Background: an optimization exercise with open tools, aiming at small area. Do not read the settings as production practice.
The RTL was checked by simulation tests, not by an equivalence proof against the original design.
Some runs may be left out. An edit can pass the tests and still lose a function that they never use.
Power and IR drop assume default switching activity.

==> run_1/met1.png <==
(2 px per um)
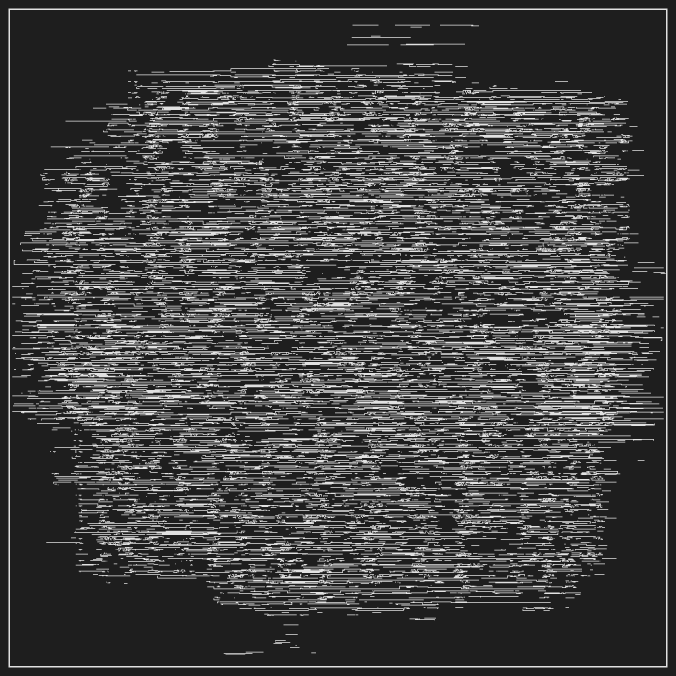
==> run_1/met2.png <==
(1.5 px per um)
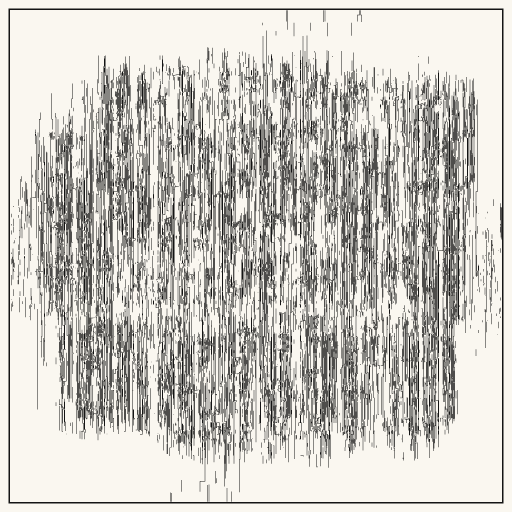
==> run_1/met3.png <==
(1 px per um)
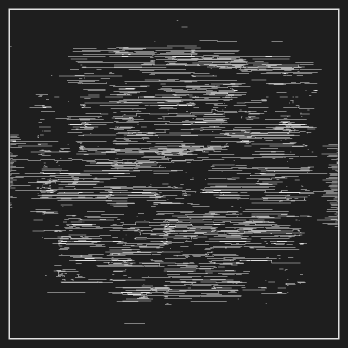
## flow/design.v

```verilog
module Decoder(Selector, WriAdd, WriEn, Clock);
input [4:0] WriAdd;
input WriEn, Clock;
output [31:0] Selector;
reg       En;
reg [4:0] Add;
always @(posedge Clock)
begin
	En  <= WriEn;
	Add <= WriAdd;
end
assign Selector = {31'b0, En} << Add;
endmodule
module CompArchReg(R, DataI, Clock, EnWri);
input Clock, EnWri;
input [31:0] DataI;
output reg [31:0] R;
always @(posedge Clock)
	if (EnWri)
		R <= DataI;
endmodule
module Multiplex(R, ReadAdd, Output, Clock);
input [1023:0] R;
input [4:0] ReadAdd;
input Clock;
output reg [31:0] Output;
wire [31:0] Sel = 32'b1 << ReadAdd;
wire [31:0] Out;
genvar b, i;
generate
for (b = 0; b < 32; b = b + 1) begin : g_bit
	wire [31:0] col;
	for (i = 0; i < 32; i = i + 1) begin : g_col
		assign col[i] = R[32*i + b];
	end
	MuxBit mb (col, Sel, Out[b]);
end
endgenerate
always @(posedge Clock)
	Output <= Out;
endmodule
module MuxBit(D, Sel, O);
input [31:0] D, Sel;
output O;
wire [10:0] n;
genvar g;
generate
for (g = 0; g < 10; g = g + 1) begin : g_grp
	AndOr3 ao (D[3*g +: 3], Sel[3*g +: 3], n[g]);
end
endgenerate
assign n[10] = ~(D[30] & Sel[30] | D[31] & Sel[31]);
assign O = ~&n;
endmodule
module AndOr3(D, S, N);
input [2:0] D, S;
output N;
assign N = ~(D[0] & S[0] | D[1] & S[1] | D[2] & S[2]);
endmodule
module Register(Clock, Reset, EnWri, WriAdd, DataI, ReadA, ReadB, DataA, DataB);
input Clock, Reset, EnWri;
input [31:0] DataI;
input [4:0] WriAdd, ReadA, ReadB;
output [31:0] DataA, DataB;
wire [31:0] Selector;
wire [1023:0] Rall;
Decoder Dec (Selector, WriAdd, EnWri, Clock);
wire [31:0] DataW = DataI & {32{~Reset}};
genvar i;
generate
for (i = 0; i < 32; i = i + 1) begin : g_reg
	CompArchReg Reg (Rall[32*i +: 32], DataW, Clock, Selector[i] | Reset);
end
endgenerate
Multiplex MulA (Rall, ReadA, DataA, Clock);
Multiplex MulB (Rall, ReadB, DataB, Clock);
endmodule
```

## flow/run.sh

```bash
#!/bin/bash
# synth_recipe.tcl (not shown) runs the flow's synth.tcl, then flattens the netlist and writes it again
# the make line also repeats each setting of config.mk as NAME=value (left out here)
make -C /OpenROAD-flow-scripts/flow DESIGN_CONFIG=/design/flow/config.mk WORK_HOME=/design/flow/orfs CLKGATE_MAP_FILE= SYNTH_SCRIPT=/design/flow/synth_recipe.tcl finish
```

## flow/config.mk

```make
export PLATFORM = sky130hd
export DESIGN_NAME = Register
export DESIGN_NICKNAME = Register
export VERILOG_FILES = /design/flow/design.v
export SDC_FILE = /design/flow/constraint.sdc
export NUM_CORES = 4
export LEC_CHECK = 0
export CAP_MARGIN = 20
export CORE_MARGIN = 2
export CORE_UTILIZATION = 40
export SLEW_MARGIN = 20
export SYNTH_HIERARCHICAL = 1
```

## flow/constraint.sdc

```tcl
create_clock -name core_clock -period 5.0 [get_ports {Clock}]
set_input_delay 1.0000 -clock core_clock [delete_from_list [all_inputs] [get_ports {Clock}]]
set_output_delay 1.0000 -clock core_clock [all_outputs]
set_load 0.01 [all_outputs]
```

==> impl_table.tex, run 1 <==
\begin{tabular}{lr}
\hline
Metric & Value \\
\hline
\multicolumn{2}{l}{\textbf{Detailed routing}} \\
\quad Drt via density & 7.353 \\
\quad First-iteration detailed-routing DRC count & 8186 \\
\quad Remaining antenna violation count & 0 \\
\quad Number of iterations in the first detailed-routing pass & 14 \\
\quad Average wire per standard cell & 38.19 um \\
\quad Remaining DRCs & 0 \\
\multicolumn{2}{l}{\textbf{Clock tree}} \\
\quad Clk Tree Root Cell & sky130\_fd\_sc\_hd\_\_clkbuf\_16 \\
\quad Clk\_lat worst skew & 0.69 ns \\
\quad Number of hold buffers added after CTS & 0 \\
\quad Gates resized, CTS repair & 0 \\
\quad CTS tree & done \\
\quad Number of buffers inserted to repair setup after CTS & 0 \\
\quad Clock-pin slew on the worst setup and hold paths & 0.06 ns \\
\quad Number of H-tree levels & 3 \\
\quad Sinks on Clock Net & 1094 \\
\quad Maximum clock path buffer count & 3 \\
\quad Clock buffers created by TritonCTS & 106 \\
\multicolumn{2}{l}{\textbf{GRT}} \\
\quad Largest net degree at the start of global routing & 50 \\
\quad Grt total ovfl & 0 \\
\quad Global routing usage summed across all routing layers & 28.10\% \\
\quad Number of antenna violations at the first check in global routing & 0 \\
\quad Wire length of the first global-routing pass & 216000 um \\
\quad Number of global-route vias before repair & 29110 \\
\quad Most Used Layer, Global Route & met2 \\
\multicolumn{2}{l}{\textbf{Die}} \\
\quad Horizontal die dimension & 328.1 um \\
\quad Area of the core & 103800 um2 \\
\quad Starting density of the core & 40.47\% \\
\quad Io pins & 114 \\
\quad Floorplan row count & 118 \\
\quad Die height & 328.1 um \\
\quad Area of the die & 107600 um2 \\
\multicolumn{2}{l}{\textbf{STA}} \\
\quad Relative slew slack & 17.76\% \\
\quad Final slew viol count & 0 \\
\quad Maximum clock frequency & 0.2726 GHz \\
\quad RSZ-0062 raised after global routing & false \\
\quad Fin Clk Skew & 0.02857 ns \\
\quad Actual slew at the worst max-slew pin & 1.231 ns \\
\quad Final-layout setup total negative slack & 0 ns \\
\quad Final critical-path required period & 3.669 ns \\
\quad Final Hold Fails & 0 \\
\quad Setup Viol. Count Final & 0 \\
\quad Final clock period utilization by the worst path & 73.38\% \\
\multicolumn{2}{l}{\textbf{Synth}} \\
\quad Post-Synthesis Cells & 2266 \\
\quad Simple-gate portion of the synthesized area & 6.687\% \\
\quad Post-Synth XOR/XNOR Area & 0\% \\
\quad Post-synthesis mux area share & 0\% \\
\quad Cells taking the most area after synthesis & sky130\_fd\_sc\_hd\_\_edfxtp\_1, sky130\_fd\_sc\_hd\_\_a222oi\_1, sky130\_fd\_sc\_hd\_\_dfxtp\_1 \\
\quad Complex-gate fraction of the synthesized area & 16.59\% \\
\quad Yosys reg bits & 1094 \\
\quad Adder and majority cell fraction of the synthesized area & 0\% \\
\quad Cell Area, Synth & 42000 um2 \\
\quad Post-synth top area share & 73.21\% \\
\quad Count of unique library cells instantiated by Yosys & 25 \\
\quad Dominant combinational cell family by area after synthesis & compound AO/OA/AOI/OAI gates \\
\quad Average instance area after synthesis & 18.54 um2 \\
\quad Largest area contributor in the synthesized netlist & sky130\_fd\_sc\_hd\_\_edfxtp\_1 \\
\quad Synthesis warning total & 9 \\
\quad Post-synthesis sequential area ratio & 76.54\% \\
\multicolumn{2}{l}{\textbf{Run}} \\
\quad Number of max-cap violations & 0 \\
\multicolumn{2}{l}{\textbf{Finish}} \\
\quad Ratio of cells with drive above 1 in the final layout & 18.13\% \\
\quad Count of nets after finishing & 2654 \\
\quad Number of inserted diodes & 0 \\
\quad Area grow syn2layout & 18.61\% \\
\quad Final cell count without fillers & 4077 \\
\quad Fill count & 8527 \\
\multicolumn{2}{l}{\textbf{Place}} \\
\quad Detailed-placement wirelength estimate & 93240 um \\
\quad Placer Congestion & 0.9362 \\
\quad Count of port buffers added during placement & 113 \\
\quad Total placed cells including tap cells & 3876 \\
\multicolumn{2}{l}{\textbf{Pwr}} \\
\quad Post-layout power & 20.73 mW \\
\quad Power density over the cells & 416.1 nW/um2 \\
\quad Peak supply drop & 0.0002668 V \\
\quad Leakage power summed over all cells & 17.03 nW \\
\multicolumn{2}{l}{\textbf{Hold path}} \\
\quad Cell depth of the worst min-delay path & 2 \\
\quad HP Class & reg2reg \\
\multicolumn{2}{l}{\textbf{Run status}} \\
\quad Outcome & complete, no violations \\
\multicolumn{2}{l}{\textbf{Setup path}} \\
\quad Required time of the critical path & 5.57 ns \\
\quad Worst EP arrival & 4.24 ns \\
\quad Kind of start point of the critical path & input pin \\
\quad Worst R2R Path Depth & 4 \\
\quad Max FO, Critical Path & 18 \\
\quad Type of the worst setup path & in2reg \\
\quad Element type at the critical path end & flop \\
\hline
\end{tabular}
-- met1.png (at the start) --
longest straight run: 97.3 um
nets with wire on the layer: 2521
share of all routed wire: 36%
wire length on this layer: 55.6 mm
total length of routed wires: 155700 um
vias: 29980
GRT met1 Usage: 38.54%

-- met2.png (at the start) --
main direction: vertical
share of all routed wire: 44%
GRT met2 Usage: 42.33%

-- met3.png (at the start) --
wire length on this layer: 22.7 mm
nets with wire on the layer: 615
main direction: horizontal
longest straight run: 139 um
share of all routed wire: 15%
met3 layer usage reported by global route: 6.377%

==> run 1: synth_stat cells (all sizes together) <==
cell	instances
a222oi	640
a22o	64
and2b	10
buf	6
clkbuf	10
dfxtp	70
edfxtp	1024
nand2	67
nand2b	6
nand3	2
nand3b	6
nand4	129
nand4b	3
nand4bb	3
nor2	96
nor2b	22
or2	35
or3	2
or3b	6
or4	64
or4b	1
==> run 1: cells in the final DEF (no fill, tap or decap), drive strengths merged <==
cell type / netlist / routed
edfxtp: 1024 / 1024
a222oi: 640 / 640
clkbuf: 10 / 145
buf: 6 / 134
nand4: 129 / 129
clkdlybuf4s50: 0 / 112
nor2: 96 / 96
dfxtp: 70 / 70
nand2: 67 / 67
a22o: 64 / 64
or4: 64 / 64
clkinv: 0 / 38
or2: 35 / 35
nor2b: 22 / 22
bufinv: 0 / 11
and2b: 10 / 10
nand2b: 6 / 6
or3b: 6 / 6
nand3b: 6 / 6
inv: 0 / 4
nand4bb: 3 / 3
nand4b: 3 / 3
clkinvlp: 0 / 3
nand3: 2 / 2
or3: 2 / 2
or4b: 1 / 1
==> run 1: sequential cells by signal, summed over array words and instances, names as in the netlist <==
register	cells
Dec.Add	5
MulB.Output	32
MulA.Output	32
Dec.En	1
g.Reg.R	1024
==> run 1: power breakdown <==
part / internal (mW) / switching [mW]
clock: 4.76 / 3.50
sequential: 10.7 / 0.369
combinational: 0.473 / 0.937
==> run 1: Yosys stat by module, one instance, submodules excluded <==
module / area (um2) / cells inside / flip-flops and latches
MuxBit: 36.28 / 5 / 0
Register: 466.7 / 71 / 0
Decoder: 350.3 / 53 / 6
CompArchReg: 960.9 / 32 / 32
Multiplex: 854.6 / 79 / 32
AndOr3: 10.01 / 1 / 0
==> run 1: path summary, 6_finish.rpt <==
check | start | end | slack (ns)
max reg2reg | Dec.En$_DFF_P_ | g_reg[6].Reg.R[15]$_DFFE_PP_ | 2.32
max | ReadA[4] | MulA.Output[4]$_DFF_P_ | 1.33
min reg2reg | g_reg[31].Reg.R[1]$_DFFE_PP_ | MulB.Output[1]$_DFF_P_ | 0.60
min | g_reg[31].Reg.R[1]$_DFFE_PP_ | MulB.Output[1]$_DFF_P_ | 0.60
==> run 1: per-layer routing <==
layer / wire length [um] / up-vias
met1: 55560 / 15080
met5: 0 / -
met3: 22720 / 404
li1: - / 11740
met4: 8589 / 0
met2: 68840 / 2758
==> run 1: layout make-up <==
cell class                      count  area [um2]  area share [%]
Clock buffer                      145        2993           6.007
Clock inverter                     56       598.1           1.200
Multi-Input combinational cell   1156       10210           20.50
Sequential cell                  1094       32150           64.53
Tap cell                         1380        1727           3.466
Timing Repair Buffer              246        2140           4.295
==> run 1: logic make-up (layout without fill, tap and decap cells) <==
logic type,after synthesis,after routing
buffers and inverters,16,447
flip-flops,1094,1094
AO/OA/AOI/OAI,704,704
AND/OR/NAND/NOR,452,452
==> run 1: worst max-delay path: stages <==
cell and delay, ns:
sky130_fd_sc_hd__clkdlybuf4s50_1 0.55, sky130_fd_sc_hd__nand2b_1 0.63, sky130_fd_sc_hd__nor2_4 0.33, sky130_fd_sc_hd__buf_4 0.27, sky130_fd_sc_hd__a222oi_1 0.29, sky130_fd_sc_hd__nand4_1 0.49, sky130_fd_sc_hd__or4_4 0.63
==> run 1: through the flow <==
step                      util [%]  area [um2]  hold slack [ns]  setup slack, ns
after floorplan                  -       42000           0.5666            2.016
after global placement       44.46       46150           0.5767           0.8510
after detailed placement     44.49       46180           0.5845           0.7266
after CTS                    47.95       49770           0.5921            1.445
after global routing         48.00       49820           0.6102            1.420
final                        48.00       49820           0.5964            1.331
==> run_1/met4.png <==
(1 px per um)
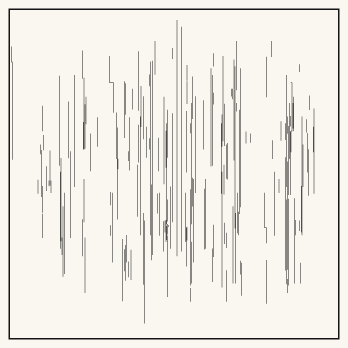

## Run 2: files that changed since run 1, shown whole
removed: flow/run.sh
==> flow/design.v <==
module Decoder(Selector, WriAdd, WriEn, Reset, Clock);
input [4:0] WriAdd;
input WriEn, Reset, Clock;
output [31:0] Selector;
reg       En;
reg [4:0] Add;
always @(posedge Clock)
begin
	En  <= WriEn;
	Add <= WriAdd;
end
wire [7:0] Hi = ({7'b0, En} << Add[4:2]) | {8{Reset}};
wire [3:0] Lo = ({3'b0, 1'b1} << Add[1:0]) | {4{Reset}};
OneHot Oh (Hi, Lo, Selector);
endmodule
module OneHot(Hi, Lo, Sel);
input [7:0] Hi;
input [3:0] Lo;
output [31:0] Sel;
genvar j, k;
generate
for (j = 0; j < 8; j = j + 1) begin : g_hi
	for (k = 0; k < 4; k = k + 1) begin : g_lo
		wire n;
		Nand2 a (Hi[j], Lo[k], n);
		Inv d (n, Sel[4*j + k]);
	end
end
endgenerate
endmodule
module Nand2(A, B, Y);
input A, B;
output Y;
assign Y = ~(A & B);
endmodule
module Inv(A, Y);
input A;
output Y;
assign Y = ~A;
endmodule
module CompArchReg(R, DataI, Clock, EnWri);
input Clock, EnWri;
input [31:0] DataI;
output reg [31:0] R;
always @(posedge Clock)
	if (EnWri)
		R <= DataI;
endmodule
module Multiplex(Rn, ReadAdd, Output, Clock);
input [1023:0] Rn;
input [4:0] ReadAdd;
input Clock;
output reg [31:0] Output;
wire [7:0] Hi = {7'b0, 1'b1} << ReadAdd[4:2];
wire [3:0] Lo = {3'b0, 1'b1} << ReadAdd[1:0];
wire [31:0] Sel;
wire [31:0] Out;
OneHot Oh (Hi, Lo, Sel);
genvar b, i;
generate
for (b = 0; b < 32; b = b + 1) begin : g_bit
	wire [31:0] col;
	for (i = 0; i < 32; i = i + 1) begin : g_col
		assign col[i] = Rn[32*i + b];
	end
	MuxBit mb (col, Sel, Out[b]);
end
endgenerate
always @(posedge Clock)
	Output <= Out;
endmodule
module MuxBit(Dn, Sel, O);
input [31:0] Dn, Sel;
output O;
wire [10:0] n;
wire [2:0] m;
genvar g;
generate
for (g = 0; g < 10; g = g + 1) begin : g_grp
	AndOr3 ao (Dn[3*g +: 3], Sel[3*g +: 3], n[g]);
end
endgenerate
AndOr2 ao10 (Dn[31:30], Sel[31:30], n[10]);
Nand4 c0 (n[3:0], m[0]);
Nand4 c1 (n[7:4], m[1]);
Nand3 c2 (n[10:8], m[2]);
Nor3 c3 (m, O);
endmodule
module AndOr3(D, S, N);
input [2:0] D, S;
output N;
assign N = ~(D[0] & S[0] | D[1] & S[1] | D[2] & S[2]);
endmodule
module AndOr2(D, S, N);
input [1:0] D, S;
output N;
assign N = ~(D[0] & S[0] | D[1] & S[1]);
endmodule
module Nand4(A, Y);
input [3:0] A;
output Y;
assign Y = ~&A;
endmodule
module Nand3(A, Y);
input [2:0] A;
output Y;
assign Y = ~&A;
endmodule
module Nor3(A, Y);
input [2:0] A;
output Y;
assign Y = ~|A;
endmodule
module Register(Clock, Reset, EnWri, WriAdd, DataI, ReadA, ReadB, DataA, DataB);
input Clock, Reset, EnWri;
input [31:0] DataI;
input [4:0] WriAdd, ReadA, ReadB;
output [31:0] DataA, DataB;
wire [31:0] Selector;
wire [1023:0] Rn;
Decoder Dec (Selector, WriAdd, EnWri, Reset, Clock);
wire ResetN = ~Reset;
wire [31:0] DataN;
Nand2Vec Wd (DataI, ResetN, DataN);
genvar i;
generate
for (i = 0; i < 32; i = i + 1) begin : g_reg
	CompArchReg Reg (Rn[32*i +: 32], DataN, Clock, Selector[i]);
end
endgenerate
Multiplex MulA (Rn, ReadA, DataA, Clock);
Multiplex MulB (Rn, ReadB, DataB, Clock);
endmodule
module Nand2Vec(A, B, Y);
input [31:0] A;
input B;
output [31:0] Y;
assign Y = ~(A & {32{B}});
endmodule
==> flow/flow/run.sh <==
#!/bin/bash
# Standard ORFS layout, changed in three places:
#  - synthesis buffers are removed at floorplan and port buffers are the
#    smallest buffer;
#  - after global placement, flow/size.tcl sizes the gates to their loads
#    (instead of leaving it all to repair_design's buffering);
#  - clock tree synthesis uses clkbuf_8 with larger sink clusters and no
#    dummy loads.
set -euo pipefail
export REMOVE_ABC_BUFFERS=1
export BUFFER_PORTS_ARGS="-buffer_cell sky130_fd_sc_hd__buf_1"
export CTS_ARGS="-sink_clustering_enable -repair_clock_nets -dont_use_dummy_load -buf_list {sky130_fd_sc_hd__clkbuf_8} -sink_clustering_size 18 -sink_clustering_max_diameter 60"
export RESULTS=$PWD/orfs/results/sky130hd/Register/base
bash standard.sh $RESULTS/3_3_place_gp.odb > standard_place.log 2>&1
openroad -no_init -exit flow/size.tcl > size.log 2>&1
bash standard.sh > standard_finish.log 2>&1
==> flow/flow/size.tcl <==
# Gate sizing after global placement: every combinational cell to the
# smallest of its family, then drivers up until their nets' slew is in range.
set P $::env(FLOW_HOME)/platforms/sky130hd
set R $::env(RESULTS)
read_liberty $P/lib/sky130_fd_sc_hd__tt_025C_1v80.lib
read_db $R/3_3_place_gp.odb
read_sdc $R/2_floorplan.sdc
source $P/setRC.tcl
source [file dirname [info script]]/size_lib.tcl
estimate_parasitics -placement
report_design_area
size_pass 1.1
report_design_area
estimate_parasitics -placement
report_check_types -max_slew -max_capacitance -violators
write_db $R/3_3_place_gp.odb
==> flow/flow/size_lib.tcl <==
# Resize combinational cells: first everything to the smallest cell of its
# family, then drivers up only as far as their nets' slew needs.
proc size_pass {target} {
  set lib [lindex [get_libs *] 0]
  set fam [dict create]
  foreach lc [get_lib_cells */*] {
    set n [get_name $lc]
    if {[regexp {^(sky130_fd_sc_hd__[a-z0-9]+)_([0-9]+)$} $n -> base sz]} {
      if {[string match "*lpflow*" $n] || [string match "*probe*" $n]} continue
      dict lappend fam $base [list $n [get_property $lc area] $sz]
    }
  }
  foreach base [dict keys $fam] {
    dict set fam $base [lsort -real -index 1 [lsort -integer -decreasing -index 2 [dict get $fam $base]]]
  }
  set insts {}
  foreach c [get_cells *] {
    set ref [get_property $c ref_name]
    if {![regexp {^(sky130_fd_sc_hd__[a-z0-9]+)_([0-9]+)$} $ref -> base sz]} continue
    if {[regexp {^sky130_fd_sc_hd__(df|edf|sdf|dl|tap|fill|decap|conb|clkbuf|clkinv)} $ref]} continue
    lappend insts [list $c $base]
  }
  set down 0
  foreach ib $insts {
    lassign $ib c base
    set small [lindex [dict get $fam $base] 0 0]
    if {[get_property $c ref_name] ne $small} { replace_cell $c $small; incr down }
  }
  puts "downsized $down"
  for {set pass 0} {$pass < 3} {incr pass} {
    set up 0
    foreach ib $insts {
      lassign $ib c base
      set outs [get_pins -of_objects $c -filter "direction == output"]
      if {[llength $outs] == 0} continue
      set opts [dict get $fam $base]
      set ref [get_property $c ref_name]
      set i 0
      foreach o $opts { if {[lindex $o 0] eq $ref} break; incr i }
      while 1 {
        set worst 0
        foreach o $outs {
          set net [get_nets -of_objects $o]
          foreach p [get_pins -of_objects $net] {
            set s [get_property $p slew_max]
            if {$s > $worst} { set worst $s }
          }
        }
        if {$worst <= $target || $i >= [llength $opts] - 1} break
        incr i
        replace_cell $c [lindex $opts $i 0]
        incr up
      }
    }
    puts "pass $pass upsized $up"
    if {$up == 0} break
  }
}
==> flow/standard.sh <==
#!/bin/bash
# synth_recipe.tcl (not shown) runs the flow's synth.tcl, then flattens the netlist and writes it again
# the make line also repeats each setting of config.mk as NAME=value (left out here)
make -C /OpenROAD-flow-scripts/flow DESIGN_CONFIG=/design/flow/config.mk WORK_HOME=/design/flow/orfs CLKGATE_MAP_FILE= SYNTH_SCRIPT=/design/flow/synth_recipe.tcl "${@:-finish}"
==> flow/config.mk <==
export PLATFORM = sky130hd
export DESIGN_NAME = Register
export DESIGN_NICKNAME = Register
export VERILOG_FILES = /design/flow/design.v
export SDC_FILE = /design/flow/constraint.sdc
export NUM_CORES = 4
export LEC_CHECK = 0
export CAP_MARGIN = 10
export CORE_MARGIN = 2
export CORE_UTILIZATION = 45
export GPL_TIMING_DRIVEN = 0
export SLEW_MARGIN = 10
export SYNTH_HIERARCHICAL = 1
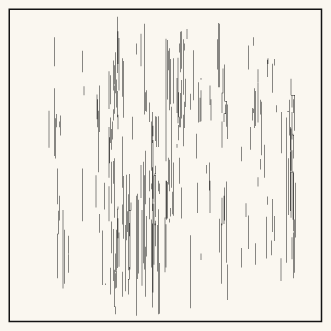
(run_2/met4.png)
(1 px per um)
longest straight run: 145 um
wire length on this layer: 8310 um
main direction: vertical
share of all routed wire: 5.5%
nets with wire on the layer: 107
total length of routed wires: 151600 um
vias: 29380

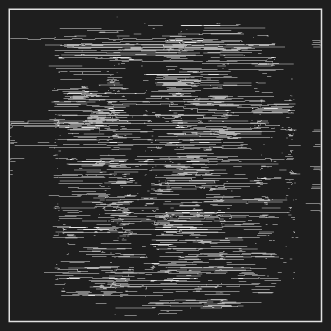
(run_2/met3.png)
(1 px per um)
longest straight run: 180 um
share of all routed wire: 15%
main direction: horizontal
wire length on this layer: 22.2 mm
nets with wire on the layer: 462
met3 layer usage reported by global route: 8.638%

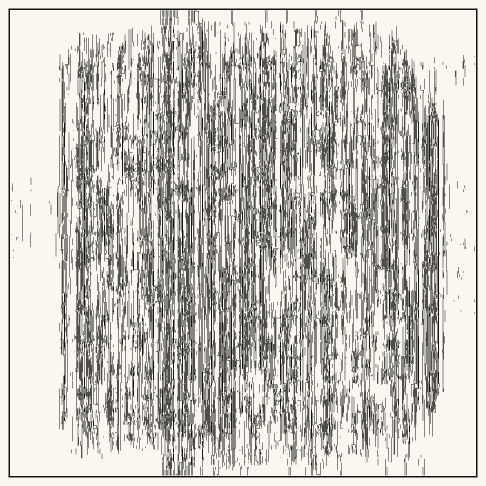
(run_2/met2.png)
(1.5 px per um)
share of all routed wire: 45%
nets with wire on the layer: 2373
wire length on this layer: 68.8 mm
longest straight run: 177 um
main direction: vertical
GRT met2 Usage: 46.77%

==> impl_table.tex, run 2 <==
\begin{tabular}{lr}
\hline
Metric & Value \\
\hline
\multicolumn{2}{l}{\textbf{Run status}} \\
\quad Outcome & complete, no violations (unchanged) \\
\multicolumn{2}{l}{\textbf{Place}} \\
\quad Count of port buffers added during placement & 113 (unchanged) \\
\quad Area of placed instances & 43660 um2 (was 46180 um2) \\
\quad Detailed-placement wirelength estimate & 76890 um (was 93240 um) \\
\quad Placer Congestion & 0.8838 (was 0.9362) \\
\multicolumn{2}{l}{\textbf{Pwr}} \\
\quad Leakage power summed over all cells & 13.95 nW (was 17.03 nW) \\
\quad Peak supply drop & 0.0002040 V (was 0.0002668 V) \\
\quad Power density over the cells & 372.5 nW/um2 (was 416.1 nW/um2) \\
\quad Post-layout power & 16.69 mW (was 20.73 mW) \\
\multicolumn{2}{l}{\textbf{Die}} \\
\quad Horizontal die dimension & 310.6 um (was 328.1 um) \\
\quad Die height & 310.6 um (was 328.1 um) \\
\quad Area of the die & 96500 um2 (was 107600 um2) \\
\quad Area of the core & 93190 um2 (was 103800 um2) \\
\quad Io pins & 114 (unchanged) \\
\quad Floorplan row count & 112 (was 118) \\
\quad Starting density of the core & 45.41\% (was 40.47\%) \\
\multicolumn{2}{l}{\textbf{STA}} \\
\quad Actual slew at the worst max-slew pin & 1.219 ns (was 1.231 ns) \\
\quad RSZ-0062 raised after global routing & false (unchanged) \\
\quad Final slew viol count & 0 (unchanged) \\
\quad Fin Clk Skew & 0.08437 ns (was 0.02857 ns) \\
\quad Setup Viol. Count Final & 0 (unchanged) \\
\quad Final Hold Fails & 0 (unchanged) \\
\quad Relative slew slack & 18.60\% (was 17.76\%) \\
\quad Final-layout setup total negative slack & 0 ns (unchanged) \\
\quad Worst Hold Margin & 0.3343 ns (was 0.5964 ns) \\
\quad Maximum clock frequency & 0.3305 GHz (was 0.2726 GHz) \\
\quad Final critical-path required period & 3.026 ns (was 3.669 ns) \\
\quad Final clock period utilization by the worst path & 60.52\% (was 73.38\%) \\
\multicolumn{2}{l}{\textbf{Clock tree}} \\
\quad Sinks on Clock Net & 1094 (unchanged) \\
\quad Gates resized, CTS repair & 0 (unchanged) \\
\quad Clock-pin slew on the worst setup and hold paths & 0.11 ns (was 0.06 ns) \\
\quad Maximum clock path buffer count & 3 (unchanged) \\
\quad Clk Tree Root Cell & sky130\_fd\_sc\_hd\_\_clkbuf\_8 (was sky130\_fd\_sc\_hd\_\_clkbuf\_16) \\
\quad Number of H-tree levels & 3 (unchanged) \\
\quad Clock buffers created by TritonCTS & 81 (was 106) \\
\quad Number of hold buffers added after CTS & 0 (unchanged) \\
\quad Number of buffers inserted to repair setup after CTS & 0 (unchanged) \\
\quad Clk\_lat worst skew & 0.78 ns (was 0.69 ns) \\
\quad CTS tree & done (unchanged) \\
\multicolumn{2}{l}{\textbf{Finish}} \\
\quad Area grow syn2layout & 5.879\% (was 18.61\%) \\
\quad Number of flip-flops under the largest register name & 1024 (unchanged) \\
\quad Ratio of cells with drive above 1 in the final layout & 7.438\% (was 18.13\%) \\
\quad Fill count & 7754 (was 8527) \\
\quad Leading cell type in the layout, fill and taps excluded & sky130\_fd\_sc\_hd\_\_edfxtp\_1 (unchanged) \\
\quad Count of nets after finishing & 2566 (was 2654) \\
\quad Regs by FF count & g.Reg.R (1024), MulA.Output (32), MulB.Output (32) (unchanged) \\
\quad Commonest cells after routing, fill and taps aside & sky130\_fd\_sc\_hd\_\_edfxtp\_1, sky130\_fd\_sc\_hd\_\_a222oi\_1, sky130\_fd\_sc\_hd\_\_nand4\_1 (was sky130\_fd\_sc\_hd\_\_edfxtp\_1, sky130\_fd\_sc\_hd\_\_a222oi\_1, sky130\_fd\_sc\_hd\_\_buf\_4) \\
\quad Post-route cell area & 44800 um2 (was 49820 um2) \\
\quad Biggest register & g.Reg.R (unchanged) \\
\quad Core utilization of the finished layout & 48.07\% (was 48.00\%) \\
\multicolumn{2}{l}{\textbf{Detailed routing}} \\
\quad First-iteration detailed-routing DRC count & 7896 (was 8186) \\
\quad Number of iterations in the first detailed-routing pass & 13 (was 14) \\
\quad Remaining antenna violation count & 0 (unchanged) \\
\quad Remaining DRCs & 0 (unchanged) \\
\quad Drt via density & 7.777 (was 7.353) \\
\quad Average wire per standard cell & 40.11 um (was 38.19 um) \\
\multicolumn{2}{l}{\textbf{Synth}} \\
\quad Simple-gate portion of the synthesized area & 5.754\% (was 6.687\%) \\
\quad Post-synth top area share & 72.67\% (was 73.21\%) \\
\quad Post-synthesis sequential area ratio & 75.98\% (was 76.54\%) \\
\quad Adder and majority cell fraction of the synthesized area & 0\% (unchanged) \\
\quad Cells taking the most area after synthesis & sky130\_fd\_sc\_hd\_\_edfxtp\_1, sky130\_fd\_sc\_hd\_\_a222oi\_1, sky130\_fd\_sc\_hd\_\_dfxtp\_1 (unchanged) \\
\quad Cell Area, Synth & 42310 um2 (was 42000 um2) \\
\quad Synthesis warning total & 9 (unchanged) \\
\quad Post-Synth XOR/XNOR Area & 0\% (unchanged) \\
\quad Dominant combinational cell family by area after synthesis & compound AO/OA/AOI/OAI gates (unchanged) \\
\quad Post-synthesis mux area share & 0\% (unchanged) \\
\quad Yosys reg bits & 1094 (unchanged) \\
\quad Async S/R FF share, synth & 0\% (unchanged) \\
\quad Complex-gate fraction of the synthesized area & 17.28\% (was 16.59\%) \\
\quad Top\_reg\_cell synth & sky130\_fd\_sc\_hd\_\_edfxtp\_1 (unchanged) \\
\quad Number of enable-type register cells in the synthesized netlist & 1024 (unchanged) \\
\quad Leading cell types by count after synthesis & sky130\_fd\_sc\_hd\_\_edfxtp\_1, sky130\_fd\_sc\_hd\_\_a222oi\_1, sky130\_fd\_sc\_hd\_\_nand2\_1, sky130\_fd\_sc\_hd\_\_nand4\_1, sky130\_fd\_sc\_hd\_\_inv\_1 (was sky130\_fd\_sc\_hd\_\_edfxtp\_1, sky130\_fd\_sc\_hd\_\_a222oi\_1, sky130\_fd\_sc\_hd\_\_nand4\_1) \\
\quad Most repeated cell in the gate-level netlist after synthesis & sky130\_fd\_sc\_hd\_\_edfxtp\_1 (unchanged) \\
\quad Average instance area after synthesis & 18.21 um2 (was 18.54 um2) \\
\quad Post-Synthesis Cells & 2324 (was 2266) \\
\quad Largest area contributor in the synthesized netlist & sky130\_fd\_sc\_hd\_\_edfxtp\_1 (unchanged) \\
\quad Count of unique library cells instantiated by Yosys & 26 (was 25) \\
\multicolumn{2}{l}{\textbf{Hold path}} \\
\quad Hold Startpoint & WriAdd[1] (was g\_reg[31].Reg.R[1]\$\_DFFE\_PP\_) \\
\quad Cell depth of the worst min-delay path & 1 (was 2) \\
\quad HP Class & in2reg (was reg2reg) \\
\quad Hold path endpoint & Dec.Add[1]\$\_DFF\_P\_ (was MulB.Output[1]\$\_DFF\_P\_) \\
\multicolumn{2}{l}{\textbf{GRT}} \\
\quad Most Used Layer, Global Route & met2 (unchanged) \\
\quad Largest net degree at the start of global routing & 33 (was 50) \\
\quad Wire length of the first global-routing pass & 206700 um (was 216000 um) \\
\quad GRT met1 Usage & 38.51\% (was 38.54\%) \\
\quad Grt total ovfl & 0 (unchanged) \\
\quad Global routing usage summed across all routing layers & 30.15\% (was 28.10\%) \\
\quad Number of antenna violations at the first check in global routing & 10 (was 0) \\
\quad Number of global-route vias before repair & 29060 (was 29110) \\
\multicolumn{2}{l}{\textbf{Setup path}} \\
\quad Max FO, Critical Path & 32 (was 18) \\
\quad Kind of start point of the critical path & input pin (unchanged) \\
\quad RR Startpoint & Dec.Add[1]\$\_DFF\_P\_ (was Dec.En\$\_DFF\_P\_) \\
\quad Critical register-to-register path endpoint & g\_reg[22].Reg.R[21]\$\_DFFE\_PP\_ (was g\_reg[6].Reg.R[15]\$\_DFFE\_PP\_) \\
\quad Worst R2R Path Depth & 4 (unchanged) \\
\quad Required time of the critical path & 5.53 ns (was 5.57 ns) \\
\quad Element type at the critical path end & flop (unchanged) \\
\quad R2R setup slack & 2.59 ns (was 2.32 ns) \\
\quad Worst EP arrival & 3.55 ns (was 4.24 ns) \\
\quad Type of the worst setup path & in2reg (unchanged) \\
\multicolumn{2}{l}{\textbf{Run}} \\
\quad Number of max-cap violations & 0 (unchanged) \\
\hline
\end{tabular}
run 2: cell types whose count changed after synthesis, sizes merged, moves of 10 or more:
cell	delta
inv	+100
nor3	+66
clkbuf	-10
or4	-64
nor2	-93
nand3	+62
nand2	+61
and2b	-10
a22oi	+64
or2	-35
a22o	-64
nor2b	-17
run 2: through the flow:
| step | worst slack [ns] | instances |
|---|---|---|
| after global placement | 0.6575 | 3687 |
| after detailed placement | 1.471 | 3687 |
| after global routing | 1.948 | 3771 |
| final | 1.974 | 3778 |
| after floorplan | 2.293 | 2320 |
| after CTS | 2.234 | 3768 |
run 2: cell families after synthesis:
logic type	count (synthesis)
flops	1094
buf+inv	104
simple gates	410
compound gates	716
run 2: worst max-delay path, cell delays in order:
cell and delay (ns):
sky130_fd_sc_hd__buf_1 0.30, sky130_fd_sc_hd__and3b_1 0.27, sky130_fd_sc_hd__nand2_1 0.10, sky130_fd_sc_hd__inv_2 0.36
sky130_fd_sc_hd__a222oi_1 0.56, sky130_fd_sc_hd__nand4_1 0.29, sky130_fd_sc_hd__nor3_1 0.65
run 2: report_power, final:
part	total (mW)	switching [mW]	internal, mW	leakage (nW)
registers	11.1	0.296	10.8	10.0
logic	1.39	1.14	0.257	3.37
clock network	4.22	2.77	1.45	0.582
total	16.7	4.20	12.5	13.9
run 2: modules after synthesis, one instance, submodules excluded, a selection:
module | area (um2) | copies in the design | flops+latches | cells inside
AndOr3 | 10.01 | 640 | 0 | 1
CompArchReg | 960.9 | 32 | 32 | 32
Decoder | 260.2 | 1 | 6 | 24
Inv | 3.754 | 96 | 0 | 1
Nand2Vec | 153.9 | 1 | 0 | 35
Nand3 | 5.005 | 64 | 0 | 1
Register | 3.754 | 1 | 0 | 1
run 2: cell type report:
type,count,area [um2],area share [%]
well taps,1254,1569,3.502
multi-input cells,1126,9091,20.29
diodes,10,25.02,0.05586
flip-flops and latches,1094,32150,71.76
inverters,100,425.4,0.9496
repair buffers,113,424.2,0.9468
clock buffers,81,1115,2.488
run 2: per-layer routing:
layer	share of wire, %	routed length (um)
met1	34	52170
met2	45	68750
met3	15	22220
met4	5.5	8305
met5	0.067	101
run 2: worst max path at each step:
stage	to	slack, ns	from	cells past startpoint
6_report	MulB.Output[21]$_DFF_P_	1.97	ReadB[3]	7
5_1_grt	MulB.Output[25]$_DFF_P_	1.95	ReadB[0]	7
3_3_place_gp	MulB.Output[0]$_DFF_P_	0.66	ReadB[1]	7
2_1_floorplan	MulA.Output[0]$_DFF_P_	2.29	ReadA[1]	6
4_1_cts	MulB.Output[1]$_DFF_P_	2.23	ReadB[0]	7
3_5_place_dp	MulB.Output[1]$_DFF_P_	1.47	ReadB[0]	7
==> run_2/met1.png <==
(2 px per um)
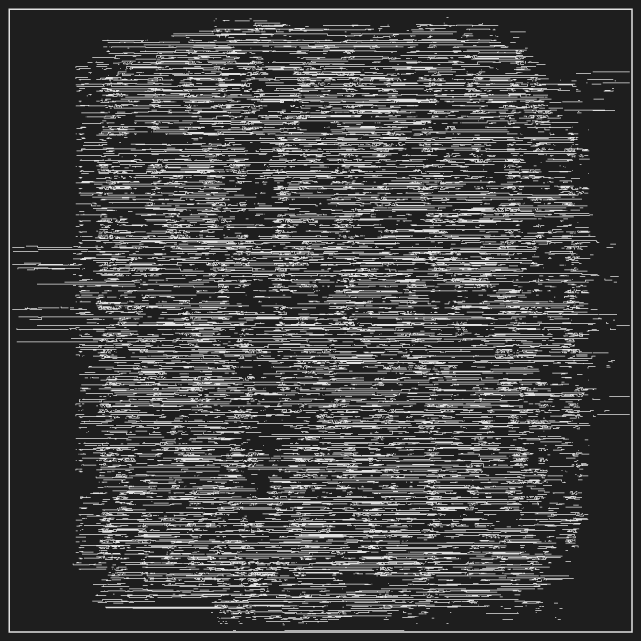

==> run 3: a larger rewrite; changed files in full <==
==> flow/design.v <==
module Decoder(Selector, SelectorN, WriAdd, WriEn, Reset, Clock);
input [4:0] WriAdd;
input WriEn, Reset, Clock;
output [31:0] Selector, SelectorN;
reg       En;
reg [4:0] Add;
always @(posedge Clock)
begin
	En  <= WriEn;
	Add <= WriAdd;
end
wire [7:0] Hi = ({7'b0, En} << Add[4:2]) | {8{Reset}};
wire [3:0] Lo = ({3'b0, 1'b1} << Add[1:0]) | {4{Reset}};
OneHot Oh (Hi, Lo, Selector, SelectorN);
endmodule
module OneHot(Hi, Lo, Sel, SelN);
input [7:0] Hi;
input [3:0] Lo;
output [31:0] Sel, SelN;
genvar j, k;
generate
for (j = 0; j < 8; j = j + 1) begin : g_hi
	for (k = 0; k < 4; k = k + 1) begin : g_lo
		Nand2 a (Hi[j], Lo[k], SelN[4*j + k]);
		Inv d (SelN[4*j + k], Sel[4*j + k]);
	end
end
endgenerate
endmodule
module Nand2(A, B, Y);
input A, B;
output Y;
assign Y = ~(A & B);
endmodule
module Inv(A, Y);
input A;
output Y;
assign Y = ~A;
endmodule
module CompArchReg(R, DataI, Clock, EnWri, EnWriN);
input Clock, EnWri, EnWriN;
input [31:0] DataI;
output [31:0] R;
wire [31:0] D;
genvar b;
generate
for (b = 0; b < 32; b = b + 1) begin : g_bit
	AndOr22 ao (R[b], EnWriN, DataI[b], EnWri, D[b]);
end
endgenerate
Dff32 ff (D, R, Clock);
endmodule
module AndOr22(A1, A2, B1, B2, X);
input A1, A2, B1, B2;
output X;
assign X = A1 & A2 | B1 & B2;
endmodule
module Dff32(D, Q, Clock);
input [31:0] D;
input Clock;
output reg [31:0] Q;
always @(posedge Clock)
	Q <= D;
endmodule
module Multiplex(Rn, ReadAdd, Output, Clock);
input [1023:0] Rn;
input [4:0] ReadAdd;
input Clock;
output reg [31:0] Output;
wire [7:0] Hi = {7'b0, 1'b1} << ReadAdd[4:2];
wire [3:0] Lo = {3'b0, 1'b1} << ReadAdd[1:0];
wire [31:0] Sel;
wire [31:0] Out;
OneHot Oh (Hi, Lo, Sel, );
genvar b, i;
generate
for (b = 0; b < 32; b = b + 1) begin : g_bit
	wire [31:0] col;
	for (i = 0; i < 32; i = i + 1) begin : g_col
		assign col[i] = Rn[32*i + b];
	end
	MuxBit mb (col, Sel, Out[b]);
end
endgenerate
always @(posedge Clock)
	Output <= Out;
endmodule
module MuxBit(Dn, Sel, O);
input [31:0] Dn, Sel;
output O;
wire [10:0] n;
wire [2:0] m;
genvar g;
generate
for (g = 0; g < 10; g = g + 1) begin : g_grp
	AndOr3 ao (Dn[3*g +: 3], Sel[3*g +: 3], n[g]);
end
endgenerate
AndOr2 ao10 (Dn[31:30], Sel[31:30], n[10]);
Nand4 c0 (n[3:0], m[0]);
Nand4 c1 (n[7:4], m[1]);
Nand3 c2 (n[10:8], m[2]);
Nor3 c3 (m, O);
endmodule
module AndOr3(D, S, N);
input [2:0] D, S;
output N;
assign N = ~(D[0] & S[0] | D[1] & S[1] | D[2] & S[2]);
endmodule
module AndOr2(D, S, N);
input [1:0] D, S;
output N;
assign N = ~(D[0] & S[0] | D[1] & S[1]);
endmodule
module Nand4(A, Y);
input [3:0] A;
output Y;
assign Y = ~&A;
endmodule
module Nand3(A, Y);
input [2:0] A;
output Y;
assign Y = ~&A;
endmodule
module Nor3(A, Y);
input [2:0] A;
output Y;
assign Y = ~|A;
endmodule
module Register(Clock, Reset, EnWri, WriAdd, DataI, ReadA, ReadB, DataA, DataB);
input Clock, Reset, EnWri;
input [31:0] DataI;
input [4:0] WriAdd, ReadA, ReadB;
output [31:0] DataA, DataB;
wire [31:0] Selector, SelectorN;
wire [1023:0] Rn;
Decoder Dec (Selector, SelectorN, WriAdd, EnWri, Reset, Clock);
wire ResetN = ~Reset;
wire [31:0] DataN;
Nand2Vec Wd (DataI, ResetN, DataN);
genvar i;
generate
for (i = 0; i < 32; i = i + 1) begin : g_reg
	CompArchReg Reg (Rn[32*i +: 32], DataN, Clock, Selector[i], SelectorN[i]);
end
endgenerate
Multiplex MulA (Rn, ReadA, DataA, Clock);
Multiplex MulB (Rn, ReadB, DataB, Clock);
endmodule
module Nand2Vec(A, B, Y);
input [31:0] A;
input B;
output [31:0] Y;
assign Y = ~(A & {32{B}});
endmodule
==> flow/flow/run.sh <==
#!/bin/bash
# Standard ORFS layout, changed in three places:
#  - synthesis buffers are removed at floorplan and port buffers are the
#    smallest buffer;
#  - after global placement, flow/size.tcl sizes the gates to their loads
#    (instead of leaving it all to repair_design's buffering);
#  - clock tree synthesis uses clkbuf_4 with small sink clusters and no
#    dummy loads.
set -euo pipefail
export REMOVE_ABC_BUFFERS=1
export BUFFER_PORTS_ARGS="-buffer_cell sky130_fd_sc_hd__buf_1"
export CTS_ARGS="-sink_clustering_enable -repair_clock_nets -dont_use_dummy_load -buf_list {sky130_fd_sc_hd__clkbuf_4} -sink_clustering_size 8 -sink_clustering_max_diameter 50"
export RESULTS=$PWD/orfs/results/sky130hd/Register/base
bash standard.sh $RESULTS/3_3_place_gp.odb > standard_place.log 2>&1
openroad -no_init -exit flow/size.tcl > size.log 2>&1
bash standard.sh > standard_finish.log 2>&1
==> flow/flow/caps.txt <==
sky130_fd_sc_hd__a2111o_1 0.175791
sky130_fd_sc_hd__a2111o_2 0.324107
sky130_fd_sc_hd__a2111o_4 0.535593
sky130_fd_sc_hd__a2111oi_0 0.021067
sky130_fd_sc_hd__a2111oi_1 0.031138
sky130_fd_sc_hd__a2111oi_2 0.056773
sky130_fd_sc_hd__a2111oi_4 0.105296
sky130_fd_sc_hd__a211o_1 0.176707
sky130_fd_sc_hd__a211o_2 0.325022
sky130_fd_sc_hd__a211o_4 0.559397
sky130_fd_sc_hd__a211oi_1 0.047617
sky130_fd_sc_hd__a211oi_2 0.088816
sky130_fd_sc_hd__a211oi_4 0.141917
sky130_fd_sc_hd__a21bo_1 0.183115
sky130_fd_sc_hd__a21bo_2 0.288401
sky130_fd_sc_hd__a21bo_4 0.475169
sky130_fd_sc_hd__a21boi_0 0.048533
sky130_fd_sc_hd__a21boi_1 0.075999
sky130_fd_sc_hd__a21boi_2 0.129099
sky130_fd_sc_hd__a21boi_4 0.215159
sky130_fd_sc_hd__a21o_1 0.177622
sky130_fd_sc_hd__a21o_2 0.309458
sky130_fd_sc_hd__a21o_4 0.568552
sky130_fd_sc_hd__a21oi_1 0.074168
sky130_fd_sc_hd__a21oi_2 0.128184
sky130_fd_sc_hd__a21oi_4 0.221568
sky130_fd_sc_hd__a221o_1 0.158396
sky130_fd_sc_hd__a221o_2 0.299387
sky130_fd_sc_hd__a221o_4 0.537424
sky130_fd_sc_hd__a221oi_1 0.054942
sky130_fd_sc_hd__a221oi_2 0.09614
sky130_fd_sc_hd__a221oi_4 0.166636
sky130_fd_sc_hd__a222oi_1 0.065928
sky130_fd_sc_hd__a22o_1 0.159312
sky130_fd_sc_hd__a22o_2 0.301218
sky130_fd_sc_hd__a22o_4 0.55665
sky130_fd_sc_hd__a22oi_1 0.088816
sky130_fd_sc_hd__a22oi_2 0.170298
sky130_fd_sc_hd__a22oi_4 0.293894
sky130_fd_sc_hd__a2bb2o_1 0.158396
sky130_fd_sc_hd__a2bb2o_2 0.300303
sky130_fd_sc_hd__a2bb2o_4 0.502634
sky130_fd_sc_hd__a2bb2oi_1 0.06959
sky130_fd_sc_hd__a2bb2oi_2 0.130015
sky130_fd_sc_hd__a2bb2oi_4 0.226145
sky130_fd_sc_hd__a311o_1 0.142832
sky130_fd_sc_hd__a311o_2 0.298472
sky130_fd_sc_hd__a311o_4 0.453196
sky130_fd_sc_hd__a311oi_1 0.043955
sky130_fd_sc_hd__a311oi_2 0.084238
sky130_fd_sc_hd__a311oi_4 0.133677
sky130_fd_sc_hd__a31o_1 0.160227
sky130_fd_sc_hd__a31o_2 0.271922
sky130_fd_sc_hd__a31o_4 0.498972
sky130_fd_sc_hd__a31oi_1 0.065928
sky130_fd_sc_hd__a31oi_2 0.118113
sky130_fd_sc_hd__a31oi_4 0.211497
sky130_fd_sc_hd__a32o_1 0.151072
sky130_fd_sc_hd__a32o_2 0.264597
sky130_fd_sc_hd__a32o_4 0.536509
sky130_fd_sc_hd__a32oi_1 0.085154
sky130_fd_sc_hd__a32oi_2 0.15565
sky130_fd_sc_hd__a32oi_4 0.25178
sky130_fd_sc_hd__a41o_1 0.16572
sky130_fd_sc_hd__a41o_2 0.325022
sky130_fd_sc_hd__a41o_4 0.560313
sky130_fd_sc_hd__a41oi_1 0.065928
sky130_fd_sc_hd__a41oi_2 0.124522
sky130_fd_sc_hd__a41oi_4 0.194102
sky130_fd_sc_hd__and2_0 0.108958
sky130_fd_sc_hd__and2_1 0.158396
sky130_fd_sc_hd__and2_2 0.303049
sky130_fd_sc_hd__and2_4 0.539255
sky130_fd_sc_hd__and2b_1 0.169383
sky130_fd_sc_hd__and2b_2 0.310374
sky130_fd_sc_hd__and2b_4 0.46876
sky130_fd_sc_hd__and3_1 0.157481
sky130_fd_sc_hd__and3_2 0.309458
sky130_fd_sc_hd__and3_4 0.532847
sky130_fd_sc_hd__and3b_1 0.157481
sky130_fd_sc_hd__and3b_2 0.309458
sky130_fd_sc_hd__and3b_4 0.46052
sky130_fd_sc_hd__and4_1 0.161143
sky130_fd_sc_hd__and4_2 0.300303
sky130_fd_sc_hd__and4_4 0.531931
sky130_fd_sc_hd__and4b_1 0.15565
sky130_fd_sc_hd__and4b_2 0.297556
sky130_fd_sc_hd__and4b_4 0.463267
sky130_fd_sc_hd__and4bb_1 0.156565
sky130_fd_sc_hd__and4bb_2 0.27009
sky130_fd_sc_hd__and4bb_4 0.461436
sky130_fd_sc_hd__buf_1 0.130015
sky130_fd_sc_hd__buf_12 5.0
sky130_fd_sc_hd__buf_16 5.0
sky130_fd_sc_hd__buf_2 0.315867
sky130_fd_sc_hd__buf_4 0.561228
sky130_fd_sc_hd__buf_6 0.785532
sky130_fd_sc_hd__buf_8 5.0
sky130_fd_sc_hd__bufbuf_16 1.49415
sky130_fd_sc_hd__bufbuf_8 0.941172
sky130_fd_sc_hd__bufinv_16 1.509714
sky130_fd_sc_hd__bufinv_8 0.942087
sky130_fd_sc_hd__clkbuf_1 0.130015
sky130_fd_sc_hd__clkbuf_16 1.531687
sky130_fd_sc_hd__clkbuf_2 0.281077
sky130_fd_sc_hd__clkbuf_4 0.517283
sky130_fd_sc_hd__clkbuf_8 0.909128
sky130_fd_sc_hd__clkdlybuf4s15_1 0.160227
sky130_fd_sc_hd__clkdlybuf4s15_2 0.280161
sky130_fd_sc_hd__clkdlybuf4s18_1 0.160227
sky130_fd_sc_hd__clkdlybuf4s18_2 0.297556
sky130_fd_sc_hd__clkdlybuf4s25_1 0.151987
sky130_fd_sc_hd__clkdlybuf4s25_2 0.298472
sky130_fd_sc_hd__clkdlybuf4s50_1 0.156565
sky130_fd_sc_hd__clkdlybuf4s50_2 0.292979
sky130_fd_sc_hd__clkinv_1 0.19044
sky130_fd_sc_hd__clkinv_16 2.348337
sky130_fd_sc_hd__clkinv_2 0.395518
sky130_fd_sc_hd__clkinv_4 0.782786
sky130_fd_sc_hd__clkinv_8 1.38154
sky130_fd_sc_hd__clkinvlp_2 0.154734
sky130_fd_sc_hd__clkinvlp_4 0.32136
sky130_fd_sc_hd__conb_1 1.9038
sky130_fd_sc_hd__dfbbn_1 0.153819
sky130_fd_sc_hd__dfbbn_2 0.288401
sky130_fd_sc_hd__dfbbp_1 0.153819
sky130_fd_sc_hd__dfrbp_1 0.16572
sky130_fd_sc_hd__dfrbp_2 0.253611
sky130_fd_sc_hd__dfrtn_1 0.174876
sky130_fd_sc_hd__dfrtp_1 0.174876
sky130_fd_sc_hd__dfrtp_2 0.322276
sky130_fd_sc_hd__dfrtp_4 0.551157
sky130_fd_sc_hd__dfsbp_1 0.166636
sky130_fd_sc_hd__dfsbp_2 0.311289
sky130_fd_sc_hd__dfstp_1 0.167551
sky130_fd_sc_hd__dfstp_2 0.311289
sky130_fd_sc_hd__dfstp_4 0.622568
sky130_fd_sc_hd__dfxbp_1 0.159312
sky130_fd_sc_hd__dfxbp_2 0.292063
sky130_fd_sc_hd__dfxtp_1 0.162058
sky130_fd_sc_hd__dfxtp_2 0.303049
sky130_fd_sc_hd__dfxtp_4 0.54658
sky130_fd_sc_hd__dlclkp_1 0.152903
sky130_fd_sc_hd__dlclkp_2 0.295725
sky130_fd_sc_hd__dlclkp_4 0.508128
sky130_fd_sc_hd__dlrbn_1 0.162058
sky130_fd_sc_hd__dlrbn_2 0.285654
sky130_fd_sc_hd__dlrbp_1 0.161143
sky130_fd_sc_hd__dlrbp_2 0.287486
sky130_fd_sc_hd__dlrtn_1 0.158396
sky130_fd_sc_hd__dlrtn_2 0.285654
sky130_fd_sc_hd__dlrtn_4 0.545664
sky130_fd_sc_hd__dlrtp_1 0.157481
sky130_fd_sc_hd__dlrtp_2 0.285654
sky130_fd_sc_hd__dlrtp_4 0.545664
sky130_fd_sc_hd__dlxbn_1 0.161143
sky130_fd_sc_hd__dlxbn_2 0.293894
sky130_fd_sc_hd__dlxbp_1 0.161143
sky130_fd_sc_hd__dlxtn_1 0.162058
sky130_fd_sc_hd__dlxtn_2 0.303965
sky130_fd_sc_hd__dlxtn_4 0.545664
sky130_fd_sc_hd__dlxtp_1 0.160227
sky130_fd_sc_hd__dlygate4sd1_1 0.159312
sky130_fd_sc_hd__dlygate4sd2_1 0.159312
sky130_fd_sc_hd__dlygate4sd3_1 0.154734
sky130_fd_sc_hd__dlymetal6s2s_1 0.157481
sky130_fd_sc_hd__dlymetal6s4s_1 0.156565
sky130_fd_sc_hd__dlymetal6s6s_1 0.160227
sky130_fd_sc_hd__ebufn_1 0.075999
sky130_fd_sc_hd__ebufn_2 0.125437
sky130_fd_sc_hd__ebufn_4 0.219736
sky130_fd_sc_hd__ebufn_8 0.380869
sky130_fd_sc_hd__edfxbp_1 0.168467
sky130_fd_sc_hd__edfxtp_1 0.171214
sky130_fd_sc_hd__einvn_0 0.050364
sky130_fd_sc_hd__einvn_1 0.074168
sky130_fd_sc_hd__einvn_2 0.128184
sky130_fd_sc_hd__einvn_4 0.244456
sky130_fd_sc_hd__einvn_8 0.411082
sky130_fd_sc_hd__einvp_1 0.076914
sky130_fd_sc_hd__einvp_2 0.135508
sky130_fd_sc_hd__einvp_4 0.236216
sky130_fd_sc_hd__einvp_8 0.403757
sky130_fd_sc_hd__fa_1 0.15565
sky130_fd_sc_hd__fa_2 0.288401
sky130_fd_sc_hd__fa_4 0.519114
sky130_fd_sc_hd__fah_1 0.161143
sky130_fd_sc_hd__fahcin_1 0.071421
sky130_fd_sc_hd__fahcon_1 0.068675
sky130_fd_sc_hd__ha_1 0.157481
sky130_fd_sc_hd__ha_2 0.295725
sky130_fd_sc_hd__ha_4 0.523691
sky130_fd_sc_hd__inv_1 0.181284
sky130_fd_sc_hd__inv_12 1.417246
sky130_fd_sc_hd__inv_16 1.681833
sky130_fd_sc_hd__inv_2 0.331431
sky130_fd_sc_hd__inv_4 0.563059
sky130_fd_sc_hd__inv_6 0.782786
sky130_fd_sc_hd__inv_8 1.035471
sky130_fd_sc_hd__lpflow_clkbufkapwr_1 0.13093
sky130_fd_sc_hd__lpflow_clkbufkapwr_16 1.742258
sky130_fd_sc_hd__lpflow_clkbufkapwr_2 0.281992
sky130_fd_sc_hd__lpflow_clkbufkapwr_4 0.52186
sky130_fd_sc_hd__lpflow_clkbufkapwr_8 0.950327
sky130_fd_sc_hd__lpflow_clkinvkapwr_1 0.191355
sky130_fd_sc_hd__lpflow_clkinvkapwr_16 2.351084
sky130_fd_sc_hd__lpflow_clkinvkapwr_2 0.395518
sky130_fd_sc_hd__lpflow_clkinvkapwr_4 0.784617
sky130_fd_sc_hd__lpflow_clkinvkapwr_8 1.42457
sky130_fd_sc_hd__lpflow_inputiso0n_1 0.158396
sky130_fd_sc_hd__lpflow_inputiso0p_1 0.169383
sky130_fd_sc_hd__lpflow_inputiso1n_1 0.169383
sky130_fd_sc_hd__lpflow_inputiso1p_1 0.164805
sky130_fd_sc_hd__lpflow_inputisolatch_1 0.162058
sky130_fd_sc_hd__lpflow_isobufsrc_1 0.082407
sky130_fd_sc_hd__lpflow_isobufsrc_16 0.576792
sky130_fd_sc_hd__lpflow_isobufsrc_2 0.142832
sky130_fd_sc_hd__lpflow_isobufsrc_4 0.254527
sky130_fd_sc_hd__lpflow_isobufsrc_8 0.420237
sky130_fd_sc_hd__lpflow_isobufsrckapwr_16 1.71937
sky130_fd_sc_hd__lpflow_lsbuf_lh_hl_isowell_tap_1 0.128184
sky130_fd_sc_hd__lpflow_lsbuf_lh_hl_isowell_tap_2 0.301218
sky130_fd_sc_hd__lpflow_lsbuf_lh_hl_isowell_tap_4 0.549326
sky130_fd_sc_hd__lpflow_lsbuf_lh_isowell_4 0.549326
sky130_fd_sc_hd__lpflow_lsbuf_lh_isowell_tap_1 0.128184
sky130_fd_sc_hd__lpflow_lsbuf_lh_isowell_tap_2 0.301218
sky130_fd_sc_hd__lpflow_lsbuf_lh_isowell_tap_4 0.549326
sky130_fd_sc_hd__macro_sparecell 1.8948
sky130_fd_sc_hd__maj3_1 0.15565
sky130_fd_sc_hd__maj3_2 0.30488
sky130_fd_sc_hd__maj3_4 0.534678
sky130_fd_sc_hd__mux2_1 0.173045
sky130_fd_sc_hd__mux2_2 0.297556
sky130_fd_sc_hd__mux2_4 0.536509
sky130_fd_sc_hd__mux2_8 0.931101
sky130_fd_sc_hd__mux2i_1 0.068675
sky130_fd_sc_hd__mux2i_2 0.108042
sky130_fd_sc_hd__mux2i_4 0.19044
sky130_fd_sc_hd__mux4_1 0.161143
sky130_fd_sc_hd__mux4_2 0.301218
sky130_fd_sc_hd__mux4_4 0.548411
sky130_fd_sc_hd__nand2_1 0.166636
sky130_fd_sc_hd__nand2_2 0.295725
sky130_fd_sc_hd__nand2_4 0.5301
sky130_fd_sc_hd__nand2_8 0.933848
sky130_fd_sc_hd__nand2b_1 0.150156
sky130_fd_sc_hd__nand2b_2 0.285654
sky130_fd_sc_hd__nand2b_4 0.52186
sky130_fd_sc_hd__nand3_1 0.146494
sky130_fd_sc_hd__nand3_2 0.26002
sky130_fd_sc_hd__nand3_4 0.469675
sky130_fd_sc_hd__nand3b_1 0.143748
sky130_fd_sc_hd__nand3b_2 0.263682
sky130_fd_sc_hd__nand3b_4 0.479746
sky130_fd_sc_hd__nand4_1 0.124522
sky130_fd_sc_hd__nand4_2 0.20051
sky130_fd_sc_hd__nand4_4 0.357981
sky130_fd_sc_hd__nand4b_1 0.124522
sky130_fd_sc_hd__nand4b_2 0.20051
sky130_fd_sc_hd__nand4b_4 0.36439
sky130_fd_sc_hd__nand4bb_1 0.123606
sky130_fd_sc_hd__nand4bb_2 0.20051
sky130_fd_sc_hd__nand4bb_4 0.35615
sky130_fd_sc_hd__nor2_1 0.08607
sky130_fd_sc_hd__nor2_2 0.141917
sky130_fd_sc_hd__nor2_4 0.25178
sky130_fd_sc_hd__nor2_8 0.433054
sky130_fd_sc_hd__nor2b_1 0.082407
sky130_fd_sc_hd__nor2b_2 0.142832
sky130_fd_sc_hd__nor2b_4 0.254527
sky130_fd_sc_hd__nor3_1 0.052195
sky130_fd_sc_hd__nor3_2 0.092478
sky130_fd_sc_hd__nor3_4 0.153819
sky130_fd_sc_hd__nor3b_1 0.049448
sky130_fd_sc_hd__nor3b_2 0.093394
sky130_fd_sc_hd__nor3b_4 0.146494
sky130_fd_sc_hd__nor4_1 0.036631
sky130_fd_sc_hd__nor4_2 0.064097
sky130_fd_sc_hd__nor4_4 0.11262
sky130_fd_sc_hd__nor4b_1 0.033884
sky130_fd_sc_hd__nor4b_2 0.065012
sky130_fd_sc_hd__nor4b_4 0.113535
sky130_fd_sc_hd__nor4bb_1 0.036631
sky130_fd_sc_hd__nor4bb_2 0.060435
sky130_fd_sc_hd__nor4bb_4 0.111704
sky130_fd_sc_hd__o2111a_1 0.161143
sky130_fd_sc_hd__o2111a_2 0.299387
sky130_fd_sc_hd__o2111a_4 0.551157
sky130_fd_sc_hd__o2111ai_1 0.071421
sky130_fd_sc_hd__o2111ai_2 0.129099
sky130_fd_sc_hd__o2111ai_4 0.215159
sky130_fd_sc_hd__o211a_1 0.183115
sky130_fd_sc_hd__o211a_2 0.268259
sky130_fd_sc_hd__o211a_4 0.509043
sky130_fd_sc_hd__o211ai_1 0.074168
sky130_fd_sc_hd__o211ai_2 0.133677
sky130_fd_sc_hd__o211ai_4 0.215159
sky130_fd_sc_hd__o21a_1 0.162974
sky130_fd_sc_hd__o21a_2 0.29481
sky130_fd_sc_hd__o21a_4 0.509959
sky130_fd_sc_hd__o21ai_0 0.050364
sky130_fd_sc_hd__o21ai_1 0.080576
sky130_fd_sc_hd__o21ai_2 0.13917
sky130_fd_sc_hd__o21ai_4 0.224314
sky130_fd_sc_hd__o21ba_1 0.156565
sky130_fd_sc_hd__o21ba_2 0.264597
sky130_fd_sc_hd__o21ba_4 0.45228
sky130_fd_sc_hd__o21bai_1 0.07783
sky130_fd_sc_hd__o21bai_2 0.140086
sky130_fd_sc_hd__o21bai_4 0.245371
sky130_fd_sc_hd__o221a_1 0.152903
sky130_fd_sc_hd__o221a_2 0.281077
sky130_fd_sc_hd__o221a_4 0.487986
sky130_fd_sc_hd__o221ai_1 0.070506
sky130_fd_sc_hd__o221ai_2 0.128184
sky130_fd_sc_hd__o221ai_4 0.216074
sky130_fd_sc_hd__o22a_1 0.162058
sky130_fd_sc_hd__o22a_2 0.30488
sky130_fd_sc_hd__o22a_4 0.5301
sky130_fd_sc_hd__o22ai_1 0.073252
sky130_fd_sc_hd__o22ai_2 0.137339
sky130_fd_sc_hd__o22ai_4 0.21699
sky130_fd_sc_hd__o2bb2a_1 0.156565
sky130_fd_sc_hd__o2bb2a_2 0.29481
sky130_fd_sc_hd__o2bb2a_4 0.497141
sky130_fd_sc_hd__o2bb2ai_1 0.075999
sky130_fd_sc_hd__o2bb2ai_2 0.134592
sky130_fd_sc_hd__o2bb2ai_4 0.246287
sky130_fd_sc_hd__o311a_1 0.15565
sky130_fd_sc_hd__o311a_2 0.293894
sky130_fd_sc_hd__o311a_4 0.539255
sky130_fd_sc_hd__o311ai_0 0.029307
sky130_fd_sc_hd__o311ai_1 0.045786
sky130_fd_sc_hd__o311ai_2 0.082407
sky130_fd_sc_hd__o311ai_4 0.142832
sky130_fd_sc_hd__o31a_1 0.149241
sky130_fd_sc_hd__o31a_2 0.285654
sky130_fd_sc_hd__o31a_4 0.544749
sky130_fd_sc_hd__o31ai_1 0.047617
sky130_fd_sc_hd__o31ai_2 0.080576
sky130_fd_sc_hd__o31ai_4 0.144663
sky130_fd_sc_hd__o32a_1 0.150156
sky130_fd_sc_hd__o32a_2 0.300303
sky130_fd_sc_hd__o32a_4 0.55665
sky130_fd_sc_hd__o32ai_1 0.046702
sky130_fd_sc_hd__o32ai_2 0.088816
sky130_fd_sc_hd__o32ai_4 0.153819
sky130_fd_sc_hd__o41a_1 0.14741
sky130_fd_sc_hd__o41a_2 0.305796
sky130_fd_sc_hd__o41a_4 0.544749
sky130_fd_sc_hd__o41ai_1 0.033884
sky130_fd_sc_hd__o41ai_2 0.062266
sky130_fd_sc_hd__o41ai_4 0.108958
sky130_fd_sc_hd__or2_0 0.100718
sky130_fd_sc_hd__or2_1 0.164805
sky130_fd_sc_hd__or2_2 0.299387
sky130_fd_sc_hd__or2_4 0.514536
sky130_fd_sc_hd__or2b_1 0.169383
sky130_fd_sc_hd__or2b_2 0.312205
sky130_fd_sc_hd__or2b_4 0.515452
sky130_fd_sc_hd__or3_1 0.167551
sky130_fd_sc_hd__or3_2 0.310374
sky130_fd_sc_hd__or3_4 0.531931
sky130_fd_sc_hd__or3b_1 0.167551
sky130_fd_sc_hd__or3b_2 0.269175
sky130_fd_sc_hd__or3b_4 0.469675
sky130_fd_sc_hd__or4_1 0.167551
sky130_fd_sc_hd__or4_2 0.310374
sky130_fd_sc_hd__or4_4 0.534678
sky130_fd_sc_hd__or4b_1 0.167551
sky130_fd_sc_hd__or4b_2 0.265513
sky130_fd_sc_hd__or4b_4 0.533762
sky130_fd_sc_hd__or4bb_1 0.167551
sky130_fd_sc_hd__or4bb_2 0.312205
sky130_fd_sc_hd__or4bb_4 0.532847
sky130_fd_sc_hd__probe_p_8 0.954905
sky130_fd_sc_hd__probec_p_8 0.952158
sky130_fd_sc_hd__sdfbbn_1 0.153819
sky130_fd_sc_hd__sdfbbn_2 0.291148
sky130_fd_sc_hd__sdfbbp_1 0.153819
sky130_fd_sc_hd__sdfrbp_1 0.130015
sky130_fd_sc_hd__sdfrbp_2 0.253611
sky130_fd_sc_hd__sdfrtn_1 0.1822
sky130_fd_sc_hd__sdfrtp_1 0.183115
sky130_fd_sc_hd__sdfrtp_2 0.328684
sky130_fd_sc_hd__sdfrtp_4 0.58137
sky130_fd_sc_hd__sdfsbp_1 0.168467
sky130_fd_sc_hd__sdfsbp_2 0.309458
sky130_fd_sc_hd__sdfstp_1 0.167551
sky130_fd_sc_hd__sdfstp_2 0.315867
sky130_fd_sc_hd__sdfstp_4 0.554819
sky130_fd_sc_hd__sdfxbp_1 0.159312
sky130_fd_sc_hd__sdfxbp_2 0.290232
sky130_fd_sc_hd__sdfxtp_1 0.162974
sky130_fd_sc_hd__sdfxtp_2 0.308543
sky130_fd_sc_hd__sdfxtp_4 0.539255
sky130_fd_sc_hd__sdlclkp_1 0.154734
sky130_fd_sc_hd__sdlclkp_2 0.301218
sky130_fd_sc_hd__sdlclkp_4 0.532847
sky130_fd_sc_hd__sedfxbp_1 0.168467
sky130_fd_sc_hd__sedfxbp_2 0.301218
sky130_fd_sc_hd__sedfxtp_1 0.171214
sky130_fd_sc_hd__sedfxtp_2 0.315867
sky130_fd_sc_hd__sedfxtp_4 0.560313
sky130_fd_sc_hd__xnor2_1 0.06959
sky130_fd_sc_hd__xnor2_2 0.121775
sky130_fd_sc_hd__xnor2_4 0.211497
sky130_fd_sc_hd__xnor3_1 0.154734
sky130_fd_sc_hd__xnor3_2 0.301218
sky130_fd_sc_hd__xnor3_4 0.554819
sky130_fd_sc_hd__xor2_1 0.076914
sky130_fd_sc_hd__xor2_2 0.130015
sky130_fd_sc_hd__xor2_4 0.219736
sky130_fd_sc_hd__xor3_1 0.151072
sky130_fd_sc_hd__xor3_2 0.285654
sky130_fd_sc_hd__xor3_4 0.506296
==> flow/flow/size_lib.tcl <==
# Resize combinational cells: first everything to the smallest cell of its
# family, then drivers up only as far as their nets' slew and capacitance
# need (caps.txt: each cell's output max_capacitance from the liberty file).
proc size_pass {target {capfrac 0.8}} {
  set capfile [file join [file dirname [info script]] caps.txt]
  if {[info exists ::size_capfile]} { set capfile $::size_capfile }
  set caplim [dict create]
  set f [open $capfile]
  foreach line [split [read $f] "\n"] {
    if {[llength $line] == 2} { dict set caplim [lindex $line 0] [lindex $line 1] }
  }
  close $f
  set lib [lindex [get_libs *] 0]
  set fam [dict create]
  foreach lc [get_lib_cells */*] {
    set n [get_name $lc]
    if {[regexp {^(sky130_fd_sc_hd__[a-z0-9]+)_([0-9]+)$} $n -> base sz]} {
      if {[string match "*lpflow*" $n] || [string match "*probe*" $n]} continue
      dict lappend fam $base [list $n [get_property $lc area] $sz]
    }
  }
  foreach base [dict keys $fam] {
    dict set fam $base [lsort -real -index 1 [lsort -integer -decreasing -index 2 [dict get $fam $base]]]
  }
  set insts {}
  foreach c [get_cells *] {
    set ref [get_property $c ref_name]
    if {![regexp {^(sky130_fd_sc_hd__[a-z0-9]+)_([0-9]+)$} $ref -> base sz]} continue
    if {[regexp {^sky130_fd_sc_hd__(df|edf|sdf|dl|tap|fill|decap|conb|clkbuf|clkinv)} $ref]} continue
    lappend insts [list $c $base]
  }
  set down 0
  foreach ib $insts {
    lassign $ib c base
    set small [lindex [dict get $fam $base] 0 0]
    if {[get_property $c ref_name] ne $small} { replace_cell $c $small; incr down }
  }
  puts "downsized $down"
  # replace_cell drops the parasitics of the nets it touches
  estimate_parasitics -placement
  for {set pass 0} {$pass < 3} {incr pass} {
    set up 0
    foreach ib $insts {
      lassign $ib c base
      set outs [get_pins -of_objects $c -filter "direction == output"]
      if {[llength $outs] == 0} continue
      set opts [dict get $fam $base]
      set ref [get_property $c ref_name]
      set i 0
      foreach o $opts { if {[lindex $o 0] eq $ref} break; incr i }
      while 1 {
        set worst 0
        set capok 1
        set ref [get_property $c ref_name]
        foreach o $outs {
          set net [get_nets -of_objects $o]
          if {[dict exists $caplim $ref]} {
            set cap [expr {[$net capacitance [sta::cmd_scene] max] * 1e12}]
            if {$cap > $capfrac * [dict get $caplim $ref]} { set capok 0 }
          }
          foreach p [get_pins -of_objects $net] {
            set s [get_property $p slew_max]
            if {$s > $worst} { set worst $s }
          }
        }
        if {($worst <= $target && $capok) || $i >= [llength $opts] - 1} break
        incr i
        replace_cell $c [lindex $opts $i 0]
        estimate_parasitics -placement
        incr up
      }
    }
    puts "pass $pass upsized $up"
    if {$up == 0} break
  }
}
==> flow/config.mk <==
export PLATFORM = sky130hd
export DESIGN_NAME = Register
export DESIGN_NICKNAME = Register
export VERILOG_FILES = /design/flow/design.v
export SDC_FILE = /design/flow/constraint.sdc
export NUM_CORES = 4
export LEC_CHECK = 0
export CAP_MARGIN = 10
export CORE_MARGIN = 2
export CORE_UTILIZATION = 65
export GPL_TIMING_DRIVEN = 0
export SLEW_MARGIN = 10
export SYNTH_HIERARCHICAL = 1
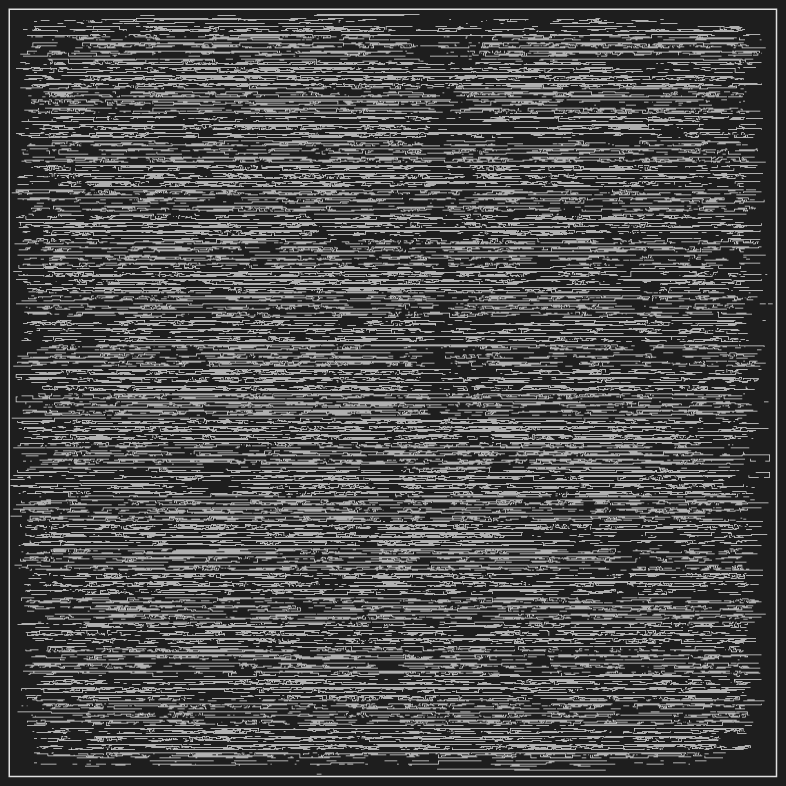
(run_3/met1.png)
(3 px per um)
longest straight run: 114 um
share of all routed wire: 33%
wire length on this layer: 61.7 mm
nets with wire on the layer: 3557
vias: 41850
GRT met1 Usage: 66.12%

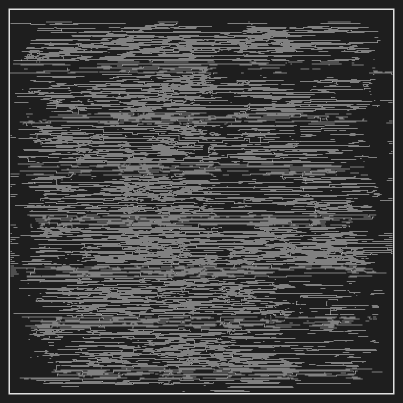
(run_3/met3.png)
(1.5 px per um)
nets with wire on the layer: 893
wire length on this layer: 37.2 mm
met3 layer usage reported by global route: 31.29%
total length of routed wires: 189500 um

==> impl_table.tex, run 3 <==
\begin{tabular}{lr}
\hline
Metric & Value \\
\hline
\multicolumn{2}{l}{\textbf{STA}} \\
\quad Maximum clock frequency & 0.2336 GHz (was 0.3305 GHz) \\
\quad Final clock period utilization by the worst path & 85.61\% (was 60.52\%) \\
\quad Final critical-path required period & 4.280 ns (was 3.026 ns) \\
\quad RSZ-0062 raised after global routing & false (unchanged) \\
\quad Setup Viol. Count Final & 0 (unchanged) \\
\quad Final slew viol count & 0 (unchanged) \\
\quad Actual slew at the worst max-slew pin & 1.309 ns (was 1.219 ns) \\
\quad Final-layout setup total negative slack & 0 ns (unchanged) \\
\quad Final Hold Fails & 0 (unchanged) \\
\quad Fin Clk Skew & 0.07879 ns (was 0.08437 ns) \\
\quad Relative slew slack & 12.40\% (was 18.60\%) \\
\multicolumn{2}{l}{\textbf{Run status}} \\
\quad Outcome & complete, no violations (unchanged) \\
\multicolumn{2}{l}{\textbf{Detailed routing}} \\
\quad Number of iterations in the first detailed-routing pass & 17 (was 13) \\
\quad Drt via density & 9.339 (was 7.777) \\
\quad Remaining DRCs & 0 (unchanged) \\
\quad First-iteration detailed-routing DRC count & 14080 (was 7896) \\
\quad Average wire per standard cell & 42.30 um (was 40.11 um) \\
\quad Remaining antenna violation count & 0 (unchanged) \\
\multicolumn{2}{l}{\textbf{Synth}} \\
\quad Count of unique library cells instantiated by Yosys & 26 (unchanged) \\
\quad Post-synth top area share & 53.38\% (was 72.67\%) \\
\quad Number of enable-type register cells in the synthesized netlist & 0 (was 1024) \\
\quad Synthesis warning total & 9 (unchanged) \\
\quad Post-synthesis sequential area ratio & 53.38\% (was 75.98\%) \\
\quad Leading cell types by count after synthesis & sky130\_fd\_sc\_hd\_\_dfxtp\_1, sky130\_fd\_sc\_hd\_\_a22o\_1, sky130\_fd\_sc\_hd\_\_a222oi\_1 (was sky130\_fd\_sc\_hd\_\_edfxtp\_1, sky130\_fd\_sc\_hd\_\_a222oi\_1, sky130\_fd\_sc\_hd\_\_nand2\_1, sky130\_fd\_sc\_hd\_\_nand4\_1, sky130\_fd\_sc\_hd\_\_inv\_1) \\
\quad Cell Area, Synth & 41030 um2 (was 42310 um2) \\
\quad Top\_reg\_cell synth & sky130\_fd\_sc\_hd\_\_dfxtp\_1 (was sky130\_fd\_sc\_hd\_\_edfxtp\_1) \\
\quad Async S/R FF share, synth & 0\% (unchanged) \\
\quad Post-Synthesis Cells & 3348 (was 2324) \\
\quad Largest area contributor in the synthesized netlist & sky130\_fd\_sc\_hd\_\_dfxtp\_1 (was sky130\_fd\_sc\_hd\_\_edfxtp\_1) \\
\quad Average instance area after synthesis & 12.26 um2 (was 18.21 um2) \\
\quad Yosys reg bits & 1094 (unchanged) \\
\quad Cells taking the most area after synthesis & sky130\_fd\_sc\_hd\_\_dfxtp\_1, sky130\_fd\_sc\_hd\_\_a22o\_1, sky130\_fd\_sc\_hd\_\_a222oi\_1 (was sky130\_fd\_sc\_hd\_\_edfxtp\_1, sky130\_fd\_sc\_hd\_\_a222oi\_1, sky130\_fd\_sc\_hd\_\_dfxtp\_1) \\
\quad Most repeated cell in the gate-level netlist after synthesis & sky130\_fd\_sc\_hd\_\_dfxtp\_1 (was sky130\_fd\_sc\_hd\_\_edfxtp\_1) \\
\multicolumn{2}{l}{\textbf{GRT}} \\
\quad Number of global-route vias before repair & 39090 (was 29060) \\
\quad Global routing usage summed across all routing layers & 55.63\% (was 30.15\%) \\
\quad Largest net degree at the start of global routing & 34 (was 33) \\
\quad Wire length of the first global-routing pass & 262700 um (was 206700 um) \\
\quad Grt total ovfl & 0 (unchanged) \\
\quad Number of antenna violations at the first check in global routing & 17 (was 10) \\
\multicolumn{2}{l}{\textbf{Place}} \\
\quad Detailed-placement wirelength estimate & 97090 um (was 76890 um) \\
\quad Count of port buffers added during placement & 113 (unchanged) \\
\quad Placer Congestion & 1.020 (was 0.8838) \\
\multicolumn{2}{l}{\textbf{Clock tree}} \\
\quad Gates resized, CTS repair & 0 (unchanged) \\
\quad Maximum clock path buffer count & 3 (unchanged) \\
\quad Clock-pin slew on the worst setup and hold paths & 0.10 ns (was 0.11 ns) \\
\quad Clk Tree Root Cell & sky130\_fd\_sc\_hd\_\_clkbuf\_4 (was sky130\_fd\_sc\_hd\_\_clkbuf\_8) \\
\quad Clk\_lat worst skew & 1.14 ns (was 0.78 ns) \\
\quad Number of H-tree levels & 4 (was 3) \\
\quad Sinks on Clock Net & 1094 (unchanged) \\
\quad Number of buffers inserted to repair setup after CTS & 0 (unchanged) \\
\quad Clock buffers created by TritonCTS & 156 (was 81) \\
\quad CTS tree & done (unchanged) \\
\multicolumn{2}{l}{\textbf{Finish}} \\
\quad Ratio of cells with drive above 1 in the final layout & 8.953\% (was 7.438\%) \\
\quad Core utilization of the finished layout & 68.96\% (was 48.07\%) \\
\quad Regs by FF count & g.Reg.ff.Q (1024), MulA.Output (32), MulB.Output (32) (was g.Reg.R (1024), MulA.Output (32), MulB.Output (32)) \\
\quad Leading cell type in the layout, fill and taps excluded & sky130\_fd\_sc\_hd\_\_dfxtp\_1 (was sky130\_fd\_sc\_hd\_\_edfxtp\_1) \\
\quad Count of nets after finishing & 3671 (was 2566) \\
\quad Area grow syn2layout & 5.431\% (was 5.879\%) \\
\quad Number of flip-flops under the largest register name & 1024 (unchanged) \\
\quad Commonest cells after routing, fill and taps aside & sky130\_fd\_sc\_hd\_\_dfxtp\_1, sky130\_fd\_sc\_hd\_\_a22o\_1, sky130\_fd\_sc\_hd\_\_a222oi\_1 (was sky130\_fd\_sc\_hd\_\_edfxtp\_1, sky130\_fd\_sc\_hd\_\_a222oi\_1, sky130\_fd\_sc\_hd\_\_nand4\_1) \\
\quad Biggest register & g.Reg.ff.Q (was g.Reg.R) \\
\multicolumn{2}{l}{\textbf{Die}} \\
\quad Floorplan row count & 92 (was 112) \\
\quad Starting density of the core & 65.40\% (was 45.41\%) \\
\quad Area of the core & 62740 um2 (was 93190 um2) \\
\quad Die height & 255.3 um (was 310.6 um) \\
\quad Io pins & 114 (unchanged) \\
\quad Horizontal die dimension & 255.3 um (was 310.6 um) \\
\quad Area of the die & 65150 um2 (was 96500 um2) \\
\multicolumn{2}{l}{\textbf{Setup path}} \\
\quad Type of the worst setup path & reg2reg (was in2reg) \\
\quad Element type at the critical path end & flop (unchanged) \\
\quad Max FO, Critical Path & 33 (was 32) \\
\quad Required time of the critical path & 6.00 ns (was 5.53 ns) \\
\quad Kind of start point of the critical path & flop (was input pin) \\
\quad Worst EP arrival & 5.28 ns (was 3.55 ns) \\
\multicolumn{2}{l}{\textbf{Hold path}} \\
\quad HP Class & in2reg (unchanged) \\
\multicolumn{2}{l}{\textbf{Pwr}} \\
\quad Power density over the cells & 437.8 nW/um2 (was 372.5 nW/um2) \\
\quad Peak supply drop & 0.0002753 V (was 0.0002040 V) \\
\quad Leakage power summed over all cells & 17.31 nW (was 13.95 nW) \\
\quad Post-layout power & 18.94 mW (was 16.69 mW) \\
\multicolumn{2}{l}{\textbf{Run}} \\
\quad Number of max-cap violations & 0 (unchanged) \\
\hline
\end{tabular}
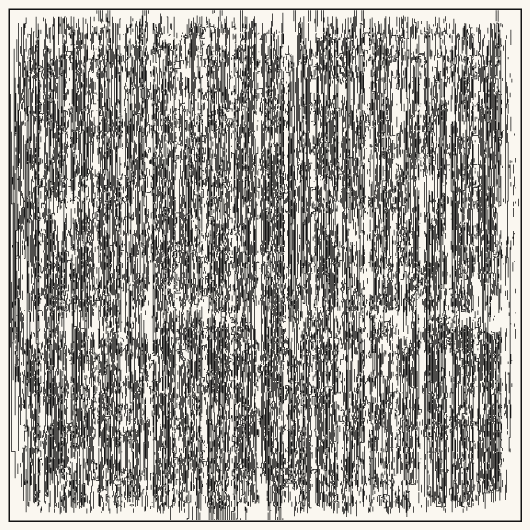
(run_3/met2.png)
(2 px per um)
longest straight run: 129 um
nets with wire on the layer: 3377
wire length on this layer: 72.6 mm
main direction: vertical
share of all routed wire: 38%
GRT met2 Usage: 73.79%

## run 3: changes by cell type after synthesis, sizes merged
| cell | delta |
|---|---|
| a22o | +1024 |
| dfxtp | +1024 |
| edfxtp | -1024 |
## run 3: area by class of cell
cell class	count	area, um2
inverter	100	375.4
antenna	16	40.04
timing repair buffer	119	484.2
multi-input combinational	2150	18230
fill	4732	19470
sequential	1094	21900
clock buffer	156	1171
tap	846	1059
## run 3: cell families (layout without fill, tap and decap cells)
family	count (synthesis)	in the layout	synth area share, %
AOI/OAI and AO/OA	1740	1740	39.68
and+or+nand+nor	410	410	5.934
other	0	16	0
buffers and inverters	104	375	1.009
DFF	1094	1094	53.38
## run 3: final timing paths
check / startpoint / endpoint / slack, ns / cells past startpoint
hold / removal: WriAdd[2] / Dec.Add[2]$_DFF_P_ / 0.51 / 2
hold reg to reg: g_reg[31].Reg.ff.Q[22]$_DFF_P_ / g_reg[31].Reg.ff.Q[22]$_DFF_P_ / 0.52 / 1
setup reg to reg: Dec.Add[1]$_DFF_P_ / g_reg[10].Reg.ff.Q[0]$_DFF_P_ / 0.72 / 5
setup / recovery: Dec.Add[1]$_DFF_P_ / g_reg[10].Reg.ff.Q[0]$_DFF_P_ / 0.72 / 5
## run 3: critical path: stages, from the launching register on
cell,delay (ns)
sky130_fd_sc_hd__dfxtp_1,0.64
sky130_fd_sc_hd__inv_2,0.07
sky130_fd_sc_hd__o21bai_1,0.86
sky130_fd_sc_hd__nand2_2,1.06
sky130_fd_sc_hd__inv_2,1.25
sky130_fd_sc_hd__a22o_1,0.25
## run 3: Yosys stat by module, one instance, submodules excluded, excerpt
module / times used / area (um2) / flip-flops and latches / cells inside
Multiplex: 2 / 728.2 / 32 / 44
Dff32: 32 / 640.6 / 32 / 32
Decoder: 1 / 260.2 / 6 / 24
Nand2Vec: 1 / 153.9 / 0 / 35
AndOr2: 64 / 12.51 / 0 / 1
AndOr3: 640 / 10.01 / 0 / 1
Nor3: 64 / 10.01 / 0 / 1
AndOr22: 1024 / 8.758 / 0 / 1
Nand4: 128 / 6.256 / 0 / 1
Nand3: 64 / 5.005 / 0 / 1
Inv: 96 / 3.754 / 0 / 1
Nand2: 96 / 3.754 / 0 / 1
Register: 1 / 3.754 / 0 / 1
## run 3: report_power, final
group / total [mW] / switching [mW] / internal, mW
registers: 11.3 / 1.12 / 10.1
logic: 3.21 / 1.96 / 1.25
clock network: 4.47 / 3.04 / 1.43
total: 18.9 / 6.12 / 12.8
## run 3: layer usage
layer | part of all wire, % | track usage [%] | wire length, um | up-vias
met3 | 20 | 31.29 | 37200 | 1335
met5 | 0.18 | 3.083 | 347 | -
met1 | 33 | 66.12 | 61680 | 19740
met2 | 38 | 73.79 | 72590 | 4962
li1 | - | - | - | 15790
met4 | 9.3 | 41.50 | 17710 | 19
## run 3: stage by stage
step | hold WS, ns | setup WS [ns] | area [um2] | instances
finish | 0.5112 | 0.7196 | 43260 | 4481
global route | 0.5256 | 0.9433 | 43240 | 4472
CTS | 0.5154 | 1.309 | 43220 | 4465
detailed placement | 0.4927 | 0.7117 | 41990 | 4303
global placement | 0.4873 | -0.3119 | 42480 | 4303
floorplan | 0.4769 | 2.269 | 40990 | 3344
## run 3: repair_timing
| item | CTS | global route |
|---|---|---|
| setup endpoints to repair | 0 | 0 |
| hold buffers | 6 | 0 |
| endpoints found under the hold margin | 6 | 0 |
==> run_3/met4.png <==
(1.5 px per um)
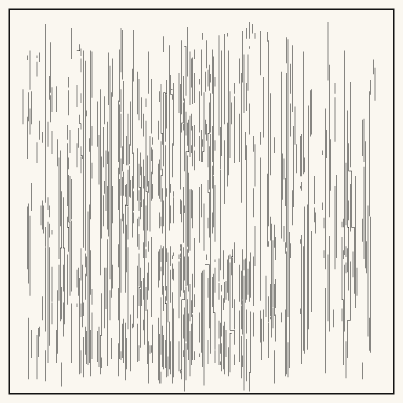

--- run 4 (diff from run 3) ---
--- a/flow/config.mk
+++ b/flow/config.mk
@@ -7,7 +7,7 @@
 export LEC_CHECK = 0
 export CAP_MARGIN = 10
 export CORE_MARGIN = 2
-export CORE_UTILIZATION = 65
+export CORE_UTILIZATION = 45
 export GPL_TIMING_DRIVEN = 0
 export SLEW_MARGIN = 10
 export SYNTH_HIERARCHICAL = 1
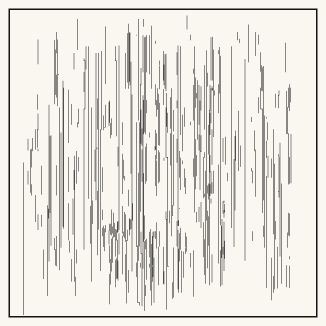
(run_4/met4.png)
(1 px per um)
share of all routed wire: 7.4%
wire length on this layer: 14700 um
nets with wire on the layer: 197
total length of routed wires: 197900 um
vias: 40150

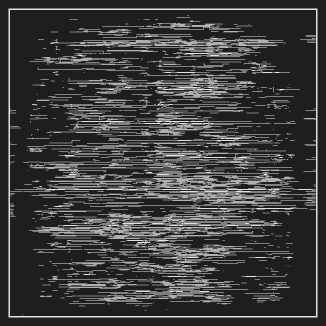
(run_4/met3.png)
(1 px per um)
main direction: horizontal
share of all routed wire: 16%
nets with wire on the layer: 794
longest straight run: 134 um
wire length on this layer: 30.8 mm
met3 layer usage reported by global route: 16.24%

==> impl_table.tex, run 4 <==
\begin{tabular}{lr}
\hline
Metric & Value \\
\hline
\multicolumn{2}{l}{\textbf{Run status}} \\
\quad Outcome & complete, no violations (unchanged) \\
\multicolumn{2}{l}{\textbf{Pwr}} \\
\quad Peak supply drop & 0.0002501 V (was 0.0002753 V) \\
\quad Share of power burned in combinational logic & 16.8\% (was 17.0\%) \\
\quad Relative contribution of sequential cells to total power & 59.3\% (was 59.4\%) \\
\quad Reported net switching power & 6.116 mW (was 6.120 mW) \\
\quad Int Power & 12.83 mW (was 12.82 mW) \\
\quad Switching part of the total & 32.28\% (was 32.31\%) \\
\quad Leakage power summed over all cells & 17.31 nW (about the same) \\
\quad Proportion of power drawn by the clock network & 23.9\% (was 23.6\%) \\
\quad Power density over the cells & 434.0 nW/um2 (was 437.8 nW/um2) \\
\multicolumn{2}{l}{\textbf{GRT}} \\
\quad Global routing usage summed across all routing layers & 39.93\% (was 55.63\%) \\
\quad GRT met2 Usage & 57.05\% (was 73.79\%) \\
\quad Grt total ovfl & 0 (unchanged) \\
\quad Wire length of the first global-routing pass & 272800 um (was 262700 um) \\
\quad Largest net degree at the start of global routing & 34 (unchanged) \\
\quad Number of global-route vias before repair & 38820 (was 39090) \\
\quad Most Used Layer, Global Route & met2 (unchanged) \\
\quad Number of antenna violations at the first check in global routing & 14 (was 17) \\
\multicolumn{2}{l}{\textbf{Finish}} \\
\quad Commonest cells after routing, fill and taps aside & sky130\_fd\_sc\_hd\_\_dfxtp\_1, sky130\_fd\_sc\_hd\_\_a22o\_1, sky130\_fd\_sc\_hd\_\_a222oi\_1 (unchanged) \\
\quad Regs by FF count & g.Reg.ff.Q (1024), MulA.Output (32), MulB.Output (32) (unchanged) \\
\quad Number of flip-flops under the largest register name & 1024 (unchanged) \\
\quad Fill count & 8042 (was 4732) \\
\quad Area grow syn2layout & 6.376\% (was 5.431\%) \\
\quad Sequential cell area in the final layout & 21900 um2 (unchanged) \\
\quad Leading cell type in the layout, fill and taps excluded & sky130\_fd\_sc\_hd\_\_dfxtp\_1 (unchanged) \\
\quad Final cell count without fillers & 4803 (was 4481) \\
\quad Multi-input gate area in the final layout & 18220 um2 (was 18230 um2) \\
\quad Ratio of cells with drive above 1 in the final layout & 8.978\% (was 8.953\%) \\
\quad Count of nets after finishing & 3672 (was 3671) \\
\quad Post-route cell area & 43650 um2 (was 43260 um2) \\
\quad Biggest register & g.Reg.ff.Q (unchanged) \\
\multicolumn{2}{l}{\textbf{Synth}} \\
\quad Largest area contributor in the synthesized netlist & sky130\_fd\_sc\_hd\_\_dfxtp\_1 (unchanged) \\
\quad Post-synth top area share & 53.38\% (unchanged) \\
\quad Post-synthesis sequential area ratio & 53.38\% (unchanged) \\
\quad Count of unique library cells instantiated by Yosys & 26 (unchanged) \\
\quad Async S/R FF share, synth & 0\% (unchanged) \\
\quad Most repeated cell in the gate-level netlist after synthesis & sky130\_fd\_sc\_hd\_\_dfxtp\_1 (unchanged) \\
\quad Cells taking the most area after synthesis & sky130\_fd\_sc\_hd\_\_dfxtp\_1, sky130\_fd\_sc\_hd\_\_a22o\_1, sky130\_fd\_sc\_hd\_\_a222oi\_1 (unchanged) \\
\quad Number of enable-type register cells in the synthesized netlist & 0 (unchanged) \\
\quad Synthesis warning total & 9 (unchanged) \\
\quad Yosys reg bits & 1094 (unchanged) \\
\quad Cell Area, Synth & 41030 um2 (unchanged) \\
\quad Top\_reg\_cell synth & sky130\_fd\_sc\_hd\_\_dfxtp\_1 (unchanged) \\
\quad Post-Synthesis Cells & 3348 (unchanged) \\
\quad Average instance area after synthesis & 12.26 um2 (unchanged) \\
\quad Leading cell types by count after synthesis & sky130\_fd\_sc\_hd\_\_dfxtp\_1, sky130\_fd\_sc\_hd\_\_a22o\_1, sky130\_fd\_sc\_hd\_\_a222oi\_1 (unchanged) \\
\multicolumn{2}{l}{\textbf{STA}} \\
\quad Final-layout setup total negative slack & 0 ns (unchanged) \\
\quad Worst Hold Margin & 0.5063 ns (was 0.5112 ns) \\
\quad Setup Viol. Count Final & 0 (unchanged) \\
\quad Final Hold Fails & 0 (unchanged) \\
\quad Final clock period utilization by the worst path & 84.64\% (was 85.61\%) \\
\quad Fin Clk Skew & 0.1052 ns (was 0.07879 ns) \\
\quad Final slew viol count & 0 (unchanged) \\
\quad Actual slew at the worst max-slew pin & 1.272 ns (was 1.309 ns) \\
\quad RSZ-0062 raised after global routing & false (unchanged) \\
\quad Relative slew slack & 14.92\% (was 12.40\%) \\
\quad Fin worst setup slack & 0.7678 ns (was 0.7196 ns) \\
\quad Final critical-path required period & 4.232 ns (was 4.280 ns) \\
\quad Maximum clock frequency & 0.2363 GHz (was 0.2336 GHz) \\
\multicolumn{2}{l}{\textbf{Setup path}} \\
\quad Worst EP arrival & 5.25 ns (was 5.28 ns) \\
\quad Type of the worst setup path & reg2reg (unchanged) \\
\quad R2R setup slack & 0.77 ns (was 0.72 ns) \\
\quad Worst R2R Path Depth & 5 (unchanged) \\
\quad Required time of the critical path & 6.01 ns (was 6.00 ns) \\
\quad Critical register-to-register path endpoint & g\_reg[6].Reg.ff.Q[1]\$\_DFF\_P\_ (was g\_reg[10].Reg.ff.Q[0]\$\_DFF\_P\_) \\
\quad Kind of start point of the critical path & flop (unchanged) \\
\quad Max FO, Critical Path & 33 (unchanged) \\
\quad RR Startpoint & Dec.Add[1]\$\_DFF\_P\_ (unchanged) \\
\quad Element type at the critical path end & flop (unchanged) \\
\multicolumn{2}{l}{\textbf{Place}} \\
\quad Placer Congestion & 0.9370 (was 1.020) \\
\quad Area of placed instances & 42390 um2 (was 41990 um2) \\
\quad Count of port buffers added during placement & 113 (unchanged) \\
\quad Setup Slack @ Placement & 0.6323 ns (was 0.7117 ns) \\
\quad Total placed cells including tap cells & 4633 (was 4303) \\
\quad Detailed-placement wirelength estimate & 103000 um (was 97090 um) \\
\multicolumn{2}{l}{\textbf{Run}} \\
\quad Number of max-cap violations & 0 (unchanged) \\
\multicolumn{2}{l}{\textbf{Detailed routing}} \\
\quad Number of iterations in the first detailed-routing pass & 22 (was 17) \\
\quad Remaining DRCs & 0 (unchanged) \\
\quad First-iteration detailed-routing DRC count & 10950 (was 14080) \\
\quad Drt via density & 8.360 (was 9.339) \\
\quad Remaining antenna violation count & 0 (unchanged) \\
\quad Average wire per standard cell & 41.21 um (was 42.30 um) \\
\multicolumn{2}{l}{\textbf{Die}} \\
\quad Starting density of the core & 45.52\% (was 65.40\%) \\
\quad Io pins & 114 (unchanged) \\
\quad Horizontal die dimension & 306.0 um (was 255.3 um) \\
\quad Area of the die & 93610 um2 (was 65150 um2) \\
\quad Floorplan row count & 110 (was 92) \\
\quad Die height & 306.0 um (was 255.3 um) \\
\quad Area of the core & 90150 um2 (was 62740 um2) \\
\multicolumn{2}{l}{\textbf{Clock tree}} \\
\quad Maximum clock path buffer count & 3 (unchanged) \\
\quad Clock-pin slew on the worst setup and hold paths & 0.09 ns (was 0.10 ns) \\
\quad Clk\_lat worst skew & 1.12 ns (was 1.14 ns) \\
\quad Sinks on Clock Net & 1094 (unchanged) \\
\quad Number of H-tree levels & 4 (unchanged) \\
\quad Clk Tree Root Cell & sky130\_fd\_sc\_hd\_\_clkbuf\_4 (unchanged) \\
\quad Clock buffers created by TritonCTS & 157 (was 156) \\
\quad Number of buffers inserted to repair setup after CTS & 0 (unchanged) \\
\quad CTS tree & done (unchanged) \\
\multicolumn{2}{l}{\textbf{Hold path}} \\
\quad Hold Startpoint & EnWri (was WriAdd[2]) \\
\quad HP Class & in2reg (unchanged) \\
\quad Hold path endpoint & Dec.En\$\_DFF\_P\_ (was Dec.Add[2]\$\_DFF\_P\_) \\
\quad Cell depth of the worst min-delay path & 2 (unchanged) \\
\hline
\end{tabular}
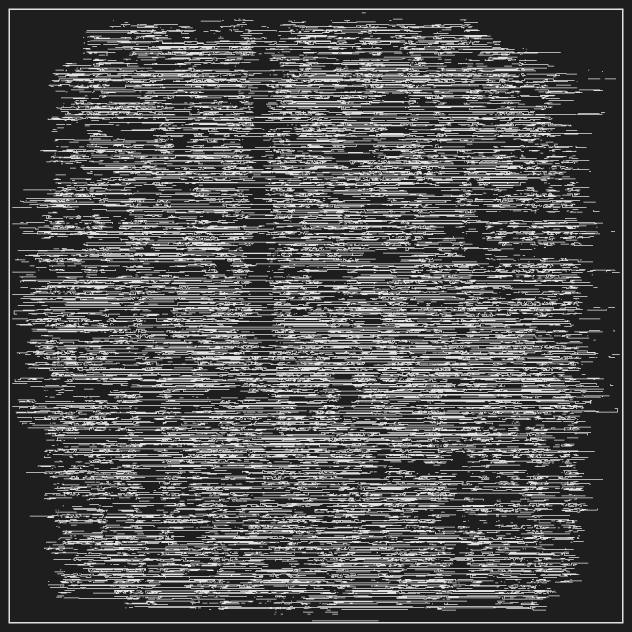
(run_4/met1.png)
(2 px per um)
wire length on this layer: 70.8 mm
main direction: horizontal
GRT met1 Usage: 48.50%

## run 4: changes by cell type in the layout (fill, tap and decap cells not counted), sizes merged
cell	previous run	this run
diode	16	7
clkbuf	156	157
## run 4: cells by family (layout without fill, tap and decap cells)
group	count (synthesis)	count (layout)	share of synthesized area (%)
DFF	1094	1094	53.38
AOI/OAI and AO/OA	1740	1740	39.68
and+or+nand+nor	410	410	5.934
buffers and inverters	104	376	1.009
other	0	7	0
## run 4: worst max path at each step
stage,start,slack (ns),cells after the start,endpoint
2_1_floorplan,Reset,2.27,4,g_reg[12].Reg.ff.Q[0]$_DFF_P_
3_3_place_gp,Reset,-0.25,5,g_reg[22].Reg.ff.Q[17]$_DFF_P_
3_5_place_dp,Reset,0.63,5,g_reg[6].Reg.ff.Q[14]$_DFF_P_
4_1_cts,Dec.Add[1]$_DFF_P_,1.12,5,g_reg[6].Reg.ff.Q[25]$_DFF_P_
5_1_grt,Dec.Add[1]$_DFF_P_,0.93,5,g_reg[6].Reg.ff.Q[25]$_DFF_P_
6_report,Dec.Add[1]$_DFF_P_,0.77,5,g_reg[6].Reg.ff.Q[1]$_DFF_P_
## run 4: worst max-delay path, cell delays in order, from the launching register on
cell                       delay [ns]
sky130_fd_sc_hd__dfxtp_1         0.50
sky130_fd_sc_hd__inv_2           0.06
sky130_fd_sc_hd__o21bai_1        0.96
sky130_fd_sc_hd__nand2_2         1.11
sky130_fd_sc_hd__inv_2           1.18
sky130_fd_sc_hd__a22o_1          0.27
## run 4: power by group through the flow
stage                     Clock (mW)  Sequential [mW]  Combinational, mW
final                           4.52             11.2               3.19
after global routing            4.80             11.4               3.24
after CTS                       4.47             11.2               3.01
after detailed placement           0             11.3               3.01
after global placement             0             11.2               3.01
after floorplan                    0             11.2               1.86
## run 4: timing repair
| item | in CTS | in global routing |
|---|---|---|
| hold buffers | 6 | 0 |
| gates resized for setup | 0 | 0 |
| endpoints found under the hold margin | 6 | 0 |
## run 4: cell type report
cell class,instances,share of cell area [%]
inverter,100,0.8600
timing repair buffer,119,1.109
clock buffer,157,2.700
sequential,1094,50.18
tap,1176,3.371
antenna,7,0.04013
multi-input combinational,2150,41.74
## run 4: layer usage
layer	share of wire (%)	vias to the layer above
met3	16	838
met5	0.038	-
li1	-	15770
met1	36	19570
met2	41	3961
met4	7.4	12
## run 4: through the flow
| step | utilization, % | total power, mW |
|---|---|---|
| global route | 48.41 | 19.39 |
| floorplan | - | 13.04 |
| finish | 48.42 | 18.94 |
| global placement | 47.58 | 14.24 |
| detailed placement | 47.02 | 14.35 |
| CTS | 48.40 | 18.63 |
## run 4: Yosys stat by module, one instance, submodules excluded, a selection
module / flops+latches / cells / copies in the design / cell area (um2)
Dff32: 32 / 32 / 32 / 640.6
Multiplex: 32 / 44 / 2 / 728.2
AndOr3: 0 / 1 / 640 / 10.01
Register: 0 / 1 / 1 / 3.754
AndOr2: 0 / 1 / 64 / 12.51
Nor3: 0 / 1 / 64 / 10.01
Nand2: 0 / 1 / 96 / 3.754

==> static timing again, ports no longer ideal <==
How much do the figures lean on ideal ports? The routed layouts below were timed once more, with nothing changed but the port constraints.
Step 1 assumes that a clkbuf_16 drives the clock port and a buf_2 every other input.
Step 2 times the ports against the registers' clock, not the clock port: input delays grow and output delays shrink by t, the midpoint of the rising clock arrivals with the driver on.
Three values: ideal ports, drivers, drivers and shift; two values: the first two.
| run | t, ns | slack for setup (ns) | worst setup path at the end | clock arrival spread, ns |
|---|---|---|---|---|
| run 1 | 0.748 | 1.331 / 1.364 / 0.616 | input to register | 0.035 / 0.035 |
| run 2 | 0.811 | 1.974 / 1.988 / 1.177 | input to register | 0.085 / 0.085 |
| run 3 | 1.172 | 0.720 / 0.720 / 0.223 | input to register | 0.088 / 0.088 |
| run 4 | 1.143 | 0.768 / 0.768 / 0.157 | input to register | 0.112 / 0.113 |
After both steps every run listed still meets setup and hold. For run 2, which loses most, drivers alone change the setup slack by +0.014 ns; drivers and shift together by -0.797 ns.
